Source: an optimization exercise on an open RTL-to-GDS flow (aim: small area, a short achievable clock period and few clock cycles). Production flows keep margins and buffers that such runs may drop.
The RTL was checked by simulation tests, not by an equivalence proof against the original design.
The series may have gaps, and a smaller design here may also do less where the tests do not look.

**Run 1: routing view**

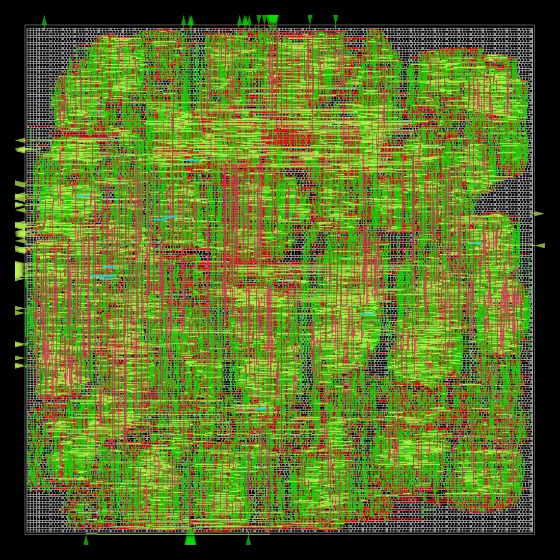
**Run 1: signal wires on met4**

Supply wires on this layer in grey. Cells faint in the background.
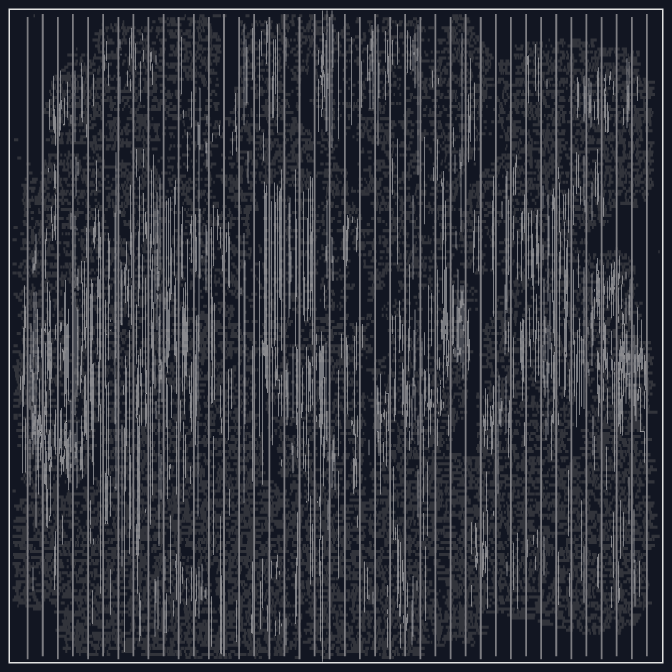
**Run 1: M2 wires**

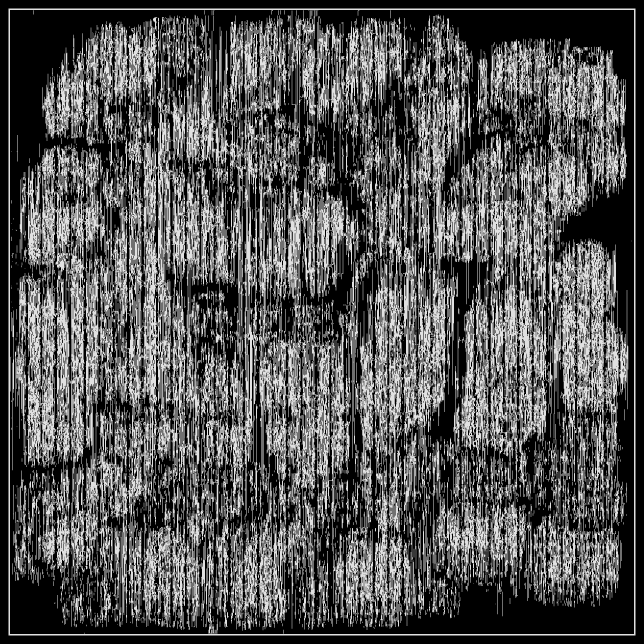
--- flow/run.sh ---
#!/bin/bash
# synth_recipe.tcl (not shown) runs the flow's synth.tcl, then flattens the netlist and writes it again
# the make line also repeats each setting of config.mk as NAME=value (left out here)
make -C /OpenROAD-flow-scripts/flow DESIGN_CONFIG=/design/flow/config.mk WORK_HOME=/design/flow/orfs CLKGATE_MAP_FILE= SYNTH_SCRIPT=/design/flow/synth_recipe.tcl finish
--- flow/design.v ---
typedef struct packed {
  logic sign;
  logic [5 - 1:0] exp;
  logic [10 - 1:0] frac;
} fp16_t;
typedef struct packed {
  logic sign;
  logic [8 - 1:0] exp;
  logic [23 - 1:0] frac;
} fp32_t;
typedef struct packed {
  logic sign;
  logic [11 - 1:0] exp;
  logic [52 - 1:0] frac;
} fp64_t;
typedef enum logic[$clog2(10 + 1) - 1:0] {
  FPU_ADD,
  FPU_SUB,
  FPU_MUL,
  FPU_DIV,
  FPU_FMAD,
  FPU_FMS,
  FPU_FNMAD,
  FPU_FNMS,
  FPU_MAX,
  FPU_MIN
} fpuOp_t;
typedef struct packed {
  logic Z, C, N, V;
} condCode_t;
typedef struct packed {
  logic NV, DZ, OF, UF, NX;
} statusFlag_t;
typedef struct packed {
  logic OF, UF, NX;
} opStatusFlag_t;
typedef struct packed {
  logic lt, eq, gt;
} fpuComp_t;
module fpuAddSubAligner
  #(parameter int  FRACW = 10,
    parameter int  EXPW  = 5)
  (input  fp16_t                largeNum, smallNum,
   output fp16_t                alignedSmallNum,
   output logic [FRACW - 1:0] shiftedOut,
   output logic               sticky);
  logic [EXPW - 1:0] expDiff;
  logic [FRACW + 1:0] extFrac;
  always_comb begin
    expDiff = (largeNum.exp == EXPW'(0) ? EXPW'(1) : largeNum.exp) - (smallNum.exp == EXPW'(0) ? EXPW'(1) : smallNum.exp);
    alignedSmallNum.sign = smallNum.sign;
    {extFrac, shiftedOut} = {smallNum.exp != '0 ? 1'b1 : 1'b0, smallNum.frac, FRACW'(0)} >> expDiff;
    alignedSmallNum.exp = largeNum.exp;
    alignedSmallNum.frac = extFrac[FRACW - 1:0];
    sticky = (shiftedOut != FRACW'(0));
  end
endmodule
module fpuLZC
  #(parameter int WIDTH = 16,
              parameter int OUTWIDTH = $clog2(WIDTH + 1))
  (input  logic [WIDTH - 1:0]    lzcIn,
   output logic [OUTWIDTH - 1:0] lzcOut);
  always_comb begin
    lzcOut = WIDTH;
    for (int i = WIDTH - 1; i >= 0; i--) begin
      if (lzcIn[i] && lzcOut == WIDTH)
        lzcOut = WIDTH - i;
    end
  end
endmodule
module fpuTZC
  #(parameter int WIDTH = 16,
              parameter int OUTWIDTH = $clog2(WIDTH + 1))
  (input  logic [WIDTH - 1:0]    tzcIn,
   output logic [OUTWIDTH - 1:0] tzcOut);
  always_comb begin
    tzcOut = 0;
    for (int i = 0; i < WIDTH; i++) begin
      if (tzcIn[i] && tzcOut == 0)
        tzcOut = i;
    end
  end
endmodule
module fpuNormalizer
  #(parameter int FRACW = 10,
    parameter int EXPW = 5,
    parameter int EXP_MAX = 30,
    parameter int PFW = 10)
  (input  logic                     unnormSign,
   input  logic [1:0]               unnormInt,
   input  logic [PFW - 1:0]         unnormFrac,
   input  logic [EXPW - 1:0]        unnormExp,
   input  logic [EXPW - 1:0]        denormDiff,
   input  logic                     sticky,
   input  logic                     OFin,
   input  logic                     div,
   output fp16_t                    normOut,
   output opStatusFlag_t            opStatusFlags);
  logic [$clog2(PFW + 1) - 1:0] lzc;
  logic [PFW + 1:0] explicitSig;
  logic [FRACW - 1:0] roundedFrac;
  logic OF, UF, NX;
  logic preRoundOF;
  logic roundNormOF;
  assign OF = (preRoundOF | roundNormOF | OFin);
  assign opStatusFlags = {OF, UF, NX};
  logic [EXPW - 1:0] roundedExp;
  logic [EXPW - 1:0] preRoundExp;
  logic denormalized;
  assign denormalized = ((unnormExp == EXPW'(0)) & ~OFin);
  logic [PFW - 1:0] postDenormFrac;
  logic [FRACW - 1:0] denormShiftAmount;
  logic guard, round;
  logic denormGuard, denormRound;
  logic [PFW - 1:0] roundedPostDenormFrac;
  assign roundedPostDenormFrac = postDenormFrac;
  logic [1:0] postDenormInt;
  logic [EXPW - 1:0] absDenormDiff;
  fpuLZC #(.WIDTH(PFW)) fpuMulLZC(.lzcIn(unnormFrac), .lzcOut(lzc));
  always_comb begin
    normOut.exp = OF ? {FRACW{'1}} : roundedExp;
    postDenormInt = explicitSig[PFW + 1:PFW];
    if (denormalized) begin
      normOut.frac = OF ? FRACW'(0) :
                           roundedPostDenormFrac[PFW - 1:PFW - FRACW] + (denormRound & (denormGuard | sticky));
      if (denormDiff[EXPW - 1]) begin
        {postDenormInt, postDenormFrac} = (div) ? explicitSig >> denormShiftAmount : explicitSig << denormShiftAmount;
      end
      else begin
        {postDenormInt, postDenormFrac} = (div) ? explicitSig << denormShiftAmount : explicitSig >> denormShiftAmount;
      end
    end
    else begin
      postDenormFrac = (div) ? explicitSig[PFW - 1:PFW - FRACW] : explicitSig[PFW - FRACW:0];
      normOut.frac = OF ? FRACW'(0) : roundedFrac;
    end
  end
  always_comb begin
    normOut.sign = unnormSign;
    denormGuard = postDenormFrac[PFW - FRACW];
    denormRound = postDenormFrac[PFW - FRACW - 1];
    preRoundOF = 1'b0;
    absDenormDiff = (denormDiff[EXPW - 1]) ? ~(denormDiff) + EXPW'(1) : denormDiff;
    denormShiftAmount = (absDenormDiff + 1);
    if (unnormInt > 2'd1) begin
      preRoundExp = (denormalized) ? unnormExp : unnormExp + EXPW'(1);
      if (preRoundExp > EXP_MAX) begin
        preRoundOF = 1'b1;
      end
      explicitSig = {unnormInt, unnormFrac} >> 1;
      denormShiftAmount--;
    end
    else if (unnormInt == 2'b0) begin
      if (lzc <= unnormExp) begin
        preRoundExp = unnormExp - lzc;
        explicitSig = {unnormInt, unnormFrac} << lzc;
      end
      else begin
        preRoundExp = 0;
        explicitSig = {unnormInt, unnormFrac};
      end
    end
    else begin
      preRoundExp = unnormExp;
      explicitSig = {unnormInt, unnormFrac};
    end
    guard = (unnormInt > 2'd1) ? unnormFrac[PFW - FRACW + 1] : explicitSig[PFW - FRACW];
    round = (unnormInt > 2'd1) ? unnormFrac[PFW - FRACW] : explicitSig[PFW - FRACW - 1];
  end
  always_comb begin
    roundedExp = (denormalized && (postDenormInt != 2'd0)) ?
                 EXPW'(1) : preRoundExp;
    roundNormOF = 1'b0;
    if (round & (sticky | guard)) begin
      roundedFrac = explicitSig[PFW - 1:PFW - FRACW] + FRACW'(1);
      if (roundedFrac == '0) begin
        roundedExp = preRoundExp + EXPW'(1);
        if (roundedExp == 0 || roundedExp > EXP_MAX) begin
          roundNormOF = 1;
        end
      end
    end
    else if (guard & round & ~sticky) begin
      roundedFrac = explicitSig[PFW - 1:PFW - FRACW] & 16'hFFFD;
    end
    else begin
      roundedFrac = explicitSig[PFW - 1:PFW - FRACW];
    end
  end
  assign NX = (sticky | round);
  assign UF = ~OF && (roundedExp == 0 && roundedFrac != 0);
endmodule
module fpuAddSubSorter
  (input  fp16_t fpuIn1, fpuIn2,
   output fp16_t largeNum, smallNum);
  assign {largeNum, smallNum} = ({fpuIn1.exp, fpuIn1.frac} > {fpuIn2.exp, fpuIn2.frac}) ?
                                {fpuIn1, fpuIn2} : {fpuIn2, fpuIn1};
endmodule
module fpuIsSpecialValue
  #(parameter int FRACW = 10,
    parameter int EXPW = 5)
  (input  fp16_t  fpuIn,
   output logic inf, nan);
  always_comb begin
    inf = 1'b0;
    nan = 1'b0;
    if (fpuIn.exp == {EXPW{1'b1}}) begin
      if (fpuIn.frac == {FRACW{1'b0}}) begin
        inf = 1'b1;
      end
      else begin
        nan = 1'b1;
      end
    end
  end
endmodule
typedef enum logic[1:0] {
  MUL_WAIT,
  MUL_COMP,
  MUL_DONE
} fpuMultiplyState_t;
module fpuMultiplierFSM
  (input  logic clock, reset, compDone, start,
   output logic compEn,
   output logic done);
  fpuMultiplyState_t currState, nextState;
  always_ff @(posedge clock, posedge reset) begin
    if (reset) begin
      currState <= MUL_WAIT;
    end
    else begin
      currState <= nextState;
    end
  end
  always_comb begin
    compEn = 0;
    done = 0;
    unique case (currState)
      MUL_WAIT: nextState = (start) ? MUL_COMP : MUL_WAIT;
      MUL_COMP: begin
        nextState = (compDone) ? MUL_DONE : MUL_COMP;
        compEn = 1;
      end
      MUL_DONE: begin
        nextState = MUL_DONE;
        done = 1;
      end
    endcase
  end
endmodule
module radix16Mult
  #(parameter int WIDTH = 32,
    parameter int OUTWIDTH = (WIDTH << 1))
   (input  logic [WIDTH - 1:0]    mulIn1, mulIn2,
    input  logic                  clock, reset, start,
    output logic [OUTWIDTH - 1:0] mulOut,
    output logic                  done);
   localparam int ITERS = WIDTH / 4;
   logic [WIDTH + 3:0] storedMultiplier_shiftReg;
   logic [3:0] radixBits;
   int unsigned iterCounter;
   logic compDone;
   logic compEn;
   assign compDone = (iterCounter == ITERS + 1);
   logic [OUTWIDTH - 1:0] extMultiplicand;
   logic [OUTWIDTH - 1:0] currPP;
   logic [OUTWIDTH - 1:0] addend;
   assign addend = (currPP << (iterCounter << 2));
   always_ff @(posedge clock) begin
     if (start) begin
       storedMultiplier_shiftReg <= {4'd0, mulIn2};
       iterCounter <= 0;
       mulOut <= 0;
       extMultiplicand <= mulIn1;
     end
     else if (compEn) begin
       storedMultiplier_shiftReg <= (storedMultiplier_shiftReg >> 4);
       iterCounter <= (iterCounter + 1);
       mulOut <= mulOut + addend;
     end
   end
   assign radixBits = storedMultiplier_shiftReg[3:0];
   always_comb begin
     unique case (radixBits)
       4'b0000: currPP = 0;
       4'b0001: currPP = extMultiplicand;
       4'b0010: currPP = (extMultiplicand << 1);
       4'b0011: currPP = (extMultiplicand << 1) + extMultiplicand;
       4'b0100: currPP = (extMultiplicand << 2);
       4'b0101: currPP = (extMultiplicand << 2) + extMultiplicand;
       4'b0110: currPP = (extMultiplicand << 2) + (extMultiplicand << 1);
       4'b0111: currPP = (extMultiplicand << 2) + (extMultiplicand << 1) + extMultiplicand;
       4'b1000: currPP = (extMultiplicand << 3);
       4'b1001: currPP = (extMultiplicand << 3) + extMultiplicand;
       4'b1010: currPP = (extMultiplicand << 3) + (extMultiplicand << 1);
       4'b1011: currPP = (extMultiplicand << 3) + (extMultiplicand << 1) + extMultiplicand;
       4'b1100: currPP = (extMultiplicand << 3) + (extMultiplicand << 2);
       4'b1101: currPP = (extMultiplicand << 3) + (extMultiplicand << 2) + extMultiplicand;
       4'b1110: currPP = (extMultiplicand << 3) + (extMultiplicand << 2) + (extMultiplicand << 1);
       4'b1111: currPP = (extMultiplicand << 3) + (extMultiplicand << 2) + (extMultiplicand << 1) + extMultiplicand;
     endcase
   end
  fpuMultiplierFSM FSM(.*);
endmodule
typedef enum logic [1:0] {
  DIV_WAIT,
  DIV_COMP,
  DIV_DONE
} fpuDividerState_t;
module fpuDivider
  #(parameter int WIDTH = 16,
    parameter int FRACW = 10)
  (input  logic [WIDTH - 1:0] divIn1, divIn2,
   input  logic               start, clock, reset,
   output logic [WIDTH - 1:0] divOut,
   output logic [WIDTH - 1:0] divRem,
   output logic               done);
  logic [$clog2(WIDTH + 1) - 1:0] shiftCounter;
  logic [2 * WIDTH - 1:0] remShiftReg;
  logic [2 * WIDTH - 1:0] shiftedAQ;
  logic [WIDTH - 1:0] nextPartialRem;
  logic [WIDTH - 1:0] nextDivOut;
  logic [WIDTH:0] tempRemReg;
  logic [WIDTH - 1:0] latchedIn1;
  logic [WIDTH - 1:0] latchedIn2;
  logic compEn, compDone;
  logic restore;
  always_ff @(posedge clock) begin
    if (start) begin
      shiftCounter <= WIDTH;
      remShiftReg <= {WIDTH'(0), divIn1};
      latchedIn1 <= divIn1;
      latchedIn2 <= divIn2;
    end
    else if (compEn) begin
      shiftCounter <= shiftCounter - 1;
      remShiftReg <= {nextPartialRem, nextDivOut};
    end
  end
  assign shiftedAQ = remShiftReg << 1;
  assign tempRemReg = (shiftedAQ[2 * WIDTH - 1:WIDTH] - latchedIn2);
  assign restore = (tempRemReg[WIDTH]);
  assign nextPartialRem = (restore) ? (shiftedAQ[2 * WIDTH - 1:WIDTH]) : tempRemReg;
  assign divOut = remShiftReg[WIDTH - 1:0];
  assign divRem = remShiftReg[2 * WIDTH - 1:WIDTH];
  assign nextDivOut = {shiftedAQ[WIDTH - 1:1] , ~restore};
  assign compDone = (shiftCounter == 1);
  fpuDividerFSM FSM(.*);
endmodule
module fpuDividerFSM
  (input  logic clock, reset, compDone, start,
   output logic compEn, done);
  fpuDividerState_t currState, nextState;
  always_ff @(posedge clock, posedge reset) begin
    if (reset) begin
      currState <= DIV_WAIT;
    end
    else begin
      currState <= nextState;
    end
  end
  always_comb begin
    unique case (currState)
      DIV_WAIT: nextState = (start) ? DIV_COMP : DIV_WAIT;
      DIV_COMP: nextState = (compDone) ? DIV_DONE : DIV_COMP;
      DIV_DONE: nextState = DIV_DONE;
    endcase
  end
  assign compEn = (currState == DIV_COMP);
  assign done = (currState == DIV_DONE);
endmodule
`default_nettype none
module fpuAddSub
  #(parameter int FRACW = 10,
    parameter int EXPW = 5,
    parameter int EXP_MAX = (1 << EXPW) - 2,
    parameter int BIAS = 15)
  (input  logic          sub,
   input  fp16_t           fpuIn1, fpuIn2,
   output fp16_t           fpuOut,
   output condCode_t     condCodes,
   output opStatusFlag_t opStatusFlags);
  logic Z, C, N, V;
  assign condCodes = {Z, C, N, V};
  logic sticky;
  logic effS1;
  logic effS2;
  assign effS1 = fpuIn1.sign;
  assign effS2 = fpuIn2.sign ^ sub;
  fp16_t largeNum;
  fp16_t smallNum;
  fpuAddSubSorter  sorter(.*);
  logic effSignLarge, effSignSmall;
  always_comb begin
    if (largeNum == fpuIn1) begin
      effSignLarge = effS1;
      effSignSmall = effS2;
    end
    else begin
      effSignLarge = effS2;
      effSignSmall = effS1;
    end
  end
  logic [FRACW - 1:0] shiftedOut;
  fp16_t alignedSmallNum;
  fpuAddSubAligner #(.FRACW(FRACW), .EXPW(EXPW)) aligner(.*);
  logic [2 * FRACW - 1:0] fracSum;
  logic [2 * FRACW:0] extLargeFrac;
  logic [2 * FRACW:0] extSmallFrac;
  logic [1:0] intPart;
  assign extLargeFrac = {~(largeNum.exp == 0), largeNum.frac, FRACW'(0)};
  assign extSmallFrac = {(alignedSmallNum == smallNum && smallNum.exp != EXPW'(0)), alignedSmallNum.frac, shiftedOut};
  assign {intPart, fracSum} = (effSignLarge == effSignSmall) ?
                              (extLargeFrac + extSmallFrac) :
                              (extLargeFrac - extSmallFrac);
  fp16_t normalizedOut;
  logic [EXPW - 1:0] denormDiff;
  fpuLZC #(.WIDTH(2 * FRACW)) LZC(.lzcIn(fracSum), .lzcOut(denormDiff));
  fpuNormalizer #(.FRACW(FRACW), .EXPW(EXPW), .EXP_MAX(EXP_MAX), .PFW(2 * FRACW))
                normalizer(.unnormSign(effSignLarge), .unnormInt(intPart),
                           .unnormFrac(fracSum),
                           .unnormExp(largeNum.exp),
                           .sticky,
                           .denormDiff(denormDiff + EXPW'(1)),
                           .OFin(1'b0),
                           .div(1'b0), .normOut(normalizedOut),
                           .opStatusFlags);
  assign Z = (normalizedOut == '0);
  assign C = 1'b0;
  assign N = normalizedOut.sign;
  assign V = 1'b0;
  assign fpuOut = normalizedOut;
endmodule
module fpuComp
  (input  fp16_t   fpuIn1, fpuIn2,
   input  logic  isInf1, isInf2,
   input  logic  isNaN1, isNaN2,
   output logic  lt, eq, gt);
  localparam int MAG_WIDTH = $bits(fpuIn1) - 1;
  logic [MAG_WIDTH - 1:0] mag1;
  logic [MAG_WIDTH - 1:0] mag2;
  logic magLt;
  logic magGt;
  logic noNaNs, noInfs;
  assign noNaNs = (~isNaN1 & ~isNaN2);
  assign noInfs = (~isInf1 & ~isInf2);
  assign mag1 = {fpuIn1.exp, fpuIn1.frac};
  assign mag2 = {fpuIn2.exp, fpuIn2.frac};
  assign magLt = (mag1 < mag2);
  assign magGt = (mag1 > mag2);
  assign lt = ((fpuIn1.sign & fpuIn2.sign & magGt) |
               (~fpuIn1.sign & ~fpuIn2.sign & magLt) |
               (fpuIn1.sign & ~fpuIn2.sign) |
               (isInf1 & fpuIn1.sign)) & noNaNs & ~(isInf2 & fpuIn2.sign);
  assign eq = ((fpuIn1 == fpuIn2) | (isInf1 & isInf2 & fpuIn1.sign == fpuIn2.sign)) & noNaNs;
  assign gt = ((fpuIn1.sign & fpuIn2.sign & magLt) |
               (~fpuIn1.sign & ~fpuIn2.sign & magGt) |
               (~fpuIn1.sign & fpuIn2.sign) |
               (isInf1 & ~fpuIn1.sign)) & noNaNs & ~(isInf2 & ~fpuIn2.sign);
endmodule
typedef enum logic [1:0] {
  FPMUL_WAIT,
  FPMUL_SIGCOMP,
  FPMUL_DONE
} fpuMulState_t;
module fpuMul
  #(parameter int FRACW = 10,
    parameter int EXPW = 5,
    parameter int EXP_MAX = (1 << EXPW) - 1,
    parameter int BIAS = 15)
  (input  fp16_t           fpuIn1, fpuIn2,
   input  logic          clock, reset, start,
   output fp16_t           fpuOut,
   output logic          done,
   output condCode_t     condCodes,
   output opStatusFlag_t opStatusFlags);
  logic [1:0] sigMulOutInt;
  logic [2 * FRACW - 1:0] sigMulOutFrac;
  logic sigMulDone;
  logic [FRACW:0] sigMulIn1;
  logic [FRACW:0] sigMulIn2;
  logic outSign;
  logic sticky;
  logic [EXPW - 1:0] unnormExp;
  logic Z, C, N, V;
  assign condCodes = {Z, C, N, V};
  assign outSign = fpuIn1.sign ^ fpuIn2.sign;
  logic OFin;
  logic expCarry;
  logic denorm;
  assign {expCarry, unnormExp} = fpuIn1.exp + fpuIn2.exp - BIAS;
  assign denorm = ((fpuIn1.exp + fpuIn2.exp) <= {expCarry, unnormExp});
  assign OFin = ((expCarry & ~denorm) | ~denorm & (unnormExp == {EXPW{1'b1}} | unnormExp > EXP_MAX));
  assign sigMulIn1 = (fpuIn1.exp == '0) ? {1'b0, fpuIn1.frac} : {1'b1, fpuIn1.frac};
  assign sigMulIn2 = (fpuIn2.exp == '0) ? {1'b0, fpuIn2.frac} : {1'b1, fpuIn2.frac};
  radix16Mult #(.WIDTH(FRACW + 1)) sigMultiplier(.mulIn1(sigMulIn1), .mulIn2(sigMulIn2), .start,
                                             .clock, .reset, .mulOut({sigMulOutInt, sigMulOutFrac}),
                                             .done(sigMulDone));
  assign sticky = sigMulOutFrac[FRACW - 1:0] != 0;
  fpuNormalizer #(.FRACW(FRACW), .EXPW(EXPW), .EXP_MAX(EXP_MAX), .PFW(2 * FRACW))
                mulNormalizer(.unnormSign(outSign), .unnormInt(sigMulOutInt),
                              .unnormFrac(sigMulOutFrac),
                              .unnormExp(denorm ? EXPW'(0) : unnormExp),
                              .denormDiff(EXPW'(BIAS) - (fpuIn1.exp + fpuIn2.exp)),
                              .sticky,
                              .OFin, .div(1'b0), .normOut(fpuOut),
                              .opStatusFlags);
  assign Z = (fpuOut == '0);
  assign C = 1'b0;
  assign N = fpuOut.sign;
  assign V = 1'b0;
  fpuMulFSM FSM(.*);
endmodule
module fpuMulFSM
  (input  logic start, sigMulDone,
   input  logic clock, reset,
   output logic done);
  fpuMulState_t currState, nextState;
  always_ff @(posedge clock, posedge reset) begin
    if (reset) begin
      currState <= FPMUL_WAIT;
    end
    else begin
      currState <= nextState;
    end
  end
  always_comb begin
    unique case (currState)
      FPMUL_WAIT: nextState = (start) ? FPMUL_SIGCOMP : FPMUL_WAIT;
      FPMUL_SIGCOMP: nextState = (sigMulDone) ? FPMUL_DONE : FPMUL_SIGCOMP;
      FPMUL_DONE: nextState = FPMUL_DONE;
    endcase
  end
  assign done = (currState == FPMUL_DONE);
endmodule
typedef enum logic [1:0] {
  FPDIV_WAIT,
  FPDIV_SIGCOMP,
  FPDIV_DONE
} fpuDivState_t;
module fpuDiv
  #(parameter int FRACW = 10,
    parameter int EXPW = 5,
    parameter int EXP_MAX = (1 << EXPW) - 2,
    parameter int BIAS = 15)
  (input  fp16_t           fpuIn1, fpuIn2,
   input  logic          clock, reset, start,
   output fp16_t           fpuOut,
   output logic          done,
   output condCode_t     condCodes,
   output opStatusFlag_t opStatusFlags);
  logic Z, C, N, V;
  assign condCodes = {Z, C, N, V};
  logic [FRACW:0] dividendSig;
  logic [FRACW:0] divisorSig;
  assign dividendSig = {~(fpuIn1.exp == 0), fpuIn1.frac};
  assign divisorSig = {~(fpuIn2.exp == 0), fpuIn2.frac};
  logic [$clog2(FRACW + 1) - 1:0] divisorTZC;
  fpuTZC #(.WIDTH(FRACW)) tzc(.tzcIn(fpuIn2.frac), .tzcOut(divisorTZC));
  logic [2 * FRACW - 1:0] adjustedDividend;
  logic [2 * FRACW - 1:0] adjustedDivisor;
  logic [2 * FRACW - 1:0] significandDivOut;
  logic [2 * FRACW - 1:0] divOutFrac;
  logic sigDivDone;
  assign adjustedDividend = {dividendSig, {(FRACW-1){1'b0}}};
  assign adjustedDivisor = (divisorSig >> divisorTZC);
  fpuDivider #(.WIDTH(2 * FRACW)) divider(.divIn1(adjustedDividend),
                                          .divIn2(adjustedDivisor),
                                          .start, .clock, .reset,
                                          .divOut(significandDivOut),
                                          .divRem(),
                                          .done(sigDivDone));
  logic outSign;
  assign outSign = fpuIn1.sign ^ fpuIn2.sign;
  logic [1:0] unnormInt;
  logic [2 * FRACW - 1:0] unnormFrac;
  logic expCarry;
  logic denorm;
  logic [EXPW - 1:0] unnormExp;
  logic OFin;
  logic [63:0] intShiftAmt;
  assign intShiftAmt = (FRACW + divisorTZC - 1);
  assign unnormInt = significandDivOut >> intShiftAmt;
  assign divOutFrac = significandDivOut & ((1 << (2 * FRACW - (divisorTZC + 1))) - 1);
  assign unnormFrac = divOutFrac << (FRACW - divisorTZC + 1);
  assign {expCarry, unnormExp} = fpuIn1.exp - fpuIn2.exp + BIAS;
  assign denorm = (fpuIn1.exp + BIAS <= fpuIn2.exp);
  assign OFin = ((expCarry & ~denorm) | ~denorm & (unnormExp == {EXPW{1'b1}} | unnormExp > EXP_MAX));
  fpuNormalizer #(.FRACW(FRACW), .EXPW(EXPW), .EXP_MAX(EXP_MAX), .PFW(2 * FRACW))
                divNormalizer(.unnormSign(outSign),
                              .unnormInt,
                              .unnormFrac,
                              .unnormExp(denorm ? EXPW'(0) : unnormExp),
                              .denormDiff(EXPW'(BIAS) + (fpuIn1.exp - fpuIn2.exp)),
                              .sticky(unnormFrac[FRACW - 1:0] != 0),
                              .OFin, .div(1'b1),
                              .normOut(fpuOut),
                              .opStatusFlags);
  assign Z = (fpuOut == 0);
  assign C = 1'b0;
  assign N = fpuOut.sign;
  assign V = 1'b0;
  fpuDivFSM FSM(.*);
endmodule
module fpuDivFSM
  (input  logic start, sigDivDone,
   input  logic clock, reset,
   output logic done);
  fpuDivState_t currState, nextState;
  always_ff @(posedge clock, posedge reset) begin
    if (reset) begin
      currState <= FPDIV_WAIT;
    end
    else begin
      currState <= nextState;
    end
  end
  always_comb begin
    unique case (currState)
      FPDIV_WAIT: nextState = (start) ? FPDIV_SIGCOMP : FPDIV_WAIT;
      FPDIV_SIGCOMP: nextState = (sigDivDone) ? FPDIV_DONE : FPDIV_SIGCOMP;
      FPDIV_DONE: nextState = FPDIV_DONE;
    endcase
  end
  assign done = (currState == FPDIV_DONE);
endmodule
typedef enum logic [2:0] {
  FPFMAD_WAIT,
  FPFMAD_MUL_KICK,
  FPFMAD_MUL_WAIT,
  FPFMAD_DONE
} fpuFMADState_t;
module fpuFMAD
  #(parameter int FRACW = 10,
    parameter int EXPW = 5,
    parameter int EXP_MAX = (1 << EXPW) - 1,
    parameter int BIAS = 15)
  (input  fp16_t           fpuIn1, fpuIn2, fpuIn3,
   input  logic          clock, reset, start,
   input  logic          sub, negate,
   output fp16_t           fpuOut,
   output logic          done,
   output condCode_t     condCodes,
   output opStatusFlag_t opStatusFlags);
  logic mulStart, mulDone;
  fp16_t mulOut;
  fp16_t addOut;
  fpuMul #(.FRACW(FRACW), .EXPW(EXPW), .EXP_MAX(EXP_MAX), .BIAS(BIAS))
    multiplier(.fpuIn1, .fpuIn2, .clock, .reset, .start(mulStart), .fpuOut(mulOut),
               .done(mulDone), .condCodes(), .opStatusFlags());
  fpuAddSub #(.FRACW(FRACW), .EXPW(EXPW), .EXP_MAX(EXP_MAX), .BIAS(BIAS))
    adder(.sub, .fpuIn1(mulOut), .fpuIn2(fpuIn3), .fpuOut(addOut), .condCodes, .opStatusFlags);
  assign fpuOut = {negate ^ addOut.sign, addOut.exp, addOut.frac};
  fpuFMADFSM FSM(.*);
endmodule
module fpuFMADFSM
  (input  logic clock, reset, start, mulDone,
   output logic mulStart, done);
  fpuFMADState_t currState, nextState;
  always_ff @(posedge clock, posedge reset) begin
    if (reset) begin
      currState <= FPFMAD_WAIT;
    end
    else begin
      currState <= nextState;
    end
  end
  always_comb begin
    mulStart = 0;
    done = 0;
    unique case (currState)
      FPFMAD_WAIT: nextState = (start) ? FPFMAD_MUL_KICK : FPFMAD_WAIT;
      FPFMAD_MUL_KICK: begin
        mulStart = 1;
        nextState = FPFMAD_MUL_WAIT;
      end
      FPFMAD_MUL_WAIT: begin
        nextState = (mulDone) ? FPFMAD_DONE : FPFMAD_MUL_WAIT;
      end
      FPFMAD_DONE: begin
        done = 1;
        nextState = FPFMAD_DONE;
    end
      default: nextState = FPFMAD_WAIT;
    endcase
  end
endmodule
module fpu
  (input  fp16_t          fpuIn1, fpuIn2, fpuIn3,
   input  logic [3:0]   op,
   input  logic         clock, reset, start,
   output fp16_t          fpuOut,
   output logic         fpuDone,
   output condCode_t    condCodes,
   output statusFlag_t  statusFlags,
   output fpuComp_t     comps);
  localparam int WIDTH = 16;
  localparam int FRACW = $bits(fpuIn1.frac);
  localparam int EXPW = $bits(fpuIn1.exp);
  localparam int EXP_MAX = (1 << EXPW) - 2;
  localparam int BIAS = (1 << (EXPW - 1)) - 1;
  localparam logic [WIDTH - 1:0] NAN = (WIDTH == 16) ? 16'h7E00 :
                                       ((WIDTH == 32) ? 32'h7F800000 : 64'h3FF8000000000000);
  fp16_t fpuAddOut;
  fp16_t fpuSubOut;
  fp16_t fpuMulOut;
  fp16_t fpuDivOut;
  fp16_t fpuFMADOut;
  fp16_t fpuFMSOut;
  fp16_t fpuFNMADOut;
  fp16_t fpuFNMSOut;
  fp16_t fpuMaxOut;
  fp16_t fpuMinOut;
  condCode_t addCondCodes;
  condCode_t subCondCodes;
  condCode_t mulCondCodes;
  condCode_t divCondCodes;
  condCode_t fmadCondCodes;
  condCode_t fmsCondCodes;
  condCode_t fnmadCondCodes;
  condCode_t fnmsCondCodes;
  logic isInf1, isInf2, isNaN1, isNaN2;
  fpuIsSpecialValue #(.FRACW(FRACW), .EXPW(EXPW))
                    specVal1(.fpuIn(fpuIn1), .inf(isInf1), .nan(isNaN1)),
                    specval2(.fpuIn(fpuIn2), .inf(isInf2), .nan(isNaN2));
  logic anyNaNs;
  assign anyNaNs = (isNaN1 | isNaN2);
  opStatusFlag_t opStatusFlags;
  logic NV, DZ;
  assign statusFlags = {NV, DZ, opStatusFlags};
  assign NV = anyNaNs ||
              (isInf1 && isInf2 && (fpuIn1.sign ^ fpuIn2.sign) && (op == FPU_ADD || op == FPU_SUB)) ||
              ((op == FPU_MUL) && (isInf1 && fpuIn2 == 0) || (isInf2 && fpuIn1 == 0)) ||
              ((op == FPU_DIV) && (isInf1 && isInf2));
  assign DZ = (op == FPU_DIV && {fpuIn2.exp, fpuIn2.frac} == 0);
  opStatusFlag_t addStatusFlags;
  opStatusFlag_t subStatusFlags;
  opStatusFlag_t mulStatusFlags;
  opStatusFlag_t divStatusFlags;
  opStatusFlag_t fmadStatusFlags;
  opStatusFlag_t fmsStatusFlags;
  opStatusFlag_t fnmadStatusFlags;
  opStatusFlag_t fnmsStatusFlags;
  logic mulDone, divDone, fmadDone, fmsDone, fnmadDone, fnmsDone;
  logic lt, eq, gt;
  assign comps = {lt, eq, gt};
  fpuComp  fpuComp(.*);
  fpuAddSub #(.FRACW(FRACW), .EXPW(EXPW), .EXP_MAX(EXP_MAX), .BIAS(BIAS))
            fpuAdder(.sub(1'b0), .fpuIn1, .fpuIn2, .fpuOut(fpuAddOut),
                     .condCodes(addCondCodes), .opStatusFlags(addStatusFlags)),
            fpuSubtracter(.sub(1'b1), .fpuIn1, .fpuIn2, .fpuOut(fpuSubOut),
                          .condCodes(subCondCodes), .opStatusFlags(subStatusFlags));
  fpuMul #(.FRACW(FRACW), .EXPW(EXPW), .EXP_MAX(EXP_MAX), .BIAS(BIAS))
         fpuMultiplier(.fpuIn1, .fpuIn2, .clock, .reset, .start, .fpuOut(fpuMulOut),
                       .condCodes(mulCondCodes), .opStatusFlags(mulStatusFlags),
                       .done(mulDone));
  fpuDiv #(.FRACW(FRACW), .EXPW(EXPW), .EXP_MAX(EXP_MAX), .BIAS(BIAS))
         fpuDivider(.fpuIn1, .fpuIn2, .clock, .reset, .start,
                    .fpuOut(fpuDivOut), .done(divDone), .condCodes(divCondCodes),
                    .opStatusFlags(divStatusFlags));
  fpuFMAD #(.FRACW(FRACW), .EXPW(EXPW), .EXP_MAX(EXP_MAX), .BIAS(BIAS))
         fpuFMAD(.fpuIn1, .fpuIn2, .fpuIn3, .clock, .reset, .start, .sub(1'b0),
                 .negate(1'b0), .fpuOut(fpuFMADOut), .done(fmadDone),
                 .condCodes(fmadCondCodes),
                 .opStatusFlags(fmadStatusFlags)),
         fpuFMS(.fpuIn1, .fpuIn2, .fpuIn3, .clock, .reset, .start, .sub(1'b1),
                .negate(1'b0), .fpuOut(fpuFMSOut), .done(fmsDone), .condCodes(fmsCondCodes),
                .opStatusFlags(fmsStatusFlags)),
         fpuFNMAD(.fpuIn1, .fpuIn2, .fpuIn3, .clock, .reset, .start, .sub(1'b0), .negate(1'b1),
                  .fpuOut(fpuFNMADOut), .done(fnmadDone), .condCodes(fnmadCondCodes),
                  .opStatusFlags(fnmadStatusFlags)),
         fpuFNMS(.fpuIn1, .fpuIn2, .fpuIn3, .clock, .reset, .start, .sub(1'b1), .negate(1'b1),
                 .fpuOut(fpuFNMSOut), .done(fnmsDone), .condCodes(fnmsCondCodes),
                 .opStatusFlags(fnmsStatusFlags));
  always_comb begin
    unique case (op)
      FPU_ADD: begin
        fpuOut = (anyNaNs) ? NAN : fpuAddOut;
        condCodes = addCondCodes;
        opStatusFlags = addStatusFlags;
        fpuDone = 1;
      end
      FPU_SUB: begin
        fpuOut = (anyNaNs) ? NAN : fpuSubOut;
        condCodes = subCondCodes;
        opStatusFlags = subStatusFlags;
        fpuDone = 1;
      end
      FPU_MUL: begin
        fpuOut = (anyNaNs) ? NAN : fpuMulOut;
        condCodes = mulCondCodes;
        opStatusFlags = mulStatusFlags;
        fpuDone = mulDone;
      end
      FPU_DIV: begin
        fpuOut = (anyNaNs) ? NAN : fpuDivOut;
        condCodes = divCondCodes;
        opStatusFlags = divStatusFlags;
        fpuDone = divDone;
      end
      FPU_FMAD: begin
        fpuOut = (anyNaNs) ? NAN : fpuFMADOut;
        condCodes = fmadCondCodes;
        opStatusFlags = fmadStatusFlags;
        fpuDone = fmadDone;
      end
      FPU_FMS: begin
        fpuOut = (anyNaNs) ? NAN : fpuFMSOut;
        condCodes = fmsCondCodes;
        opStatusFlags = fmsStatusFlags;
        fpuDone = fmsDone;
      end
      FPU_FNMAD: begin
        fpuOut = (anyNaNs) ? NAN : fpuFNMADOut;
        condCodes = fnmadCondCodes;
        opStatusFlags = fnmadStatusFlags;
        fpuDone = fnmadDone;
      end
      FPU_FNMS: begin
        fpuOut = (anyNaNs) ? NAN : fpuFNMSOut;
        condCodes = fnmsCondCodes;
        opStatusFlags = fnmsStatusFlags;
        fpuDone = fnmsDone;
      end
      FPU_MAX: begin
        fpuOut = (gt) ? fpuIn1 : fpuIn2;
        condCodes = 0;
        opStatusFlags = 0;
        fpuDone = 1;
      end
      FPU_MIN: begin
        fpuOut = (lt) ? fpuIn1 : fpuIn2;
        condCodes = 0;
        opStatusFlags = 0;
        fpuDone = 1;
      end
      default: begin
        fpuOut = 0;
        condCodes = 0;
        opStatusFlags = 0;
        fpuDone = 0;
      end
    endcase
  end
endmodule
--- flow/config.mk ---
export PLATFORM = sky130hd
export DESIGN_NAME = fpu
export DESIGN_NICKNAME = fpu
export VERILOG_FILES = /design/flow/design.v
export SDC_FILE = /design/flow/constraint.sdc
export NUM_CORES = 4
export LEC_CHECK = 0
export CAP_MARGIN = 20
export CORE_MARGIN = 2
export CORE_UTILIZATION = 40
export SLEW_MARGIN = 20
--- flow/constraint.sdc ---
create_clock -name core_clock -period 65.0 [get_ports {clock}]
set_input_delay 13.0000 -clock core_clock [delete_from_list [all_inputs] [get_ports {clock}]]
set_output_delay 13.0000 -clock core_clock [all_outputs]
set_load 0.01 [all_outputs]
==> summary.md, run 1 <==
### Hold path
• **HP Class** register to register

### Timing
• **Final setup violation count** 0
• **slack of the critical path** 7130 ps
• **maximum clock frequency** 17.3 MHz
• **post-route worst hold slack** 498 ps
• **slew of the pin with the lowest slew margin** 1400 ps
• **slew margin rel.** 6.22%
• **final number of hold-violating endpoints** 0
• **setup repair after global routing missed its margin** false
• **final setup skew** 35.1 ps
• **fraction of the cycle the final worst path needs** 89.0%
• **Tmin final** 57870 ps
• **Slew Viols, Final** 0
• **Setup TNS** 0 ps

### Cells and area
• **FF+latch area** 10800 um^2
• **share of layout cells above drive strength 1** 6.72%
• **final net count** 20817
• **utilization after layout** 42.5%
• **commonest non-fill, non-tap cells in the layout** 2232 x sky130_fd_sc_hd__nor2_1, 2105 x sky130_fd_sc_hd__nand2_1, 1751 x sky130_fd_sc_hd__a21oi_1
• **synthesis-to-layout area growth** 5.62%
• **multi-input combinational cell area** 117000 um^2
• **Largest register FFs** 39
• **# fillers** 36046
• **most common cell after layout, fill and taps aside** sky130_fd_sc_hd__nor2_1
• **largest reg by FF count** fpuDivider.divider.remShiftReg

### Synth
• **fraction of synthesis flops using an asynchronous set or reset pin** 6.85%
• **distinct cell type count of the synthesized netlist** 168
• **number of enable flip-flop cells after synthesis** 132
• **sequential-to-total area share from yosys stat** 8.00%
• **mean instance size in the synthesized netlist** 6.65 um^2
• **Synth warnings** 14
• **predominant post-synthesis flop cell** sky130_fd_sc_hd__dfxtp_1
• **gate count after technology mapping** 20359
• **total of flip-flops plus latches after synthesis** 467
• **Cell Area, Synth** 135000 um^2

### Detailed routing
• **Met3 Routed Length** 69300 um
• **metal1 wirelength** 276000 um
• **iteration count of the initial detailed-routing pass** 12
• **number of nets with antenna violations after detailed routing** 0
• **Initial DRC Count** 24460
• **average wire per standard cell** 27.4 um
• **top metal layer carrying routed signals** met5
• **drc violations** 0
• **Vias per Instance** 6.84

### Worst setup path
• **Critical Path Sink Type** output pin
• **cell with the largest stage delay on the worst path** sky130_fd_sc_hd__fa_1
• **path type of the worst setup path** input pin to output pin
• **cell depth of the worst flop-to-flop path** 35
• **largest incremental delay on the critical path** 1060 ps
• **Data arrival, critical path** 44870 ps
• **startpoint of the worst register-to-register path** fpuFMS.multiplier.sigMultiplier.extMultiplicand[1]$_DFFE_PP_
• **number of cells on the critical path** 113
• **crit-path most repeated cell** sky130_fd_sc_hd__ha_1
• **endpoint of the lowest-slack register-to-register path** fpuFMS.multiplier.sigMultiplier.mulOut[21]$_SDFFE_PP0P_
• **kind of cell adding the most delay to the critical path** compound AO/OA/AOI/OAI gates
• **required time reported for the critical path endpoint** 52000 ps
• **Buf+Inv Stages, Crit Path** 14
• **type of element launching the critical path** input pin
• **launching instance or port of the critical path** fpuIn2[12]
• **worst-path maximum fanout** 29
• **CP endpoint** fpuOut[8]

### Clock network
• **Clock Latency Late Sink** 650 ps
• **number of CTS-inserted buffers** 47
• **number of hold-repair buffers added at the cts stage** 0
• **CTS tree** done
• **maximum number of buffers from clock root to sink** 3
• **number of resized instances in the post-cts repair step** 0
• **Max H-tree Level** 2
• **Clock Sinks** 467
• **Reg clk slew, reported paths** 60 ps
• **number of buffers added for setup after CTS** 0
• **Root Buffer Master** sky130_fd_sc_hd__clkbuf_16

### Run status
• **outcome** no timing/DRC/antenna violations

### Die
• **boundary pin count** 84
• **number of placement rows** 213
• **die area** 343000 um^2
• **placeable core area** 337000 um^2
• **die boundary width** 586 um
• **floorplan die height** 586 um
• **effective utilization at floorplan** 40.2%

### Global routing
• **Most Crowded Layer GR** met2
• **initial antenna violation count** 39
• **pin count of the biggest net entering global routing** 116
• **met1 track demand over resource in global routing** 49.3%
• **met3 demand-to-capacity share in global routing** 6.98%
• **number of global-route vias before repair** 153534
• **total congestion overflow** 0
• **first-pass GRT wire length** 993000 um

### Placed design
• **number of port buffers** 81
• **Post-Place Setup Slack** 8330 ps
• **detailed placement HPWL** 519000 um
• **placer congestion estimate** 1.05

### Job
• **max capacitance violation total** 0

Testbench counts for the RTL of run 1, summed over its fixed seeds: cycles 19,174.
## Picture notes: 'routing view'
total met2 wirelength after detailed routing: 282000 um
global routing usage summed across all routing layers: 36.9%

## Picture notes: 'signal wires on met4'
825 nets have wire on it. The layer carries 39.9 mm of wire. The longest straight run is 242 um. The layer holds 6.0% of the routed length. The wires run mostly vertical.
total wire length: 667000 um
number of vias in the routed layout: 166826

## Picture notes: 'M2 wires'
17166 nets have wire on it. The longest straight run is 127 um.
fraction of met2 tracks used by global routing: 56.6%

[run 1: worst min-delay path by stage]
stage / startpoint / endpoint / slack (ps) / depth (start not counted)
after floorplan: register / register / 460 / 2
after global placement: register / register / 470 / 2
after detailed placement: register / register / 490 / 2
after CTS: register / register / 500 / 2
after global routing: fpuDivider.divider.remShiftReg[22]$_SDFFE_PP0P_ / fpuDivider.divider.remShiftReg[22]$_SDFFE_PP0P_ / 520 / 2
final: fpuDivider.divider.remShiftReg[38]$_SDFFE_PP0P_ / fpuDivider.divider.remShiftReg[38]$_SDFFE_PP0P_ / 500 / 2
[run 1: area by class of cell]
cell class	instances	share of cell area [%]
diodes	13	0.0227
clock buffers	64	0.969
clock inverters	23	0.143
inverters	820	2.16
multi-input cells	17849	81.8
flip-flops and latches	467	7.58
well taps	4515	3.95
repair buffers	622	3.38
[run 1: stage by stage]
stage | cell area (um^2) | instances
final | 143000 | 24373
after global routing | 143000 | 24366
after CTS | 143000 | 24359
after detailed placement | 141000 | 24272
after global placement | 141000 | 24271
after floorplan | 135000 | 20360
[run 1: cells in the mapped netlist (all sizes together), types with 354 or more instances]
| library cell | number | share of area, % |
|---|---|---|
| nand2 | 2113 | 5.9 |
| xnor2 | 743 | 4.8 |
| nor3 | 742 | 2.8 |
| nor2 | 2254 | 6.3 |
| inv | 789 | 2.2 |
| o21ai | 1304 | 4.8 |
| clkbuf | 924 | 2.6 |
| a21o | 354 | 2.0 |
| xor2 | 508 | 3.3 |
| a211oi | 376 | 2.2 |
| ha | 897 | 8.3 |
| nand3 | 774 | 2.9 |
| a21oi | 1771 | 6.6 |
| mux2i | 378 | 2.8 |
[run 1: worst min-delay path, delay by kind of cell (launching register included)]
kind	cells	cell delay, ps
AND/OR/NAND/NOR	1	80
flip-flops	1	320
AO/OA/AOI/OAI	1	50
[run 1: cell families after synthesis]
family	synth area share, %
AOI/OAI and AO/OA	36.4
xor gates and xnor gates	8.18
adders and majority gates	9.15
buffers and inverters	6.08
DFF	8.00
muxes	4.33
other	0.00277
and+or+nand+nor	27.9
**Run 1: ports around the boundary**

Pins as bars across the die edge, other pins in grey.
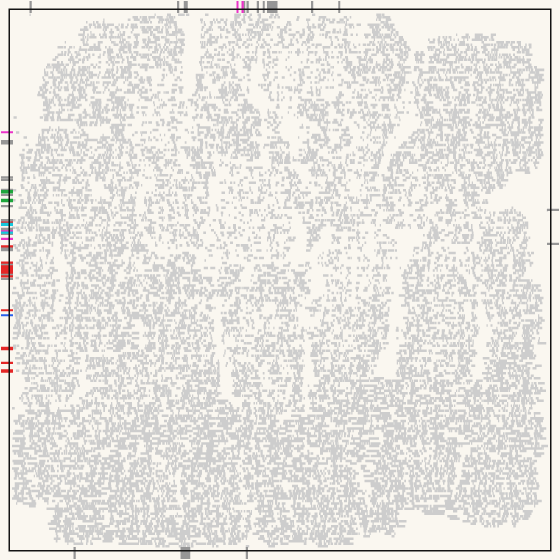

--- run 2 (changed files replaced; the others as in run 1) ---
==> flow/design.v <==
typedef struct packed {
  logic sign;
  logic [5 - 1:0] exp;
  logic [10 - 1:0] frac;
} fp16_t;
typedef struct packed {
  logic sign;
  logic [8 - 1:0] exp;
  logic [23 - 1:0] frac;
} fp32_t;
typedef struct packed {
  logic sign;
  logic [11 - 1:0] exp;
  logic [52 - 1:0] frac;
} fp64_t;
typedef enum logic[$clog2(10 + 1) - 1:0] {
  FPU_ADD,
  FPU_SUB,
  FPU_MUL,
  FPU_DIV,
  FPU_FMAD,
  FPU_FMS,
  FPU_FNMAD,
  FPU_FNMS,
  FPU_MAX,
  FPU_MIN
} fpuOp_t;
typedef struct packed {
  logic Z, C, N, V;
} condCode_t;
typedef struct packed {
  logic NV, DZ, OF, UF, NX;
} statusFlag_t;
typedef struct packed {
  logic OF, UF, NX;
} opStatusFlag_t;
typedef struct packed {
  logic lt, eq, gt;
} fpuComp_t;
module fpuAddSubAligner
  #(parameter int  FRACW = 10,
    parameter int  EXPW  = 5)
  (input  fp16_t                largeNum, smallNum,
   output fp16_t                alignedSmallNum,
   output logic [FRACW - 1:0] shiftedOut,
   output logic               sticky);
  logic [EXPW - 1:0] expDiff;
  logic [FRACW + 1:0] extFrac;
  always_comb begin
    expDiff = (largeNum.exp == EXPW'(0) ? EXPW'(1) : largeNum.exp) - (smallNum.exp == EXPW'(0) ? EXPW'(1) : smallNum.exp);
    alignedSmallNum.sign = smallNum.sign;
    {extFrac, shiftedOut} = {smallNum.exp != '0 ? 1'b1 : 1'b0, smallNum.frac, FRACW'(0)} >> expDiff;
    alignedSmallNum.exp = largeNum.exp;
    alignedSmallNum.frac = extFrac[FRACW - 1:0];
    sticky = (shiftedOut != FRACW'(0));
  end
endmodule
module fpuLZC
  #(parameter int WIDTH = 16,
              parameter int OUTWIDTH = $clog2(WIDTH + 1))
  (input  logic [WIDTH - 1:0]    lzcIn,
   output logic [OUTWIDTH - 1:0] lzcOut);
  always_comb begin
    lzcOut = WIDTH;
    for (int i = WIDTH - 1; i >= 0; i--) begin
      if (lzcIn[i] && lzcOut == WIDTH)
        lzcOut = WIDTH - i;
    end
  end
endmodule
module fpuTZC
  #(parameter int WIDTH = 16,
              parameter int OUTWIDTH = $clog2(WIDTH + 1))
  (input  logic [WIDTH - 1:0]    tzcIn,
   output logic [OUTWIDTH - 1:0] tzcOut);
  always_comb begin
    tzcOut = 0;
    for (int i = 0; i < WIDTH; i++) begin
      if (tzcIn[i] && tzcOut == 0)
        tzcOut = i;
    end
  end
endmodule
module fpuNormalizer
  #(parameter int FRACW = 10,
    parameter int EXPW = 5,
    parameter int EXP_MAX = 30,
    parameter int PFW = 10)
  (input  logic                     unnormSign,
   input  logic [1:0]               unnormInt,
   input  logic [PFW - 1:0]         unnormFrac,
   input  logic [EXPW - 1:0]        unnormExp,
   input  logic [EXPW - 1:0]        denormDiff,
   input  logic                     sticky,
   input  logic                     OFin,
   input  logic                     div,
   output fp16_t                    normOut,
   output opStatusFlag_t            opStatusFlags);
  logic [$clog2(PFW + 1) - 1:0] lzc;
  logic [PFW + 1:0] explicitSig;
  logic [FRACW - 1:0] roundedFrac;
  logic OF, UF, NX;
  logic preRoundOF;
  logic roundNormOF;
  assign OF = (preRoundOF | roundNormOF | OFin);
  assign opStatusFlags = {OF, UF, NX};
  logic [EXPW - 1:0] roundedExp;
  logic [EXPW - 1:0] preRoundExp;
  logic denormalized;
  assign denormalized = ((unnormExp == EXPW'(0)) & ~OFin);
  logic [PFW - 1:0] postDenormFrac;
  logic [FRACW - 1:0] denormShiftAmount;
  logic guard, round;
  logic denormGuard, denormRound;
  logic [PFW - 1:0] roundedPostDenormFrac;
  assign roundedPostDenormFrac = postDenormFrac;
  logic [1:0] postDenormInt;
  logic [EXPW - 1:0] absDenormDiff;
  fpuLZC #(.WIDTH(PFW)) fpuMulLZC(.lzcIn(unnormFrac), .lzcOut(lzc));
  always_comb begin
    normOut.exp = OF ? {FRACW{'1}} : roundedExp;
    postDenormInt = explicitSig[PFW + 1:PFW];
    if (denormalized) begin
      normOut.frac = OF ? FRACW'(0) :
                           roundedPostDenormFrac[PFW - 1:PFW - FRACW] + (denormRound & (denormGuard | sticky));
      if (denormDiff[EXPW - 1]) begin
        {postDenormInt, postDenormFrac} = (div) ? explicitSig >> denormShiftAmount : explicitSig << denormShiftAmount;
      end
      else begin
        {postDenormInt, postDenormFrac} = (div) ? explicitSig << denormShiftAmount : explicitSig >> denormShiftAmount;
      end
    end
    else begin
      postDenormFrac = (div) ? explicitSig[PFW - 1:PFW - FRACW] : explicitSig[PFW - FRACW:0];
      normOut.frac = OF ? FRACW'(0) : roundedFrac;
    end
  end
  always_comb begin
    normOut.sign = unnormSign;
    denormGuard = postDenormFrac[PFW - FRACW];
    denormRound = postDenormFrac[PFW - FRACW - 1];
    preRoundOF = 1'b0;
    absDenormDiff = (denormDiff[EXPW - 1]) ? ~(denormDiff) + EXPW'(1) : denormDiff;
    denormShiftAmount = (absDenormDiff + 1);
    if (unnormInt > 2'd1) begin
      preRoundExp = (denormalized) ? unnormExp : unnormExp + EXPW'(1);
      if (preRoundExp > EXP_MAX) begin
        preRoundOF = 1'b1;
      end
      explicitSig = {unnormInt, unnormFrac} >> 1;
      denormShiftAmount--;
    end
    else if (unnormInt == 2'b0) begin
      if (lzc <= unnormExp) begin
        preRoundExp = unnormExp - lzc;
        explicitSig = {unnormInt, unnormFrac} << lzc;
      end
      else begin
        preRoundExp = 0;
        explicitSig = {unnormInt, unnormFrac};
      end
    end
    else begin
      preRoundExp = unnormExp;
      explicitSig = {unnormInt, unnormFrac};
    end
    guard = (unnormInt > 2'd1) ? unnormFrac[PFW - FRACW + 1] : explicitSig[PFW - FRACW];
    round = (unnormInt > 2'd1) ? unnormFrac[PFW - FRACW] : explicitSig[PFW - FRACW - 1];
  end
  always_comb begin
    roundedExp = (denormalized && (postDenormInt != 2'd0)) ?
                 EXPW'(1) : preRoundExp;
    roundNormOF = 1'b0;
    if (round & (sticky | guard)) begin
      roundedFrac = explicitSig[PFW - 1:PFW - FRACW] + FRACW'(1);
      if (roundedFrac == '0) begin
        roundedExp = preRoundExp + EXPW'(1);
        if (roundedExp == 0 || roundedExp > EXP_MAX) begin
          roundNormOF = 1;
        end
      end
    end
    else if (guard & round & ~sticky) begin
      roundedFrac = explicitSig[PFW - 1:PFW - FRACW] & 16'hFFFD;
    end
    else begin
      roundedFrac = explicitSig[PFW - 1:PFW - FRACW];
    end
  end
  assign NX = (sticky | round);
  assign UF = ~OF && (roundedExp == 0 && roundedFrac != 0);
endmodule
module fpuAddSubSorter
  (input  fp16_t fpuIn1, fpuIn2,
   output fp16_t largeNum, smallNum);
  assign {largeNum, smallNum} = ({fpuIn1.exp, fpuIn1.frac} > {fpuIn2.exp, fpuIn2.frac}) ?
                                {fpuIn1, fpuIn2} : {fpuIn2, fpuIn1};
endmodule
module fpuIsSpecialValue
  #(parameter int FRACW = 10,
    parameter int EXPW = 5)
  (input  fp16_t  fpuIn,
   output logic inf, nan);
  always_comb begin
    inf = 1'b0;
    nan = 1'b0;
    if (fpuIn.exp == {EXPW{1'b1}}) begin
      if (fpuIn.frac == {FRACW{1'b0}}) begin
        inf = 1'b1;
      end
      else begin
        nan = 1'b1;
      end
    end
  end
endmodule
module fpuDivIter
  #(parameter int K = 5,
    parameter int NCYC = 4,
    parameter int T = K * NCYC)
  (input  logic        clock,
   input  logic        first,       
   input  logic        run,         
   input  logic [10:0] dividendSig,
   input  logic [10:0] divisor,
   output logic [19:0] quotient,
   output logic [19:0] quotientNext);
  logic [10:0] rem;
  logic [T - 1:0] q;
  logic [10:0] remIn [K + 1];
  logic [T - 1:0] qIn [K + 1];
  always_comb begin
    remIn[0] = first ? 11'd0 : rem;
    qIn[0] = first ? T'({dividendSig, 9'd0}) : q;
    for (int i = 0; i < K; i++) begin
      logic [11:0] shifted;
      logic [12:0] diff;
      shifted = {remIn[i], qIn[i][T - 1]};
      diff = {1'b0, shifted} - {2'b0, divisor};
      remIn[i + 1] = diff[12] ? shifted[10:0] : diff[10:0];
      qIn[i + 1] = {qIn[i][T - 2:0], ~diff[12]};
    end
  end
  always_ff @(posedge clock) begin
    if (run) begin
      rem <= remIn[K];
      q <= qIn[K];
    end
  end
  assign quotient = q[19:0];
  assign quotientNext = run ? qIn[K][19:0] : q[19:0];
endmodule
`default_nettype none
module fpuAddSub
  #(parameter int FRACW = 10,
    parameter int EXPW = 5,
    parameter int EXP_MAX = (1 << EXPW) - 2,
    parameter int BIAS = 15)
  (input  logic          sub,
   input  fp16_t           fpuIn1, fpuIn2,
   output fp16_t           fpuOut,
   output condCode_t     condCodes,
   output opStatusFlag_t opStatusFlags);
  logic Z, C, N, V;
  assign condCodes = {Z, C, N, V};
  logic sticky;
  logic effS1;
  logic effS2;
  assign effS1 = fpuIn1.sign;
  assign effS2 = fpuIn2.sign ^ sub;
  fp16_t largeNum;
  fp16_t smallNum;
  fpuAddSubSorter  sorter(.*);
  logic effSignLarge, effSignSmall;
  always_comb begin
    if (largeNum == fpuIn1) begin
      effSignLarge = effS1;
      effSignSmall = effS2;
    end
    else begin
      effSignLarge = effS2;
      effSignSmall = effS1;
    end
  end
  logic [FRACW - 1:0] shiftedOut;
  fp16_t alignedSmallNum;
  fpuAddSubAligner #(.FRACW(FRACW), .EXPW(EXPW)) aligner(.*);
  logic [2 * FRACW - 1:0] fracSum;
  logic [2 * FRACW:0] extLargeFrac;
  logic [2 * FRACW:0] extSmallFrac;
  logic [1:0] intPart;
  assign extLargeFrac = {~(largeNum.exp == 0), largeNum.frac, FRACW'(0)};
  assign extSmallFrac = {(alignedSmallNum == smallNum && smallNum.exp != EXPW'(0)), alignedSmallNum.frac, shiftedOut};
  assign {intPart, fracSum} = (effSignLarge == effSignSmall) ?
                              (extLargeFrac + extSmallFrac) :
                              (extLargeFrac - extSmallFrac);
  fp16_t normalizedOut;
  logic [EXPW - 1:0] denormDiff;
  fpuLZC #(.WIDTH(2 * FRACW)) LZC(.lzcIn(fracSum), .lzcOut(denormDiff));
  fpuNormalizer #(.FRACW(FRACW), .EXPW(EXPW), .EXP_MAX(EXP_MAX), .PFW(2 * FRACW))
                normalizer(.unnormSign(effSignLarge), .unnormInt(intPart),
                           .unnormFrac(fracSum),
                           .unnormExp(largeNum.exp),
                           .sticky,
                           .denormDiff(denormDiff + EXPW'(1)),
                           .OFin(1'b0),
                           .div(1'b0), .normOut(normalizedOut),
                           .opStatusFlags);
  assign Z = (normalizedOut == '0);
  assign C = 1'b0;
  assign N = normalizedOut.sign;
  assign V = 1'b0;
  assign fpuOut = normalizedOut;
endmodule
module fpuComp
  (input  fp16_t   fpuIn1, fpuIn2,
   input  logic  isInf1, isInf2,
   input  logic  isNaN1, isNaN2,
   output logic  lt, eq, gt);
  localparam int MAG_WIDTH = $bits(fpuIn1) - 1;
  logic [MAG_WIDTH - 1:0] mag1;
  logic [MAG_WIDTH - 1:0] mag2;
  logic magLt;
  logic magGt;
  logic noNaNs, noInfs;
  assign noNaNs = (~isNaN1 & ~isNaN2);
  assign noInfs = (~isInf1 & ~isInf2);
  assign mag1 = {fpuIn1.exp, fpuIn1.frac};
  assign mag2 = {fpuIn2.exp, fpuIn2.frac};
  assign magLt = (mag1 < mag2);
  assign magGt = (mag1 > mag2);
  assign lt = ((fpuIn1.sign & fpuIn2.sign & magGt) |
               (~fpuIn1.sign & ~fpuIn2.sign & magLt) |
               (fpuIn1.sign & ~fpuIn2.sign) |
               (isInf1 & fpuIn1.sign)) & noNaNs & ~(isInf2 & fpuIn2.sign);
  assign eq = ((fpuIn1 == fpuIn2) | (isInf1 & isInf2 & fpuIn1.sign == fpuIn2.sign)) & noNaNs;
  assign gt = ((fpuIn1.sign & fpuIn2.sign & magLt) |
               (~fpuIn1.sign & ~fpuIn2.sign & magGt) |
               (~fpuIn1.sign & fpuIn2.sign) |
               (isInf1 & ~fpuIn1.sign)) & noNaNs & ~(isInf2 & ~fpuIn2.sign);
endmodule
module fpuMulCore
  #(parameter int FRACW = 10,
    parameter int EXPW = 5,
    parameter int EXP_MAX = (1 << EXPW) - 1,
    parameter int BIAS = 15)
  (input  fp16_t           fpuIn1, fpuIn2,
   output fp16_t           fpuOut,
   output opStatusFlag_t   opStatusFlags);
  logic [1:0] sigMulOutInt;
  logic [2 * FRACW - 1:0] sigMulOutFrac;
  logic [FRACW:0] sigMulIn1;
  logic [FRACW:0] sigMulIn2;
  logic outSign;
  logic sticky;
  logic [EXPW - 1:0] unnormExp;
  assign outSign = fpuIn1.sign ^ fpuIn2.sign;
  logic OFin;
  logic expCarry;
  logic denorm;
  assign {expCarry, unnormExp} = fpuIn1.exp + fpuIn2.exp - BIAS;
  assign denorm = ((fpuIn1.exp + fpuIn2.exp) <= {expCarry, unnormExp});
  assign OFin = ((expCarry & ~denorm) | ~denorm & (unnormExp == {EXPW{1'b1}} | unnormExp > EXP_MAX));
  assign sigMulIn1 = (fpuIn1.exp == '0) ? {1'b0, fpuIn1.frac} : {1'b1, fpuIn1.frac};
  assign sigMulIn2 = (fpuIn2.exp == '0) ? {1'b0, fpuIn2.frac} : {1'b1, fpuIn2.frac};
  assign {sigMulOutInt, sigMulOutFrac} = sigMulIn1 * sigMulIn2;
  assign sticky = sigMulOutFrac[FRACW - 1:0] != 0;
  fpuNormalizer #(.FRACW(FRACW), .EXPW(EXPW), .EXP_MAX(EXP_MAX), .PFW(2 * FRACW))
                mulNormalizer(.unnormSign(outSign), .unnormInt(sigMulOutInt),
                              .unnormFrac(sigMulOutFrac),
                              .unnormExp(denorm ? EXPW'(0) : unnormExp),
                              .denormDiff(EXPW'(BIAS) - (fpuIn1.exp + fpuIn2.exp)),
                              .sticky,
                              .OFin, .div(1'b0), .normOut(fpuOut),
                              .opStatusFlags);
endmodule
module fpuDivisor
  #(parameter int FRACW = 10)
  (input  fp16_t            fpuIn2,
   output logic [FRACW:0]   divisor);
  logic [FRACW:0] divisorSig;
  logic [$clog2(FRACW + 1) - 1:0] divisorTZC;
  assign divisorSig = {~(fpuIn2.exp == 0), fpuIn2.frac};
  fpuTZC #(.WIDTH(FRACW)) tzc(.tzcIn(fpuIn2.frac), .tzcOut(divisorTZC));
  assign divisor = divisorSig >> divisorTZC;
endmodule
module fpuDivCore
  #(parameter int FRACW = 10,
    parameter int EXPW = 5,
    parameter int EXP_MAX = (1 << EXPW) - 2,
    parameter int BIAS = 15)
  (input  fp16_t                  fpuIn1, fpuIn2,
   input  logic [2 * FRACW - 1:0] significandDivOut,
   output fp16_t                  fpuOut,
   output opStatusFlag_t          opStatusFlags);
  logic [$clog2(FRACW + 1) - 1:0] divisorTZC;
  fpuTZC #(.WIDTH(FRACW)) tzc(.tzcIn(fpuIn2.frac), .tzcOut(divisorTZC));
  logic [2 * FRACW - 1:0] divOutFrac;
  logic outSign;
  assign outSign = fpuIn1.sign ^ fpuIn2.sign;
  logic [1:0] unnormInt;
  logic [2 * FRACW - 1:0] unnormFrac;
  logic expCarry;
  logic denorm;
  logic [EXPW - 1:0] unnormExp;
  logic OFin;
  logic [63:0] intShiftAmt;
  assign intShiftAmt = (FRACW + divisorTZC - 1);
  assign unnormInt = significandDivOut >> intShiftAmt;
  assign divOutFrac = significandDivOut & ((1 << (2 * FRACW - (divisorTZC + 1))) - 1);
  assign unnormFrac = divOutFrac << (FRACW - divisorTZC + 1);
  assign {expCarry, unnormExp} = fpuIn1.exp - fpuIn2.exp + BIAS;
  assign denorm = (fpuIn1.exp + BIAS <= fpuIn2.exp);
  assign OFin = ((expCarry & ~denorm) | ~denorm & (unnormExp == {EXPW{1'b1}} | unnormExp > EXP_MAX));
  fpuNormalizer #(.FRACW(FRACW), .EXPW(EXPW), .EXP_MAX(EXP_MAX), .PFW(2 * FRACW))
                divNormalizer(.unnormSign(outSign),
                              .unnormInt,
                              .unnormFrac,
                              .unnormExp(denorm ? EXPW'(0) : unnormExp),
                              .denormDiff(EXPW'(BIAS) + (fpuIn1.exp - fpuIn2.exp)),
                              .sticky(unnormFrac[FRACW - 1:0] != 0),
                              .OFin, .div(1'b1),
                              .normOut(fpuOut),
                              .opStatusFlags);
endmodule
module fpu
  (input  fp16_t          fpuIn1, fpuIn2, fpuIn3,
   input  logic [3:0]   op,
   input  logic         clock, reset, start,
   output fp16_t          fpuOut,
   output logic         fpuDone,
   output condCode_t    condCodes,
   output statusFlag_t  statusFlags,
   output fpuComp_t     comps);
  localparam int FRACW = 10;
  localparam int EXPW = 5;
  localparam int EXP_MAX = (1 << EXPW) - 2;
  localparam int BIAS = (1 << (EXPW - 1)) - 1;
  localparam logic [15:0] NAN = 16'h7E00;
  localparam int DIV_K = 5;
  localparam int DIV_NCYC = 4;
  localparam bit DIV_MERGED = 1'b0;
  localparam int DIV_LAT = DIV_MERGED ? DIV_NCYC : DIV_NCYC + 1;
  fp16_t a, b, c;
  logic [3:0] opr;
  always_ff @(posedge clock) begin
    a <= fpuIn1;
    b <= fpuIn2;
    c <= fpuIn3;
    opr <= op;
  end
  logic [2:0] cnt;
  logic [2:0] lat;
  logic opValid;
  logic isFMA;
  assign isFMA = opr[2] & ~opr[3];
  always_comb begin
    opValid = 1'b1;
    unique case (opr)
      FPU_DIV: lat = 3'(DIV_LAT);
      FPU_FMAD, FPU_FMS, FPU_FNMAD, FPU_FNMS: lat = 3'd2;
      FPU_ADD, FPU_SUB, FPU_MUL, FPU_MAX, FPU_MIN: lat = 3'd1;
      default: begin
        lat = 3'd1;
        opValid = 1'b0;
      end
    endcase
  end
  always_ff @(posedge clock, posedge reset) begin
    if (reset) begin
      cnt <= 3'd0;
      fpuDone <= 1'b0;
    end
    else begin
      if (cnt != 3'd0 || start)
        cnt <= cnt + 3'(cnt != 3'd7);
      if (cnt == lat && opValid)
        fpuDone <= 1'b1;
    end
  end
  logic isInf1, isInf2, isNaN1, isNaN2;
  fpuIsSpecialValue #(.FRACW(FRACW), .EXPW(EXPW))
                    specVal1(.fpuIn(a), .inf(isInf1), .nan(isNaN1)),
                    specval2(.fpuIn(b), .inf(isInf2), .nan(isNaN2));
  logic anyNaNs;
  assign anyNaNs = (isNaN1 | isNaN2);
  logic NV, DZ;
  assign NV = anyNaNs ||
              (isInf1 && isInf2 && (a.sign ^ b.sign) && (opr == FPU_ADD || opr == FPU_SUB)) ||
              ((opr == FPU_MUL) && (isInf1 && b == 0) || (isInf2 && a == 0)) ||
              ((opr == FPU_DIV) && (isInf1 && isInf2));
  assign DZ = (opr == FPU_DIV && {b.exp, b.frac} == 0);
  logic lt, eq, gt;
  fpuComp comp(.fpuIn1(a), .fpuIn2(b), .isInf1, .isInf2, .isNaN1, .isNaN2,
               .lt, .eq, .gt);
  fp16_t mulOut;
  opStatusFlag_t mulFlags;
  fpuMulCore #(.FRACW(FRACW), .EXPW(EXPW), .EXP_MAX(EXP_MAX), .BIAS(BIAS))
             mulCore(.fpuIn1(a), .fpuIn2(b), .fpuOut(mulOut), .opStatusFlags(mulFlags));
  fp16_t prod;
  always_ff @(posedge clock)
    prod <= mulOut;
  fp16_t addOut;
  condCode_t addCC;
  opStatusFlag_t addFlags;
  fpuAddSub #(.FRACW(FRACW), .EXPW(EXPW), .EXP_MAX(EXP_MAX), .BIAS(BIAS))
            adder(.sub(opr[0]), .fpuIn1(isFMA ? prod : a), .fpuIn2(isFMA ? c : b),
                  .fpuOut(addOut), .condCodes(addCC), .opStatusFlags(addFlags));
  logic [10:0] divisor;
  logic [19:0] quotient, quotientNext;
  fpuDivisor #(.FRACW(FRACW)) divisorSig(.fpuIn2(b), .divisor);
  fpuDivIter #(.K(DIV_K), .NCYC(DIV_NCYC))
             divIter(.clock, .first(cnt == 3'd1), .run(cnt != 3'd0 && cnt <= 3'(DIV_NCYC)),
                     .dividendSig({~(a.exp == 0), a.frac}), .divisor,
                     .quotient, .quotientNext);
  fp16_t divOut;
  opStatusFlag_t divFlags;
  fpuDivCore #(.FRACW(FRACW), .EXPW(EXPW), .EXP_MAX(EXP_MAX), .BIAS(BIAS))
             divCore(.fpuIn1(a), .fpuIn2(b),
                     .significandDivOut(DIV_MERGED ? quotientNext : quotient),
                     .fpuOut(divOut), .opStatusFlags(divFlags));
  fp16_t resOut;
  logic resZ, resN;
  opStatusFlag_t resFlags;
  always_comb begin
    resOut = 16'd0;
    resZ = 1'b0;
    resN = 1'b0;
    resFlags = 3'd0;
    unique case (opr)
      FPU_ADD, FPU_SUB, FPU_FMAD, FPU_FMS, FPU_FNMAD, FPU_FNMS: begin
        resOut = (anyNaNs) ? NAN : {addOut.sign ^ (opr[2] & opr[1]), addOut.exp, addOut.frac};
        resZ = addCC.Z;
        resN = addCC.N;
        resFlags = addFlags;
      end
      FPU_MUL: begin
        resOut = (anyNaNs) ? NAN : mulOut;
        resZ = (mulOut == '0);
        resN = mulOut.sign;
        resFlags = mulFlags;
      end
      FPU_DIV: begin
        resOut = (anyNaNs) ? NAN : divOut;
        resZ = (divOut == '0);
        resN = divOut.sign;
        resFlags = divFlags;
      end
      FPU_MAX: resOut = (gt) ? a : b;
      FPU_MIN: resOut = (lt) ? a : b;
      default: ;
    endcase
  end
  logic ccZ, ccN;
  always_ff @(posedge clock) begin
    fpuOut <= resOut;
    ccZ <= resZ;
    ccN <= resN;
    statusFlags <= {NV, DZ, resFlags};
    comps <= {lt, eq, gt};
  end
  assign condCodes = {ccZ, 1'b0, ccN, 1'b0};
endmodule
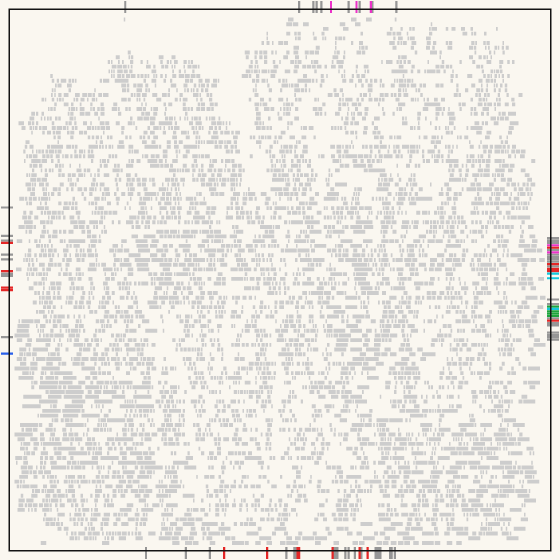
**Above:** run 2 (ports around the boundary).
Pins as bars across the die edge, other pins in grey.
Key: green = `op` [pins 4, direction input, edge right]; blue = `start` [pins 1, direction input, edge left]; magenta = `statusFlags` [pins 5, direction output, edge 3 top, 2 right]; cyan = `comps` [pins 3, direction output, edge right]; red = `fpuIn2` [pins 16, direction input, edge 7 bottom, 5 right, 4 left]
All pins by edge: 32 right, 27 bottom, 13 left, 12 top.
number of port buffers: 81
die boundary width: 311 um

==> run 2 against run 1 <==
Still clean. Area after synthesis is 72% lower. Wire length is 73% lower. Flip-flop and latch count is 334 lower. Register-to-register slack worse by 14000 ps. Non-clock buffer count is 403 lower. Count of clock-buffer cells in the layout is 46 lower. Utilization is 1.1 points higher. Critical path type is now register to register. Highest routed layer unchanged.
==> summary.md, run 2 <==
### Timing
• **Tmin final** 21740 ps
• **Final setup violation count** 0
• **slew of the pin with the lowest slew margin** 1190 ps
• **slew margin rel.** 19.7%
• **post-route worst hold slack** 481 ps
• **Setup TNS** 0 ps
• **final number of hold-violating endpoints** 0
• **fraction of the cycle the final worst path needs** 33.5%
• **setup repair after global routing missed its margin** false
• **maximum clock frequency** 46.0 MHz
• **Slew Viols, Final** 0
• **final setup skew** 20.8 ps

### Worst setup path
• **required time reported for the critical path endpoint** 65460 ps
• **worst-path maximum fanout** 54
• **path type of the worst setup path** register to register
• **Data arrival, critical path** 22210 ps
• **kind of cell adding the most delay to the critical path** simple AND/OR/NAND/NOR gates
• **largest incremental delay on the critical path** 710 ps
• **cell with the largest stage delay on the worst path** sky130_fd_sc_hd__dfxtp_1
• **type of element launching the critical path** register
• **Critical Path Sink Type** register
• **Buf+Inv Stages, Crit Path** 13
• **crit-path most repeated cell** sky130_fd_sc_hd__nand2_1

### Detailed routing
• **number of vias in the routed layout** 44796
• **Initial DRC Count** 6055
• **Vias per Instance** 6.78
• **iteration count of the initial detailed-routing pass** 9
• **average wire per standard cell** 26.9 um
• **total wire length** 178000 um
• **number of nets with antenna violations after detailed routing** 0
• **Met3 Routed Length** 18800 um
• **metal1 wirelength** 76500 um
• **drc violations** 0
• **top metal layer carrying routed signals** met5
• **total met2 wirelength after detailed routing** 75500 um

### Cells and area
• **utilization after layout** 43.5%
• **most common cell after layout, fill and taps aside** sky130_fd_sc_hd__nand2_1
• **largest reg by FF count** divIter.q
• **number of standard cells in the layout, taps in and fillers out** 6608
• **share of layout cells above drive strength 1** 7.84%
• **final net count** 5780
• **commonest non-fill, non-tap cells in the layout** 584 x sky130_fd_sc_hd__nand2_1, 547 x sky130_fd_sc_hd__nor2_1, 423 x sky130_fd_sc_hd__a21oi_1
• **Largest register FFs** 20
• **antenna diode count** 0
• **synthesis-to-layout area growth** 7.62%

### Clock network
• **number of resized instances in the post-cts repair step** 0
• **Clock Sinks** 133
• **Root Buffer Master** sky130_fd_sc_hd__clkbuf_16
• **maximum number of buffers from clock root to sink** 2
• **Max H-tree Level** 4
• **number of buffers added for setup after CTS** 0
• **Reg clk slew, reported paths** 80 ps
• **CTS tree** done
• **number of CTS-inserted buffers** 17
• **Clock Latency Late Sink** 520 ps
• **number of hold-repair buffers added at the cts stage** 0

### Global routing
• **global routing usage summed across all routing layers** 35.1%
• **number of global-route vias before repair** 41581
• **total congestion overflow** 0
• **pin count of the biggest net entering global routing** 55
• **first-pass GRT wire length** 266000 um
• **initial antenna violation count** 8

### Synth
• **total of flip-flops plus latches after synthesis** 133
• **number of enable flip-flop cells after synthesis** 31
• **mean instance size in the synthesized netlist** 6.98 um^2
• **predominant post-synthesis flop cell** sky130_fd_sc_hd__dfxtp_1
• **Area contributors post-synth** sky130_fd_sc_hd__ha_1 9.4%, sky130_fd_sc_hd__nand2_1 5.8%, sky130_fd_sc_hd__a21oi_1 5.6%
• **distinct cell type count of the synthesized netlist** 145
• **top-area cell type share of the netlist area** 9.43%
• **Synth warnings** 10
• **Cell Area, Synth** 37800 um^2
• **sequential-to-total area share from yosys stat** 7.91%
• **gate count after technology mapping** 5416
• **cell taking the most area after synthesis** sky130_fd_sc_hd__ha_1
• **cell with the most instances after synthesis** sky130_fd_sc_hd__nand2_1
• **Commonest cells post-synth** 584 x sky130_fd_sc_hd__nand2_1, 548 x sky130_fd_sc_hd__nor2_1, 424 x sky130_fd_sc_hd__a21oi_1, 302 x sky130_fd_sc_hd__o21ai_0, 285 x sky130_fd_sc_hd__ha_1
• **fraction of synthesis flops using an asynchronous set or reset pin** 3.01%

### Die
• **boundary pin count** 84
• **placeable core area** 93500 um^2
• **effective utilization at floorplan** 40.5%
• **number of placement rows** 112
• **die area** 97000 um^2

### Job
• **max capacitance violation total** 0

### Run status
• **outcome** no timing/DRC/antenna violations

### Hold path
• **HP Class** register to register

### Placed design
• **Inst Count DP** 6575
• **placer congestion estimate** 1.02
• **detailed placement HPWL** 140000 um

Testbench counts for the RTL of run 2, summed over its fixed seeds: cycles 11,494.
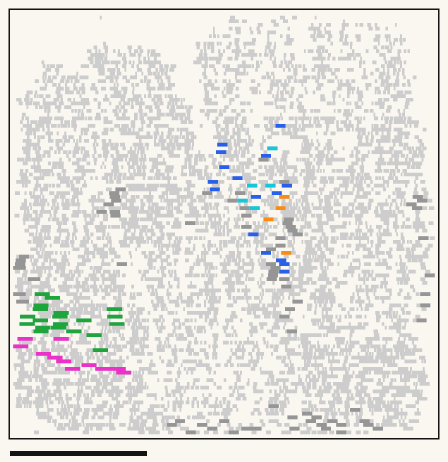
**Above:** run 2 (where the registers sit).
The bar under the picture is 100 um long.
Key: green = `divIter.q` [placed flops 20, where lower left]; magenta = `divIter.rem` [placed flops 11, where lower left]; cyan = `statusFlags` [placed flops 5, where centre]; blue = `fpuOut` [placed flops 16, where centre]; orange = `opr` [placed flops 4]
Another 77 sequential cells are not coloured.
FF+latch area: 2990 um^2

[run 2: cell types whose count changed after synthesis, sizes merged, moves of 612 or more]
| cell | change |
|---|---|
| a21oi | -1341 |
| clkbuf | -688 |
| ha | -612 |
| nand2 | -1524 |
| nor2 | -1699 |
| o21ai | -978 |
[run 2: logic make-up (layout without fill, tap and decap cells)]
kind of cell | count (synthesis) | after routing | synth area share, %
and+or+nand+nor | 2071 | 2071 | 26.6
buffers and inverters | 603 | 540 | 6.41
xor gates and xnor gates | 247 | 247 | 5.74
AOI/OAI and AO/OA | 1816 | 1816 | 33.3
muxes | 160 | 160 | 5.28
other | 1 | 2 | 0.00992
adders and majority gates | 385 | 385 | 14.7
DFF | 133 | 133 | 7.91
[run 2: per-stage QoR]
step	area [um^2]	setup slack, ps
2_1_floorplan	37800	47650
5_1_grt	40700	41610
3_5_place_dp	40100	43790
3_3_place_gp	40100	44320
6_report	40700	43260
4_1_cts	40700	43680
[run 2: cell type report]
type	instances	area, um^2
Fill cell	9971	52800
Clock inverter	14	173
Inverter	289	1090
Sequential cell	133	2990
Multi-Input combinational cell	4681	32600
Timing Repair Buffer	219	1850
Tap cell	1254	1570
Clock buffer	18	450
[run 2: per-layer routing]
layer	track usage [%]	up-vias
li1	-	20187
met1	48.7	21412
met2	53.3	2757
met3	7.41	428
met4	12.4	12
met5	0	-
[run 2: final timing paths]
check                                    start                   to  slack (ps)  cells after the start
min                        fpuDone$_DFFE_PP0P_  fpuDone$_DFFE_PP0P_         480                      1
min reg2reg                fpuDone$_DFFE_PP0P_  fpuDone$_DFFE_PP0P_         480                      1
max                             opr[3]$_DFF_P_          ccZ$_DFF_P_       43260                     76
min in group asynchronous                reset   cnt[2]$_DFFE_PP0P_       12820                      2
max in group asynchronous                reset   cnt[0]$_DFFE_PP0P_       52020                      2
max reg2reg                     opr[3]$_DFF_P_          ccZ$_DFF_P_       43260                     76
**Run 2: routing view**

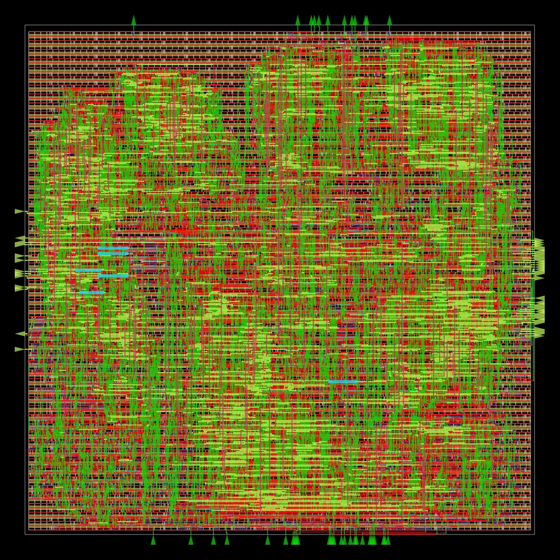

==> run 3: too many edits to list; what changed since run 2 <==
flow/design.v: 563 -> 748 lines; modules unchanged: 8
  fpuNormalizer: edited, 109 -> 96 lines
  fpuSigMult: new, 193 lines
  fpuAddSubFront: new, 45 lines
  fpuMulFront: new, 29 lines
  fpuDivFront: new, 41 lines
  fpu: edited, 138 -> 163 lines
  removed: fpuAddSub, fpuMulCore, fpuDivCore
==> module fpuMulFront as of run 3 <==
module fpuMulFront
  #(parameter int FRACW = 10,
    parameter int EXPW = 5,
    parameter int EXP_MAX = (1 << EXPW) - 1,
    parameter int BIAS = 15)
  (input  fp16_t           fpuIn1, fpuIn2,
   output logic               unnormSign,
   output logic [1:0]         unnormInt,
   output logic [2 * FRACW - 1:0] unnormFrac,
   output logic [EXPW - 1:0]  unnormExpOut,
   output logic [EXPW - 1:0]  denormDiff,
   output logic               sticky,
   output logic               OFin);
  logic [FRACW:0] sigMulIn1;
  logic [FRACW:0] sigMulIn2;
  logic [EXPW - 1:0] unnormExp;
  assign unnormSign = fpuIn1.sign ^ fpuIn2.sign;
  logic expCarry;
  logic denorm;
  assign {expCarry, unnormExp} = fpuIn1.exp + fpuIn2.exp - BIAS;
  assign denorm = ((fpuIn1.exp + fpuIn2.exp) <= {expCarry, unnormExp});
  assign OFin = ((expCarry & ~denorm) | ~denorm & (unnormExp == {EXPW{1'b1}} | unnormExp > EXP_MAX));
  assign sigMulIn1 = (fpuIn1.exp == '0) ? {1'b0, fpuIn1.frac} : {1'b1, fpuIn1.frac};
  assign sigMulIn2 = (fpuIn2.exp == '0) ? {1'b0, fpuIn2.frac} : {1'b1, fpuIn2.frac};
  fpuSigMult sigMult(.x(sigMulIn1), .y(sigMulIn2), .p({unnormInt, unnormFrac}));
  assign sticky = unnormFrac[FRACW - 1:0] != 0;
  assign unnormExpOut = denorm ? EXPW'(0) : unnormExp;
  assign denormDiff = EXPW'(BIAS) - (fpuIn1.exp + fpuIn2.exp);
endmodule
==> module fpu as of run 3 <==
module fpu
  (input  fp16_t          fpuIn1, fpuIn2, fpuIn3,
   input  logic [3:0]   op,
   input  logic         clock, reset, start,
   output fp16_t          fpuOut,
   output logic         fpuDone,
   output condCode_t    condCodes,
   output statusFlag_t  statusFlags,
   output fpuComp_t     comps);
  localparam int FRACW = 10;
  localparam int EXPW = 5;
  localparam int EXP_MAX = (1 << EXPW) - 2;
  localparam int BIAS = (1 << (EXPW - 1)) - 1;
  localparam logic [15:0] NAN = 16'h7E00;
  localparam int DIV_K = 5;
  localparam int DIV_NCYC = 4;
  localparam bit DIV_MERGED = 1'b0;
  localparam int DIV_LAT = DIV_MERGED ? DIV_NCYC : DIV_NCYC + 1;
  fp16_t a, b;
  logic [3:0] opr;
  always_ff @(posedge clock) begin
    a <= fpuIn1;
    b <= fpuIn2;
    opr <= op;
  end
  logic [2:0] cnt;
  logic [2:0] lat;
  logic opValid;
  logic isFMA;
  assign isFMA = opr[2] & ~opr[3];
  always_comb begin
    opValid = 1'b1;
    unique case (opr)
      FPU_DIV: lat = 3'(DIV_LAT);
      FPU_FMAD, FPU_FMS, FPU_FNMAD, FPU_FNMS: lat = 3'd2;
      FPU_ADD, FPU_SUB, FPU_MUL: lat = 3'd1;
      default: begin
        lat = 3'd1;
        opValid = 1'b0;
      end
    endcase
  end
  always_ff @(posedge clock, posedge reset) begin
    if (reset) begin
      cnt <= 3'd0;
      fpuDone <= 1'b0;
    end
    else begin
      if (cnt != 3'd0 || start)
        cnt <= cnt + 3'(cnt != 3'd7);
      if ((cnt == lat && opValid) || (cnt == 3'd0 && start && (op == FPU_MAX || op == FPU_MIN)))
        fpuDone <= 1'b1;
    end
  end
  logic isInf1, isInf2, isNaN1, isNaN2;
  fpuIsSpecialValue #(.FRACW(FRACW), .EXPW(EXPW))
                    specVal1(.fpuIn(fpuIn1), .inf(isInf1), .nan(isNaN1)),
                    specval2(.fpuIn(fpuIn2), .inf(isInf2), .nan(isNaN2));
  logic anyNaNs;
  assign anyNaNs = (isNaN1 | isNaN2);
  logic NV, DZ;
  assign NV = anyNaNs ||
              (isInf1 && isInf2 && (fpuIn1.sign ^ fpuIn2.sign) && (op == FPU_ADD || op == FPU_SUB)) ||
              ((op == FPU_MUL) && (isInf1 && fpuIn2 == 0) || (isInf2 && fpuIn1 == 0)) ||
              ((op == FPU_DIV) && (isInf1 && isInf2));
  assign DZ = (op == FPU_DIV && {fpuIn2.exp, fpuIn2.frac} == 0);
  logic lt, eq, gt;
  fpuComp comp(.fpuIn1, .fpuIn2, .isInf1, .isInf2, .isNaN1, .isNaN2, .lt, .eq, .gt);
  logic useMul, useDiv, fmaMulPhase;
  always_ff @(posedge clock) begin
    if (cnt == 3'd0) begin
      useMul <= (op == FPU_MUL) || (op[2] & ~op[3]);
      useDiv <= (op == FPU_DIV);
      fmaMulPhase <= (op[2] & ~op[3]);
    end
    else begin
      useMul <= (opr == FPU_MUL);
      useDiv <= (opr == FPU_DIV);
      fmaMulPhase <= 1'b0;
    end
  end
  fp16_t addX, addY;
  fp16_t normOut;
  always_ff @(posedge clock) begin
    if (cnt == 3'd0)
      addX <= fpuIn1;
    else if (fmaMulPhase)
      addX <= normOut;
    addY <= (op[2] & ~op[3]) ? fpuIn3 : fpuIn2;
  end
  logic          mSign, aSign, dSign;
  logic [1:0]    mInt, aInt, dInt;
  logic [19:0]   mFrac, aFrac, dFrac;
  logic [4:0]    mExp, aExp, dExp;
  logic [4:0]    mDD, aDD, dDD;
  logic          mSticky, aSticky, dSticky;
  logic          mOF, dOF;
  fpuMulFront #(.FRACW(FRACW), .EXPW(EXPW), .EXP_MAX(EXP_MAX), .BIAS(BIAS))
              mulFront(.fpuIn1(a), .fpuIn2(b), .unnormSign(mSign), .unnormInt(mInt),
                       .unnormFrac(mFrac), .unnormExpOut(mExp), .denormDiff(mDD),
                       .sticky(mSticky), .OFin(mOF));
  fpuAddSubFront #(.FRACW(FRACW), .EXPW(EXPW))
                 addFront(.sub(opr[0]), .fpuIn1(addX), .fpuIn2(addY),
                          .unnormSign(aSign), .unnormInt(aInt), .unnormFrac(aFrac),
                          .unnormExp(aExp), .denormDiff(aDD), .sticky(aSticky));
  logic [10:0] divisor;
  logic [19:0] quotient, quotientNext;
  fpuDivisor #(.FRACW(FRACW)) divisorSig(.fpuIn2(b), .divisor);
  fpuDivIter #(.K(DIV_K), .NCYC(DIV_NCYC))
             divIter(.clock, .first(cnt == 3'd1), .run(cnt != 3'd0 && cnt <= 3'(DIV_NCYC)),
                     .dividendSig({~(a.exp == 0), a.frac}), .divisor,
                     .quotient, .quotientNext);
  fpuDivFront #(.FRACW(FRACW), .EXPW(EXPW), .EXP_MAX(EXP_MAX), .BIAS(BIAS))
              divFront(.fpuIn1(a), .fpuIn2(b),
                       .significandDivOut(DIV_MERGED ? quotientNext : quotient),
                       .unnormSign(dSign), .unnormInt(dInt), .unnormFrac(dFrac),
                       .unnormExpOut(dExp), .denormDiff(dDD), .sticky(dSticky), .OFin(dOF));
  logic          nSign;
  logic [1:0]    nInt;
  logic [19:0]   nFrac;
  logic [4:0]    nExp, nDD;
  logic          nSticky, nOF, nDiv;
  always_comb begin
    if (useDiv) begin
      {nSign, nInt, nFrac, nExp, nDD, nSticky, nOF} = {dSign, dInt, dFrac, dExp, dDD, dSticky, dOF};
    end
    else if (useMul) begin
      {nSign, nInt, nFrac, nExp, nDD, nSticky, nOF} = {mSign, mInt, mFrac, mExp, mDD, mSticky, mOF};
    end
    else begin
      {nSign, nInt, nFrac, nExp, nDD, nSticky, nOF} = {aSign, aInt, aFrac, aExp, aDD, aSticky, 1'b0};
    end
  end
  assign nDiv = useDiv;
  opStatusFlag_t normFlags;
  fpuNormalizer #(.FRACW(FRACW), .EXPW(EXPW), .EXP_MAX(EXP_MAX), .PFW(2 * FRACW))
                normalizer(.unnormSign(nSign), .unnormInt(nInt), .unnormFrac(nFrac),
                           .unnormExp(nExp), .denormDiff(nDD), .sticky(nSticky),
                           .OFin(nOF), .div(nDiv), .normOut(normOut),
                           .opStatusFlags(normFlags));
  logic isArith, isMaxMin;
  assign isArith = ~op[3];
  assign isMaxMin = (op == FPU_MAX) || (op == FPU_MIN);
  fp16_t res;
  logic resArith, resNaN, resNeg;
  opStatusFlag_t resFlags;
  logic [1:0] resNVDZ;
  always_ff @(posedge clock) begin
    if (isMaxMin)
      res <= ((op[0] ? lt : gt)) ? fpuIn1 : fpuIn2;
    else
      res <= normOut;
    resArith <= isArith;
    resNaN <= isArith & anyNaNs;
    resNeg <= isArith & op[2] & op[1];
    resFlags <= isArith ? normFlags : 3'd0;
    resNVDZ <= {NV, DZ};
    comps <= {lt, eq, gt};
  end
  assign fpuOut = resNaN ? NAN : {res.sign ^ resNeg, res.exp, res.frac};
  assign condCodes = {resArith && (res == '0), 1'b0, resArith && res.sign, 1'b0};
  assign statusFlags = {resNVDZ, resFlags};
endmodule
==> module fpuDivFront as of run 3 <==
module fpuDivFront
  #(parameter int FRACW = 10,
    parameter int EXPW = 5,
    parameter int EXP_MAX = (1 << EXPW) - 2,
    parameter int BIAS = 15)
  (input  fp16_t                  fpuIn1, fpuIn2,
   input  logic [2 * FRACW - 1:0] significandDivOut,
   output logic               unnormSign,
   output logic [1:0]         unnormInt,
   output logic [2 * FRACW - 1:0] unnormFrac,
   output logic [EXPW - 1:0]  unnormExpOut,
   output logic [EXPW - 1:0]  denormDiff,
   output logic               sticky,
   output logic               OFin);
  logic [3:0] tzc;
  fpuTZC #(.WIDTH(FRACW)) tz(.tzcIn(fpuIn2.frac), .tzcOut(tzc));
  assign unnormSign = fpuIn1.sign ^ fpuIn2.sign;
  logic [21:0] sh;
  assign sh = {2'b0, significandDivOut} << (4'd11 - tzc);
  logic [19:0] mask;
  always_comb begin
    case (tzc)
      4'd6: mask = 20'h3ffff;
      4'd7: mask = 20'h0ffff;
      4'd8: mask = 20'h03fff;
      4'd9: mask = 20'h00fff;
      default: mask = 20'hfffff;
    endcase
  end
  assign unnormInt = sh[21:20];
  assign unnormFrac = sh[19:0] & mask;
  logic expCarry;
  logic denorm;
  logic [EXPW - 1:0] unnormExp;
  assign {expCarry, unnormExp} = fpuIn1.exp - fpuIn2.exp + BIAS;
  assign denorm = (fpuIn1.exp + BIAS <= fpuIn2.exp);
  assign OFin = ((expCarry & ~denorm) | ~denorm & (unnormExp == {EXPW{1'b1}} | unnormExp > EXP_MAX));
  assign unnormExpOut = denorm ? EXPW'(0) : unnormExp;
  assign denormDiff = EXPW'(BIAS) + (fpuIn1.exp - fpuIn2.exp);
  assign sticky = unnormFrac[FRACW - 1:0] != 0;
endmodule
--- a/flow/config.mk
+++ b/flow/config.mk
@@ -8,4 +8,5 @@
 export CAP_MARGIN = 20
 export CORE_MARGIN = 2
-export CORE_UTILIZATION = 40
+export CORE_UTILIZATION = 65
+export PLACE_DENSITY = 0.75
 export SLEW_MARGIN = 20
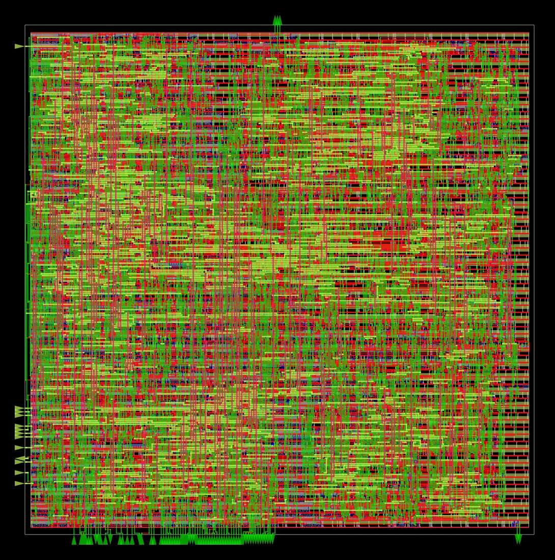
**Above:** run 3 (routing view).
top metal layer carrying routed signals: met4
number of vias in the routed layout: 25238
total wire length: 87100 um
total met2 wirelength after detailed routing: 38100 um
metal1 wirelength: 32200 um

==> run 3 against run 2 <==
Wire length shrank 51%. Via count decreased by 44%. Worst setup slack better by 2600 ps. Critical path type unchanged. Critical endpoint is now divIter.rem[10]$_DFFE_PP_.
==> summary.md, run 3 <==
### Die
• **effective utilization at floorplan** 65.7%
• **floorplan die height** 193 um
• **die area** 37400 um^2
• **number of placement rows** 69
• **die boundary width** 193 um
• **placeable core area** 35500 um^2
• **boundary pin count** 84

### Cells and area
• **Largest register FFs** 20
• **final net count** 3386
• **most common cell after layout, fill and taps aside** sky130_fd_sc_hd__nand2_1
• **share of layout cells above drive strength 1** 5.75%
• **summed area of non-filler cells in the final layout** 25000 um^2
• **number of standard cells in the layout, taps in and fillers out** 3507
• **commonest non-fill, non-tap cells in the layout** 301 x sky130_fd_sc_hd__nand2_1, 251 x sky130_fd_sc_hd__nor2_1, 221 x sky130_fd_sc_hd__inv_1

### Synth
• **number of enable flip-flop cells after synthesis** 47
• **gate count after technology mapping** 3047
• **top-area cell type share of the netlist area** 10.9%
• **fraction of the mapped netlist area in compound gates** 24.6%
• **distinct cell type count of the synthesized netlist** 115
• **predominant post-synthesis flop cell** sky130_fd_sc_hd__dfxtp_1
• **total of flip-flops plus latches after synthesis** 136
• **Synth warnings** 13
• **largest family of logic cells by synthesized area** compound AO/OA/AOI/OAI gates
• **simple-gate share of the synthesized area** 23.5%
• **cell with the most instances after synthesis** sky130_fd_sc_hd__nand2_1
• **mean instance size in the synthesized netlist** 7.65 um^2
• **Commonest cells post-synth** 301 x sky130_fd_sc_hd__nand2_1, 251 x sky130_fd_sc_hd__nor2_1, 221 x sky130_fd_sc_hd__inv_1, 215 x sky130_fd_sc_hd__a21oi_1, 204 x sky130_fd_sc_hd__ha_1
• **fraction of synthesis flops using an asynchronous set or reset pin** 2.94%
• **adder and majority cell fraction of the synthesized area** 19.2%
• **Cell Area, Synth** 23300 um^2
• **Area contributors post-synth** sky130_fd_sc_hd__ha_1 11%, sky130_fd_sc_hd__fa_1 8.2%, sky130_fd_sc_hd__dfxtp_1 7.3%

### Run status
• **outcome** no timing/DRC/antenna violations

### Detailed routing
• **number of nets with antenna violations after detailed routing** 0
• **iteration count of the initial detailed-routing pass** 7
• **Vias per Instance** 7.20
• **drc violations** 0
• **average wire per standard cell** 24.8 um
• **Initial DRC Count** 3816

### Worst setup path
• **worst-path maximum fanout** 22
• **largest incremental delay on the critical path** 940 ps
• **Critical Path Sink Type** register
• **launching instance or port of the critical path** b[1]$_DFF_P_
• **required time reported for the critical path endpoint** 65190 ps
• **Data arrival, critical path** 19320 ps
• **crit-path most repeated cell** sky130_fd_sc_hd__a21oi_1
• **path type of the worst setup path** register to register
• **startpoint of the worst register-to-register path** b[1]$_DFF_P_
• **cell depth of the worst flop-to-flop path** 74
• **number of cells on the critical path** 74
• **kind of cell adding the most delay to the critical path** compound AO/OA/AOI/OAI gates
• **Buf+Inv Stages, Crit Path** 3

### Timing
• **slack of the critical path** 45870 ps
• **Final setup violation count** 0
• **fraction of the cycle the final worst path needs** 29.4%
• **Setup TNS** 0 ps
• **slew of the pin with the lowest slew margin** 1200 ps
• **post-route worst hold slack** 488 ps
• **Tmin final** 19130 ps
• **Slew Viols, Final** 0
• **final setup skew** 11.9 ps
• **slew margin rel.** 19.1%

### Global routing
• **total congestion overflow** 0
• **first-pass GRT wire length** 136000 um
• **global routing usage summed across all routing layers** 45.2%
• **pin count of the biggest net entering global routing** 41
• **number of global-route vias before repair** 24445

### Placed design
• **placer congestion estimate** 1.01
• **detailed placement HPWL** 64900 um
• **Post-Place Setup Slack** 47220 ps
• **Inst Count DP** 3473
• **number of port buffers** 81

### Hold path
• **hold_sp** opr[3]$_DFF_P_
• **HP Class** register to register
• **Hold Path Stages** 1

### Clock network
• **number of CTS-inserted buffers** 17
• **Max H-tree Level** 4
• **CTS tree** done
• **number of resized instances in the post-cts repair step** 0
• **number of hold-repair buffers added at the cts stage** 0
• **Clock Sinks** 136
• **Root Buffer Master** sky130_fd_sc_hd__clkbuf_16
• **maximum number of buffers from clock root to sink** 2
• **number of buffers added for setup after CTS** 0

### Job
• **max capacitance violation total** 0

Testbench counts for the RTL of run 3, summed over its fixed seeds: cycles 11,013.
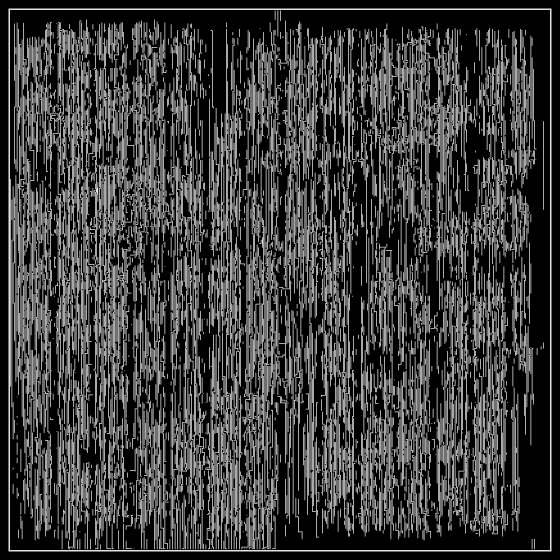
**Above:** run 3 (M2 wires).
The wires run mostly vertical. The layer carries 38.1 mm of wire. The longest straight run is 76.1 um. The layer holds 44% of the routed length.
fraction of met2 tracks used by global routing: 71.1%

-- run 3: final cells by class --
cell class / instances / area, um^2
antenna: 2 / 5.00
clock buffer: 18 / 450
clock inverter: 14 / 148
fill: 2733 / 10500
inverter: 223 / 837
multi-input combinational: 2536 / 18700
sequential: 136 / 3210
tap: 461 / 577
timing repair buffer: 117 / 1080
-- run 3: logic make-up after synthesis --
group           after synthesis
simple gates               1086
compound gates              849
buf+inv                     376
fa+ha+maj                   300
mux                         166
flops                       136
xor+xnor                    133
other cells                   1
-- run 3: path summary, 6_finish.rpt --
check | to
setup / recovery | divIter.rem[10]$_DFFE_PP_
hold / removal | fpuDone$_DFFE_PP0P_
setup reg to reg | divIter.rem[10]$_DFFE_PP_
hold reg to reg | fpuDone$_DFFE_PP0P_
max in group asynchronous | fpuDone$_DFFE_PP0P_
min in group asynchronous | cnt[0]$_DFFE_PP0P_
-- run 3: per-layer routing --
metal / global-route usage (%) / vias up / part of all wire [%]
met5: 0 / - / 0
met4: 27.0 / 0 / 6.9
met3: 10.7 / 513 / 12
met2: 71.1 / 2040 / 44
met1: 56.4 / 11749 / 37
li1: - / 10936 / -
**Run 3: ports around the boundary**

Pins as bars across the die edge, other pins in grey.
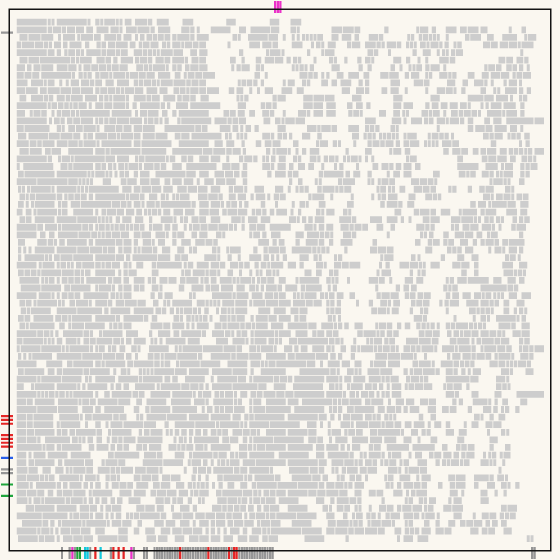

--- run 4 (diff from run 3) ---
--- a/flow/design.v
+++ b/flow/design.v
@@ -597,8 +597,8 @@
   localparam int EXP_MAX = (1 << EXPW) - 2;
   localparam int BIAS = (1 << (EXPW - 1)) - 1;
   localparam logic [15:0] NAN = 16'h7E00;
-  localparam int DIV_K = 5;
-  localparam int DIV_NCYC = 4;
+  localparam int DIV_K = 4;
+  localparam int DIV_NCYC = 5;
   localparam bit DIV_MERGED = 1'b0;
   localparam int DIV_LAT = DIV_MERGED ? DIV_NCYC : DIV_NCYC + 1;
   fp16_t a, b;
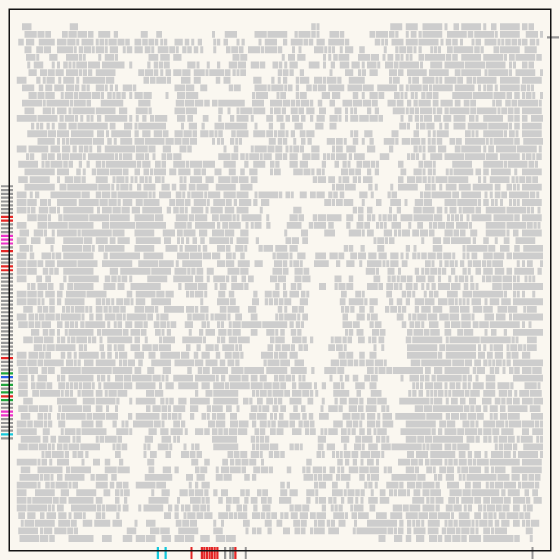
**Above:** run 4 (ports around the boundary).
Pins as bars across the die edge, other pins in grey.
Key: red = `fpuIn2` [pins 16, direction input, edge 9 bottom, 7 left]; cyan = `comps` [pins 3, direction output, edge 2 bottom, 1 left]; magenta = `statusFlags` [pins 5, direction output, edge left]; green = `op` [pins 4, direction input, edge left]; blue = `start` [pins 1, direction input, edge left]
floorplan die height: 192 um
die boundary width: 192 um

==> run 4 against run 3 <==
Register-to-register slack gained 1100 ps. Global-route usage increased by 1.0 points. Count of clock-buffer cells in the layout decreased by 1. Synthesized cell count shrank 2.0%. Critical endpoint is now addX[2]$_DFFE_PP_. Clock skew rose by 3.5 ps.
==> summary.md, run 4 <==
### Global routing
• **number of global-route vias before repair** 23573
• **first-pass GRT wire length** 132000 um
• **fraction of met2 tracks used by global routing** 73.1%
• **pin count of the biggest net entering global routing** 54
• **met1 track demand over resource in global routing** 55.7%
• **met3 demand-to-capacity share in global routing** 13.7%
• **total congestion overflow** 0
• **initial antenna violation count** 1
• **Most Crowded Layer GR** met2

### Synth
• **predominant post-synthesis flop cell** sky130_fd_sc_hd__dfxtp_1
• **Cell Area, Synth** 23000 um^2
• **sequential-to-total area share from yosys stat** 13.9%
• **Area contributors post-synth** sky130_fd_sc_hd__ha_1 10%, sky130_fd_sc_hd__fa_1 8.3%, sky130_fd_sc_hd__dfxtp_1 7.4%
• **gate count after technology mapping** 2985
• **Commonest cells post-synth** 287 x sky130_fd_sc_hd__nand2_1, 249 x sky130_fd_sc_hd__nor2_1, 215 x sky130_fd_sc_hd__inv_1, 199 x sky130_fd_sc_hd__a21oi_1, 192 x sky130_fd_sc_hd__ha_1
• **cell with the most instances after synthesis** sky130_fd_sc_hd__nand2_1
• **cell taking the most area after synthesis** sky130_fd_sc_hd__ha_1
• **fraction of synthesis flops using an asynchronous set or reset pin** 2.94%
• **total of flip-flops plus latches after synthesis** 136
• **Synth warnings** 13
• **mean instance size in the synthesized netlist** 7.72 um^2

### Clock network
• **Max H-tree Level** 4
• **number of CTS-inserted buffers** 17
• **Reg clk slew, reported paths** 80 ps
• **maximum number of buffers from clock root to sink** 2
• **Clock Latency Late Sink** 450 ps
• **number of buffers added for setup after CTS** 0
• **CTS tree** done
• **number of resized instances in the post-cts repair step** 0
• **number of hold-repair buffers added at the cts stage** 0
• **Root Buffer Master** sky130_fd_sc_hd__clkbuf_16

### Placed design
• **placer congestion estimate** 1.08
• **number of port buffers** 81
• **detailed placement HPWL** 66300 um

### Detailed routing
• **number of vias in the routed layout** 24366
• **Initial DRC Count** 3353
• **metal1 wirelength** 30900 um
• **Vias per Instance** 7.11
• **drc violations** 0
• **number of nets with antenna violations after detailed routing** 0
• **top metal layer carrying routed signals** met4

### Cells and area
• **synthesis-to-layout area growth** 7.42%
• **final net count** 3300
• **commonest non-fill, non-tap cells in the layout** 287 x sky130_fd_sc_hd__nand2_1, 249 x sky130_fd_sc_hd__nor2_1, 215 x sky130_fd_sc_hd__inv_1
• **utilization after layout** 71.3%
• **share of layout cells above drive strength 1** 6.87%
• **largest reg by FF count** divIter.q
• **most common cell after layout, fill and taps aside** sky130_fd_sc_hd__nand2_1

### Hold path
• **HP Class** register to register
• **hold_sp** fpuDone$_DFFE_PP0P_

### Worst setup path
• **Buf+Inv Stages, Crit Path** 4
• **launching instance or port of the critical path** addX[14]$_DFFE_PP_
• **largest incremental delay on the critical path** 990 ps
• **startpoint of the worst register-to-register path** addX[14]$_DFFE_PP_
• **type of element launching the critical path** register
• **path type of the worst setup path** register to register
• **Data arrival, critical path** 18220 ps
• **kind of cell adding the most delay to the critical path** compound AO/OA/AOI/OAI gates
• **Critical Path Sink Type** register
• **cell with the largest stage delay on the worst path** sky130_fd_sc_hd__a21boi_0
• **required time reported for the critical path endpoint** 65180 ps

### Timing
• **Setup TNS** 0 ps
• **maximum clock frequency** 55.4 MHz
• **final number of hold-violating endpoints** 0
• **Slew Viols, Final** 0
• **final setup skew** 15.4 ps
• **slew margin rel.** 17.9%
• **fraction of the cycle the final worst path needs** 27.8%
• **setup repair after global routing missed its margin** false
• **slew of the pin with the lowest slew margin** 1220 ps

### Die
• **number of placement rows** 68
• **die area** 37000 um^2
• **effective utilization at floorplan** 66.4%

### Run status
• **outcome** no timing/DRC/antenna violations

Testbench counts for the RTL of run 4, summed over its fixed seeds: cycles 11,239.
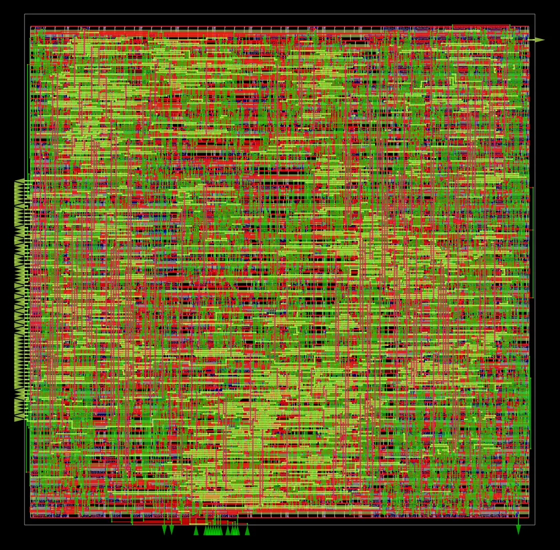
**Above:** run 4 (routing view).
average wire per standard cell: 25.1 um
total wire length: 86200 um
total met2 wirelength after detailed routing: 38000 um
global routing usage summed across all routing layers: 46.2%
Met3 Routed Length: 11400 um

## run 4: cell types whose count changed after synthesis, moves of 9 or more
cell | before | now
sky130_fd_sc_hd__a221o_1 | 3 | 12
sky130_fd_sc_hd__ha_1 | 204 | 192
sky130_fd_sc_hd__o21ai_0 | 162 | 145
sky130_fd_sc_hd__or3_1 | 23 | 12
sky130_fd_sc_hd__nand2_1 | 301 | 287
sky130_fd_sc_hd__a21oi_1 | 215 | 199
sky130_fd_sc_hd__mux2i_1 | 120 | 107
sky130_fd_sc_hd__a31oi_1 | 42 | 33
## run 4: kinds of logic (layout without fill, tap and decap cells)
| group | Yosys count | after routing | share of synthesized area [%] |
|---|---|---|---|
| flops | 136 | 136 | 13.9 |
| fa+ha+maj | 287 | 287 | 18.7 |
| compound gates | 836 | 836 | 25.4 |
| mux | 150 | 150 | 7.20 |
| other cells | 1 | 5 | 0.0163 |
| buf+inv | 380 | 365 | 6.57 |
| xor+xnor | 144 | 144 | 5.50 |
| simple gates | 1051 | 1051 | 22.7 |
## run 4: layout make-up
cell class              instances  area [um^2]
flip-flops and latches        136         3210
inverters                     219          822
fillers                      2746         9960
clock buffers                  17          425
repair buffers                114         1080
clock inverters                15          220
well taps                     455          569
multi-input cells            2470        18400
diodes                          3         7.51
## run 4: worst paths after layout
kind / endpoint / depth (start not counted)
max reg2reg: addX[2]$_DFFE_PP_ / 59
min: fpuDone$_DFFE_PP0P_ / 1
min in group asynchronous: cnt[2]$_DFFE_PP0P_ / 2
max in group asynchronous: fpuDone$_DFFE_PP0P_ / 2
max: addX[2]$_DFFE_PP_ / 59
min reg2reg: fpuDone$_DFFE_PP0P_ / 1
## run 4: worst register-to-register path, delay by kind of cell (launching register included)
| kind | cells | cell delay (ps) |
|---|---|---|
| simple gates | 17 | 4430 |
| xor+xnor | 1 | 240 |
| buf+inv | 4 | 1570 |
| compound gates | 31 | 8180 |
| fa+ha+maj | 5 | 2380 |
| flops | 1 | 510 |
| mux | 1 | 450 |
## run 4: metrics by stage
step	worst slack (ps)	instances	area, um^2	hold WS (ps)
floorplan	49080	2986	23100	469
global placement	48220	3393	24100	478
detailed placement	47740	3393	24100	515
CTS	47670	3425	24700	545
global route	46110	3426	24700	564
finish	46960	3429	24800	546
**Run 4: where the registers sit**

The bar under the picture is 50 um long.
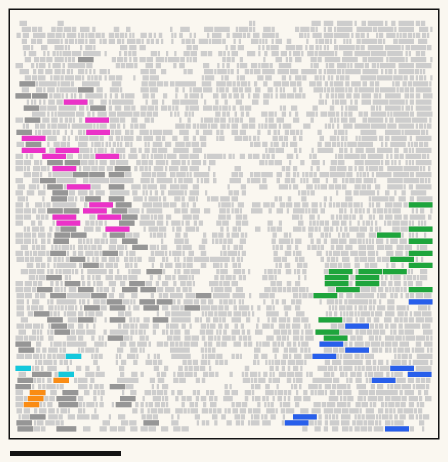

--- run 5 (diff from run 4) ---
--- a/flow/design.v
+++ b/flow/design.v
@@ -94,6 +94,7 @@
    input  logic                     sticky,
    input  logic                     OFin,
    input  logic                     div,
+   input  logic                     ddFromLzc,   
    output fp16_t                    normOut,
    output opStatusFlag_t            opStatusFlags);
   logic [21:0] x;
@@ -116,8 +117,10 @@
   end
   logic preRoundOF;
   assign preRoundOF = caseA & ~denormalized & (unnormExp == 5'd30);
+  logic [4:0] dd;
+  assign dd = ddFromLzc ? lzc + 5'd1 : denormDiff;
   logic [4:0] absDD;
-  assign absDD = denormDiff[4] ? (~denormDiff + 5'd1) : denormDiff;
+  assign absDD = dd[4] ? (~dd + 5'd1) : dd;
   logic [5:0] absDDp1, absDDm1;
   assign absDDp1 = {1'b0, absDD} + 6'd1;
   assign absDDm1 = {1'b0, absDD} - 6'd1;
@@ -129,11 +132,11 @@
     if (denormalized) begin
       if (caseA) begin
         xl = {x[21:1], 1'b0};
-        shLeft = (denormDiff[4] ^ div) && (absDD != 5'd0);
+        shLeft = (dd[4] ^ div) && (absDD != 5'd0);
         shAmt = shLeft ? absDDm1 : absDDp1;
       end
       else begin
-        shLeft = (denormDiff[4] ^ div);
+        shLeft = (dd[4] ^ div);
         shAmt = absDDp1;
       end
     end
@@ -440,7 +443,6 @@
    output logic [1:0]         unnormInt,
    output logic [2 * FRACW - 1:0] unnormFrac,
    output logic [EXPW - 1:0]  unnormExp,
-   output logic [EXPW - 1:0]  denormDiff,
    output logic               sticky);
   logic effS1;
   logic effS2;
@@ -470,11 +472,8 @@
   assign {unnormInt, unnormFrac} = (effSignLarge == effSignSmall) ?
                                    (extLargeFrac + extSmallFrac) :
                                    (extLargeFrac - extSmallFrac);
-  logic [EXPW - 1:0] lzc;
-  fpuLZC #(.WIDTH(2 * FRACW)) LZC(.lzcIn(unnormFrac), .lzcOut(lzc));
   assign unnormSign = effSignLarge;
   assign unnormExp = largeNum.exp;
-  assign denormDiff = lzc + EXPW'(1);
 endmodule
 module fpuComp
   (input  fp16_t   fpuIn1, fpuIn2,
@@ -601,10 +600,9 @@
   localparam int DIV_NCYC = 5;
   localparam bit DIV_MERGED = 1'b0;
   localparam int DIV_LAT = DIV_MERGED ? DIV_NCYC : DIV_NCYC + 1;
-  fp16_t a, b;
+  fp16_t b;
   logic [3:0] opr;
   always_ff @(posedge clock) begin
-    a <= fpuIn1;
     b <= fpuIn2;
     opr <= op;
   end
@@ -681,22 +679,22 @@
   logic          mSticky, aSticky, dSticky;
   logic          mOF, dOF;
   fpuMulFront #(.FRACW(FRACW), .EXPW(EXPW), .EXP_MAX(EXP_MAX), .BIAS(BIAS))
-              mulFront(.fpuIn1(a), .fpuIn2(b), .unnormSign(mSign), .unnormInt(mInt),
+              mulFront(.fpuIn1(addX), .fpuIn2(b), .unnormSign(mSign), .unnormInt(mInt),
                        .unnormFrac(mFrac), .unnormExpOut(mExp), .denormDiff(mDD),
                        .sticky(mSticky), .OFin(mOF));
   fpuAddSubFront #(.FRACW(FRACW), .EXPW(EXPW))
                  addFront(.sub(opr[0]), .fpuIn1(addX), .fpuIn2(addY),
                           .unnormSign(aSign), .unnormInt(aInt), .unnormFrac(aFrac),
-                          .unnormExp(aExp), .denormDiff(aDD), .sticky(aSticky));
+                          .unnormExp(aExp), .sticky(aSticky));
   logic [10:0] divisor;
   logic [19:0] quotient, quotientNext;
   fpuDivisor #(.FRACW(FRACW)) divisorSig(.fpuIn2(b), .divisor);
   fpuDivIter #(.K(DIV_K), .NCYC(DIV_NCYC))
              divIter(.clock, .first(cnt == 3'd1), .run(cnt != 3'd0 && cnt <= 3'(DIV_NCYC)),
-                     .dividendSig({~(a.exp == 0), a.frac}), .divisor,
+                     .dividendSig({~(addX.exp == 0), addX.frac}), .divisor,
                      .quotient, .quotientNext);
   fpuDivFront #(.FRACW(FRACW), .EXPW(EXPW), .EXP_MAX(EXP_MAX), .BIAS(BIAS))
-              divFront(.fpuIn1(a), .fpuIn2(b),
+              divFront(.fpuIn1(addX), .fpuIn2(b),
                        .significandDivOut(DIV_MERGED ? quotientNext : quotient),
                        .unnormSign(dSign), .unnormInt(dInt), .unnormFrac(dFrac),
                        .unnormExpOut(dExp), .denormDiff(dDD), .sticky(dSticky), .OFin(dOF));
@@ -713,7 +711,7 @@
       {nSign, nInt, nFrac, nExp, nDD, nSticky, nOF} = {mSign, mInt, mFrac, mExp, mDD, mSticky, mOF};
     end
     else begin
-      {nSign, nInt, nFrac, nExp, nDD, nSticky, nOF} = {aSign, aInt, aFrac, aExp, aDD, aSticky, 1'b0};
+      {nSign, nInt, nFrac, nExp, nDD, nSticky, nOF} = {aSign, aInt, aFrac, aExp, 5'd0, aSticky, 1'b0};
     end
   end
   assign nDiv = useDiv;
@@ -721,28 +719,34 @@
   fpuNormalizer #(.FRACW(FRACW), .EXPW(EXPW), .EXP_MAX(EXP_MAX), .PFW(2 * FRACW))
                 normalizer(.unnormSign(nSign), .unnormInt(nInt), .unnormFrac(nFrac),
                            .unnormExp(nExp), .denormDiff(nDD), .sticky(nSticky),
-                           .OFin(nOF), .div(nDiv), .normOut(normOut),
+                           .OFin(nOF), .div(nDiv), .ddFromLzc(~useMul & ~useDiv), .normOut(normOut),
                            .opStatusFlags(normFlags));
   logic isArith, isMaxMin;
   assign isArith = ~op[3];
   assign isMaxMin = (op == FPU_MAX) || (op == FPU_MIN);
   fp16_t res;
-  logic resArith, resNaN, resNeg;
+  logic resArith, resNaN, resNeg, resMaxMin, resSelIn1;
   opStatusFlag_t resFlags;
   logic [1:0] resNVDZ;
   always_ff @(posedge clock) begin
-    if (isMaxMin)
-      res <= ((op[0] ? lt : gt)) ? fpuIn1 : fpuIn2;
-    else
-      res <= normOut;
+    res <= normOut;
     resArith <= isArith;
     resNaN <= isArith & anyNaNs;
     resNeg <= isArith & op[2] & op[1];
+    resMaxMin <= isMaxMin;
+    resSelIn1 <= op[0] ? lt : gt;
     resFlags <= isArith ? normFlags : 3'd0;
     resNVDZ <= {NV, DZ};
     comps <= {lt, eq, gt};
   end
-  assign fpuOut = resNaN ? NAN : {res.sign ^ resNeg, res.exp, res.frac};
+  always_comb begin
+    if (resMaxMin)
+      fpuOut = resSelIn1 ? addX : b;
+    else if (resNaN)
+      fpuOut = NAN;
+    else
+      fpuOut = {res.sign ^ resNeg, res.exp, res.frac};
+  end
   assign condCodes = {resArith && (res == '0), 1'b0, resArith && res.sign, 1'b0};
   assign statusFlags = {resNVDZ, resFlags};
 endmodule
--- a/flow/config.mk
+++ b/flow/config.mk
@@ -5,6 +5,7 @@
 export SDC_FILE = /design/flow/constraint.sdc
 export NUM_CORES = 4
 export LEC_CHECK = 0
+export ABC_AREA = 1
 export CAP_MARGIN = 20
 export CORE_MARGIN = 2
 export CORE_UTILIZATION = 65
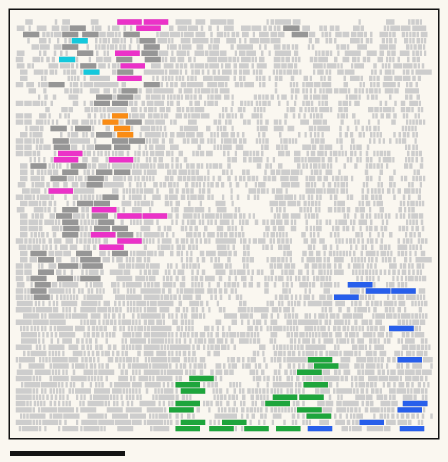
**Above:** run 5 (where the registers sit).
The bar under the picture is 50 um long.
Key: magenta = `addX` [placed flops 16]; green = `divIter.q` [placed flops 20]; orange = `opr` [placed flops 4, where upper left]; cyan = `comps` [placed flops 3]; blue = `divIter.rem` [placed flops 11, where lower right]
Another 68 sequential cells are not coloured.
Seq/total area: 12.7%

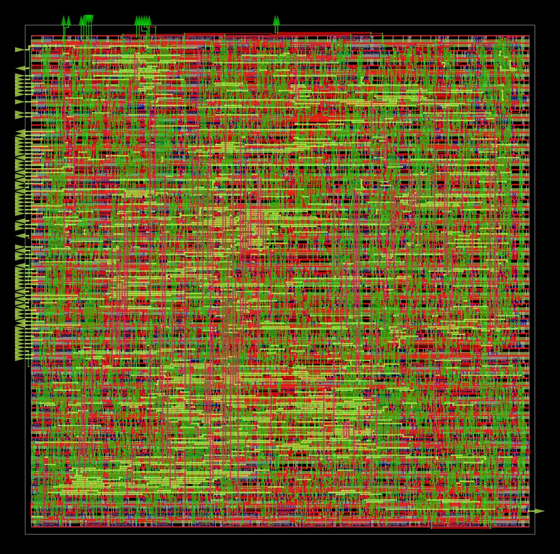
**Above:** run 5 (routing view).
total wire length: 70500 um
metal1 wirelength: 28200 um
Met3 Routed Length: 6860 um
average wire per standard cell: 18.4 um

==> run 5 against run 4 <==
Via count shrank 5.7%. Non-clock buffer count shrank 3. Global-route usage shrank 5.4 points. Register-to-register slack gained 2500 ps. Hold slack lost 18 ps. Area after synthesis shrank 6.4%. First-iteration DRC count shrank 24%. Cell count grew 12%.
==> summary.md, run 5 <==
### Placed design
• **Post-Place Setup Slack** 49370 ps
• **Inst Count DP** 3802
• **detailed placement HPWL** 55700 um
• **number of port buffers** 81
• **placer congestion estimate** 1.11

### Worst setup path
• **worst-path maximum fanout** 17
• **type of element launching the critical path** register
• **launching instance or port of the critical path** resMaxMin$_DFF_P_
• **CP endpoint** fpuOut[15]
• **cell depth of the worst flop-to-flop path** 80
• **startpoint of the worst register-to-register path** addX[5]$_DFFE_PP_
• **cell with the largest stage delay on the worst path** sky130_fd_sc_hd__nor2_1
• **largest incremental delay on the critical path** 770 ps
• **endpoint of the lowest-slack register-to-register path** addX[8]$_DFFE_PP_
• **path type of the worst setup path** register to output pin
• **required time reported for the critical path endpoint** 52000 ps
• **Critical Path Sink Type** output pin
• **Data arrival, critical path** 2840 ps

### Clock network
• **Root Buffer Master** sky130_fd_sc_hd__clkbuf_16
• **number of resized instances in the post-cts repair step** 0
• **Max H-tree Level** 4
• **number of hold-repair buffers added at the cts stage** 0
• **Reg clk slew, reported paths** 80 ps
• **number of CTS-inserted buffers** 17
• **CTS tree** done
• **maximum number of buffers from clock root to sink** 2
• **number of buffers added for setup after CTS** 0
• **Clock Sinks** 122

### Die
• **floorplan die height** 186 um
• **die boundary width** 186 um
• **die area** 34600 um^2
• **effective utilization at floorplan** 66.1%
• **boundary pin count** 84
• **number of placement rows** 66
• **placeable core area** 32600 um^2

### Cells and area
• **Largest register FFs** 20
• **# fillers** 2864
• **share of layout cells above drive strength 1** 7.60%
• **commonest non-fill, non-tap cells in the layout** 939 x sky130_fd_sc_hd__nand2_1, 550 x sky130_fd_sc_hd__inv_1, 233 x sky130_fd_sc_hd__o21ai_0
• **most common cell after layout, fill and taps aside** sky130_fd_sc_hd__nand2_1
• **number of standard cells in the layout, taps in and fillers out** 3835
• **synthesis-to-layout area growth** 6.91%
• **largest reg by FF count** divIter.q
• **final net count** 3722
• **antenna diode count** 0

### Synth
• **top-area cell type share of the netlist area** 16.3%
• **cell with the most instances after synthesis** sky130_fd_sc_hd__nand2_1
• **distinct cell type count of the synthesized netlist** 80
• **sequential-to-total area share from yosys stat** 13.6%
• **Area contributors post-synth** sky130_fd_sc_hd__nand2_1 16%, sky130_fd_sc_hd__ha_1 11%, sky130_fd_sc_hd__inv_1 9.6%
• **predominant post-synthesis flop cell** sky130_fd_sc_hd__dfxtp_1
• **gate count after technology mapping** 3364
• **fraction of synthesis flops using an asynchronous set or reset pin** 3.28%
• **cell taking the most area after synthesis** sky130_fd_sc_hd__nand2_1
• **mean instance size in the synthesized netlist** 6.41 um^2
• **Commonest cells post-synth** 939 x sky130_fd_sc_hd__nand2_1, 550 x sky130_fd_sc_hd__inv_1, 233 x sky130_fd_sc_hd__o21ai_0, 217 x sky130_fd_sc_hd__nand3_1, 209 x sky130_fd_sc_hd__nor2_1
• **total of flip-flops plus latches after synthesis** 122
• **number of enable flip-flop cells after synthesis** 47
• **Synth warnings** 13

### Timing
• **setup repair after global routing missed its margin** false
• **final setup skew** 15.8 ps
• **fraction of the cycle the final worst path needs** 24.4%
• **maximum clock frequency** 63.1 MHz
• **Slew Viols, Final** 0
• **Final setup violation count** 0
• **slew margin rel.** 28.7%
• **Setup TNS** 0 ps
• **final number of hold-violating endpoints** 0
• **slack of the critical path** 49160 ps
• **slew of the pin with the lowest slew margin** 1070 ps

### Detailed routing
• **drc violations** 0
• **number of vias in the routed layout** 22984
• **Initial DRC Count** 2539
• **Vias per Instance** 5.99
• **iteration count of the initial detailed-routing pass** 7

### Global routing
• **Most Crowded Layer GR** met2
• **number of global-route vias before repair** 22104
• **first-pass GRT wire length** 111000 um
• **met3 demand-to-capacity share in global routing** 7.32%
• **pin count of the biggest net entering global routing** 43
• **met1 track demand over resource in global routing** 51.5%
• **total congestion overflow** 0
• **fraction of met2 tracks used by global routing** 67.5%
• **initial antenna violation count** 1
• **global routing usage summed across all routing layers** 40.8%

### Job
• **max capacitance violation total** 0

### Run status
• **outcome** no timing/DRC/antenna violations

### Hold path
• **HP Class** register to register

Testbench counts for the RTL of run 5, summed over its fixed seeds: cycles 11,239.
==> run 5: cell type report <==
type	instances	area [um^2]	area share, %
Multi-Input combinational cell	2549	15700	68.2
Inverter	579	2180	9.46
Sequential cell	122	2930	12.7
Clock buffer	17	425	1.85
Tap cell	442	553	2.40
Timing Repair Buffer	111	1060	4.58
Clock inverter	15	175	0.760
==> run 5: how the worst min path moves through the flow <==
stage	depth (start not counted)	start	endpoint
floorplan	2	opr[1]$_DFF_P_	useDiv$_DFF_P_
global placement	2	opr[1]$_DFF_P_	useDiv$_DFF_P_
detailed placement	1	fpuDone$_DFFE_PP0P_	fpuDone$_DFFE_PP0P_
CTS	1	fpuDone$_DFFE_PP0P_	fpuDone$_DFFE_PP0P_
global route	1	fpuDone$_DFFE_PP0P_	fpuDone$_DFFE_PP0P_
finish	1	fpuDone$_DFFE_PP0P_	fpuDone$_DFFE_PP0P_
==> run 5: cell families (layout without fill, tap and decap cells) <==
group | after synthesis | after routing | share of synthesized area, %
other | 1 | 2 | 0.0174
buffers and inverters | 694 | 722 | 13.5
flip-flops | 122 | 122 | 13.6
multiplexers | 4 | 4 | 0.186
XOR/XNOR | 92 | 92 | 3.77
AO/OA/AOI/OAI | 561 | 561 | 15.3
AND/OR/NAND/NOR | 1603 | 1603 | 33.6
adder cells (fa/ha/maj) | 287 | 287 | 20.0
==> run 5: stage by stage <==
step | hold WS (ps) | util [%] | area [um^2]
2_1_floorplan | 474 | - | 21600
3_3_place_gp | 489 | 68.7 | 22400
3_5_place_dp | 504 | 68.7 | 22400
4_1_cts | 534 | 70.6 | 23000
5_1_grt | 559 | 70.7 | 23100
6_report | 528 | 70.7 | 23100
==> run 5: metal layers <==
metal	vias to the layer above	wire length [um]	share of wire, %
li1	10819	-	-
met1	10600	28200	40
met2	1263	31800	45
met3	302	6860	9.7
met4	0	3590	5.1
met5	-	0	0
==> run 5: critical path, delay by kind of cell, from the launching register on <==
family	cells	cell delay, ps
and+or+nand+nor	1	770
AOI/OAI and AO/OA	1	290
DFF	1	470
buffers and inverters	2	850

==> layout pictures side by side <==
M2 wires.
shot_01.png
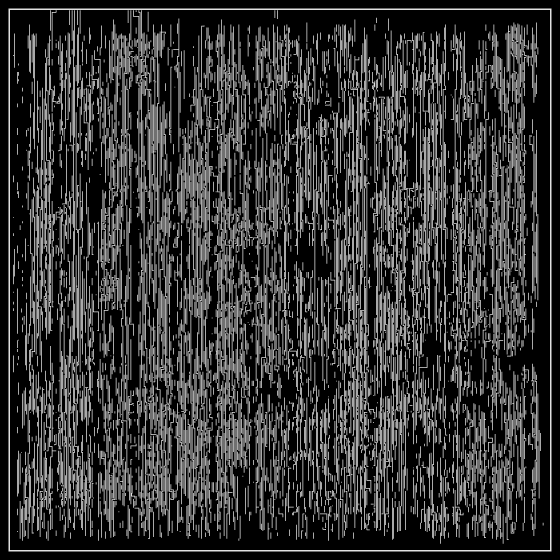
shot_02.png
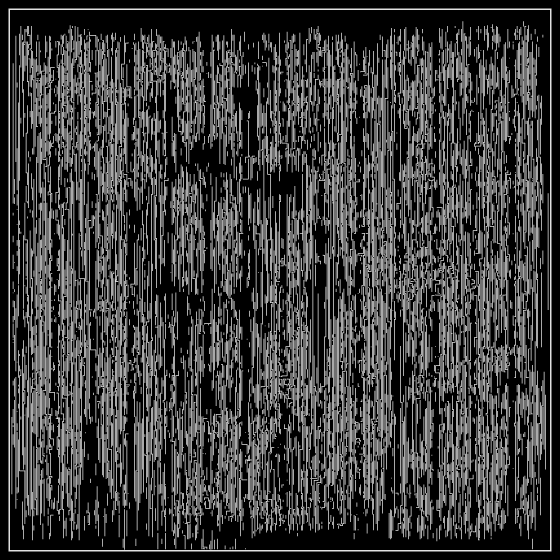
shot_03.png
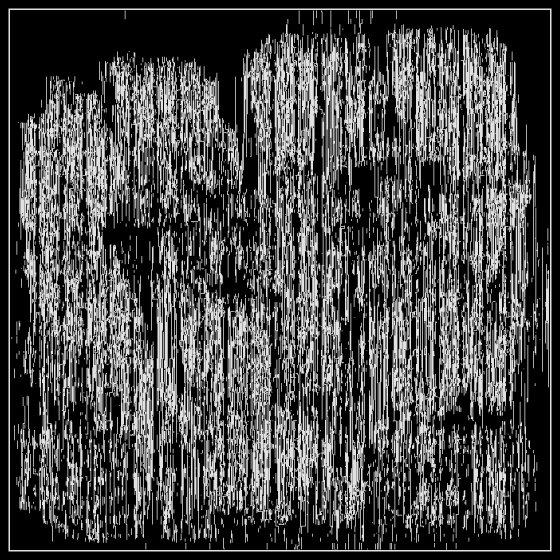
| from | picture |
|---|---|
| run 4 | shot_02.png |
| run 2 | shot_03.png |
| run 5 | shot_01.png |


==> screenshots <==
Signal wires on met4.
Supply wires on this layer in grey. Cells faint in the background.
picture 1
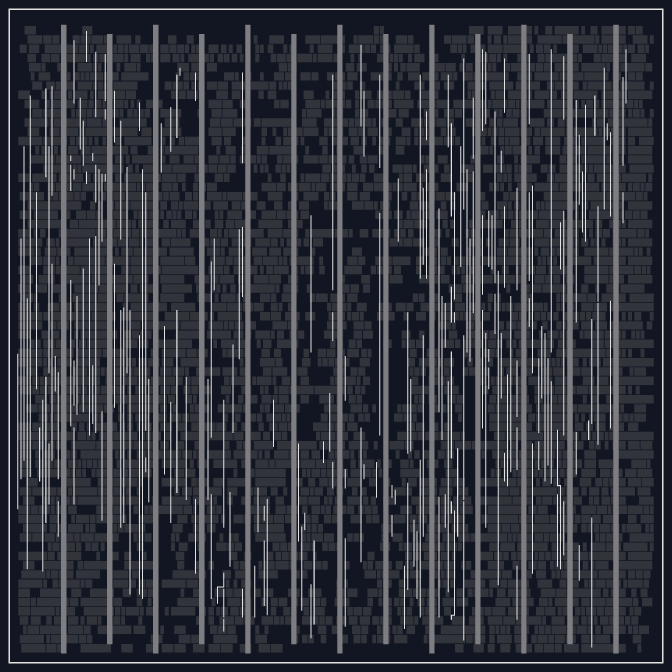
picture 2
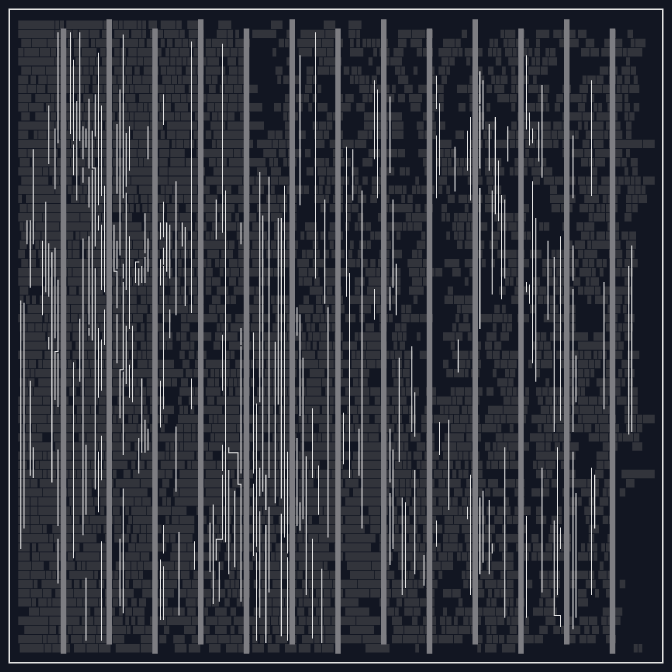
picture 3
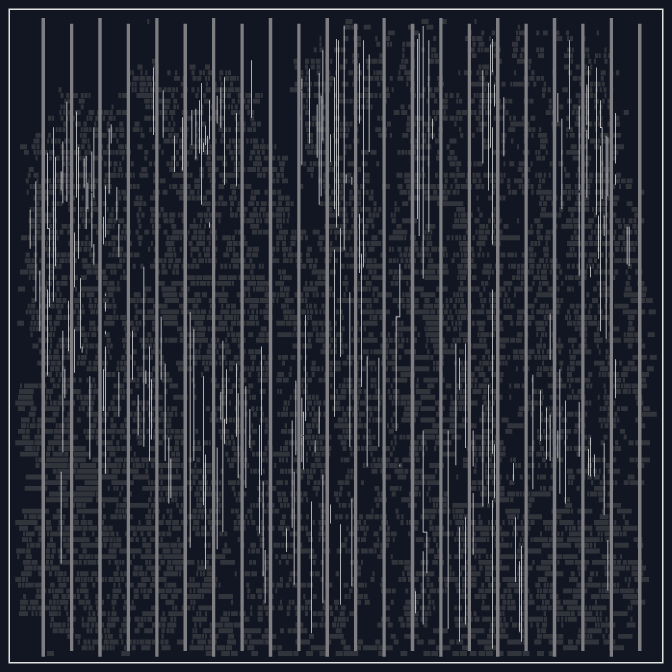
picture 4
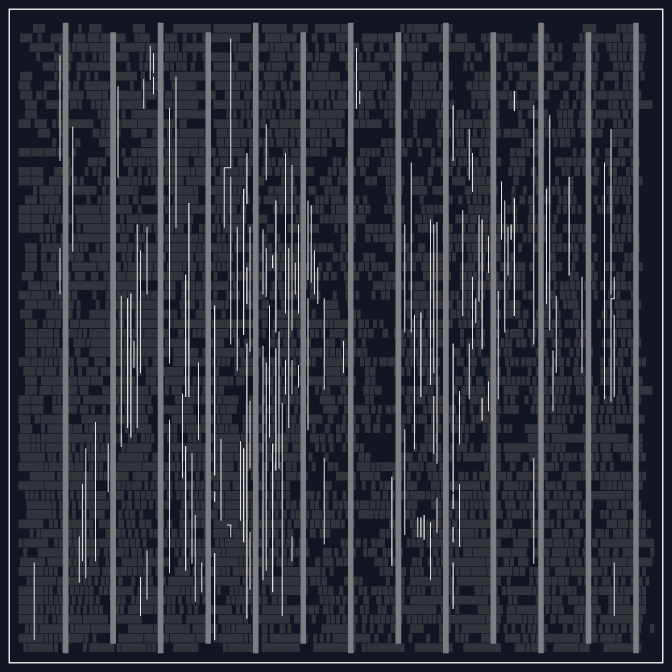
Picture 3 is run 2.
Picture 2 is run 3.
Picture 4 is run 5.
Picture 1 is run 4.

==> port drivers added, routing unchanged <==
The flow's constraints put no driver on any port. The routed layouts listed below were extracted and timed again, unchanged, in two steps.
Step 1 (the two cells are an assumption about what drives the block):
set clk [get_ports {clock}]
set_driving_cell -lib_cell sky130_fd_sc_hd__clkbuf_16 $clk
set_driving_cell -lib_cell sky130_fd_sc_hd__buf_2 [delete_from_list [all_inputs] $clk]
Step 2 moves the port delays by t, midway between the first and last clock arrival at a register: inputs arrive t later, outputs are due t later. That takes back most of the time a late clock gives input paths.
Three values: no drivers, after step 1, after step 2; two values: the first two.
run	shift t [ns]	setup slack, ns	hold slack, ns	worst setup path at the end	clock arrival spread, ns
run 1	0.697	7.130 / 7.082 / 7.082	0.498 / 0.498 / 0.498	input to output	0.039 / 0.040
run 2	0.576	43.256 / 43.256 / 43.256	0.481 / 0.481 / 0.481	register to register	0.022 / 0.022
run 3	0.503	45.870 / 45.870 / 45.870	0.488 / 0.488 / 0.488	register to register	0.012 / 0.012
run 4	0.496	46.961 / 46.961 / 46.961	0.546 / 0.546 / 0.546	register to register	0.016 / 0.017
run 5	0.506	49.162 / 49.102 / 49.279	0.528 / 0.528 / 0.528	input to register	0.016 / 0.016
After both steps setup and hold are still met in every run listed. For run 1, which loses most, drivers alone change the setup slack by -0.048 ns; drivers and shift together by -0.048 ns.
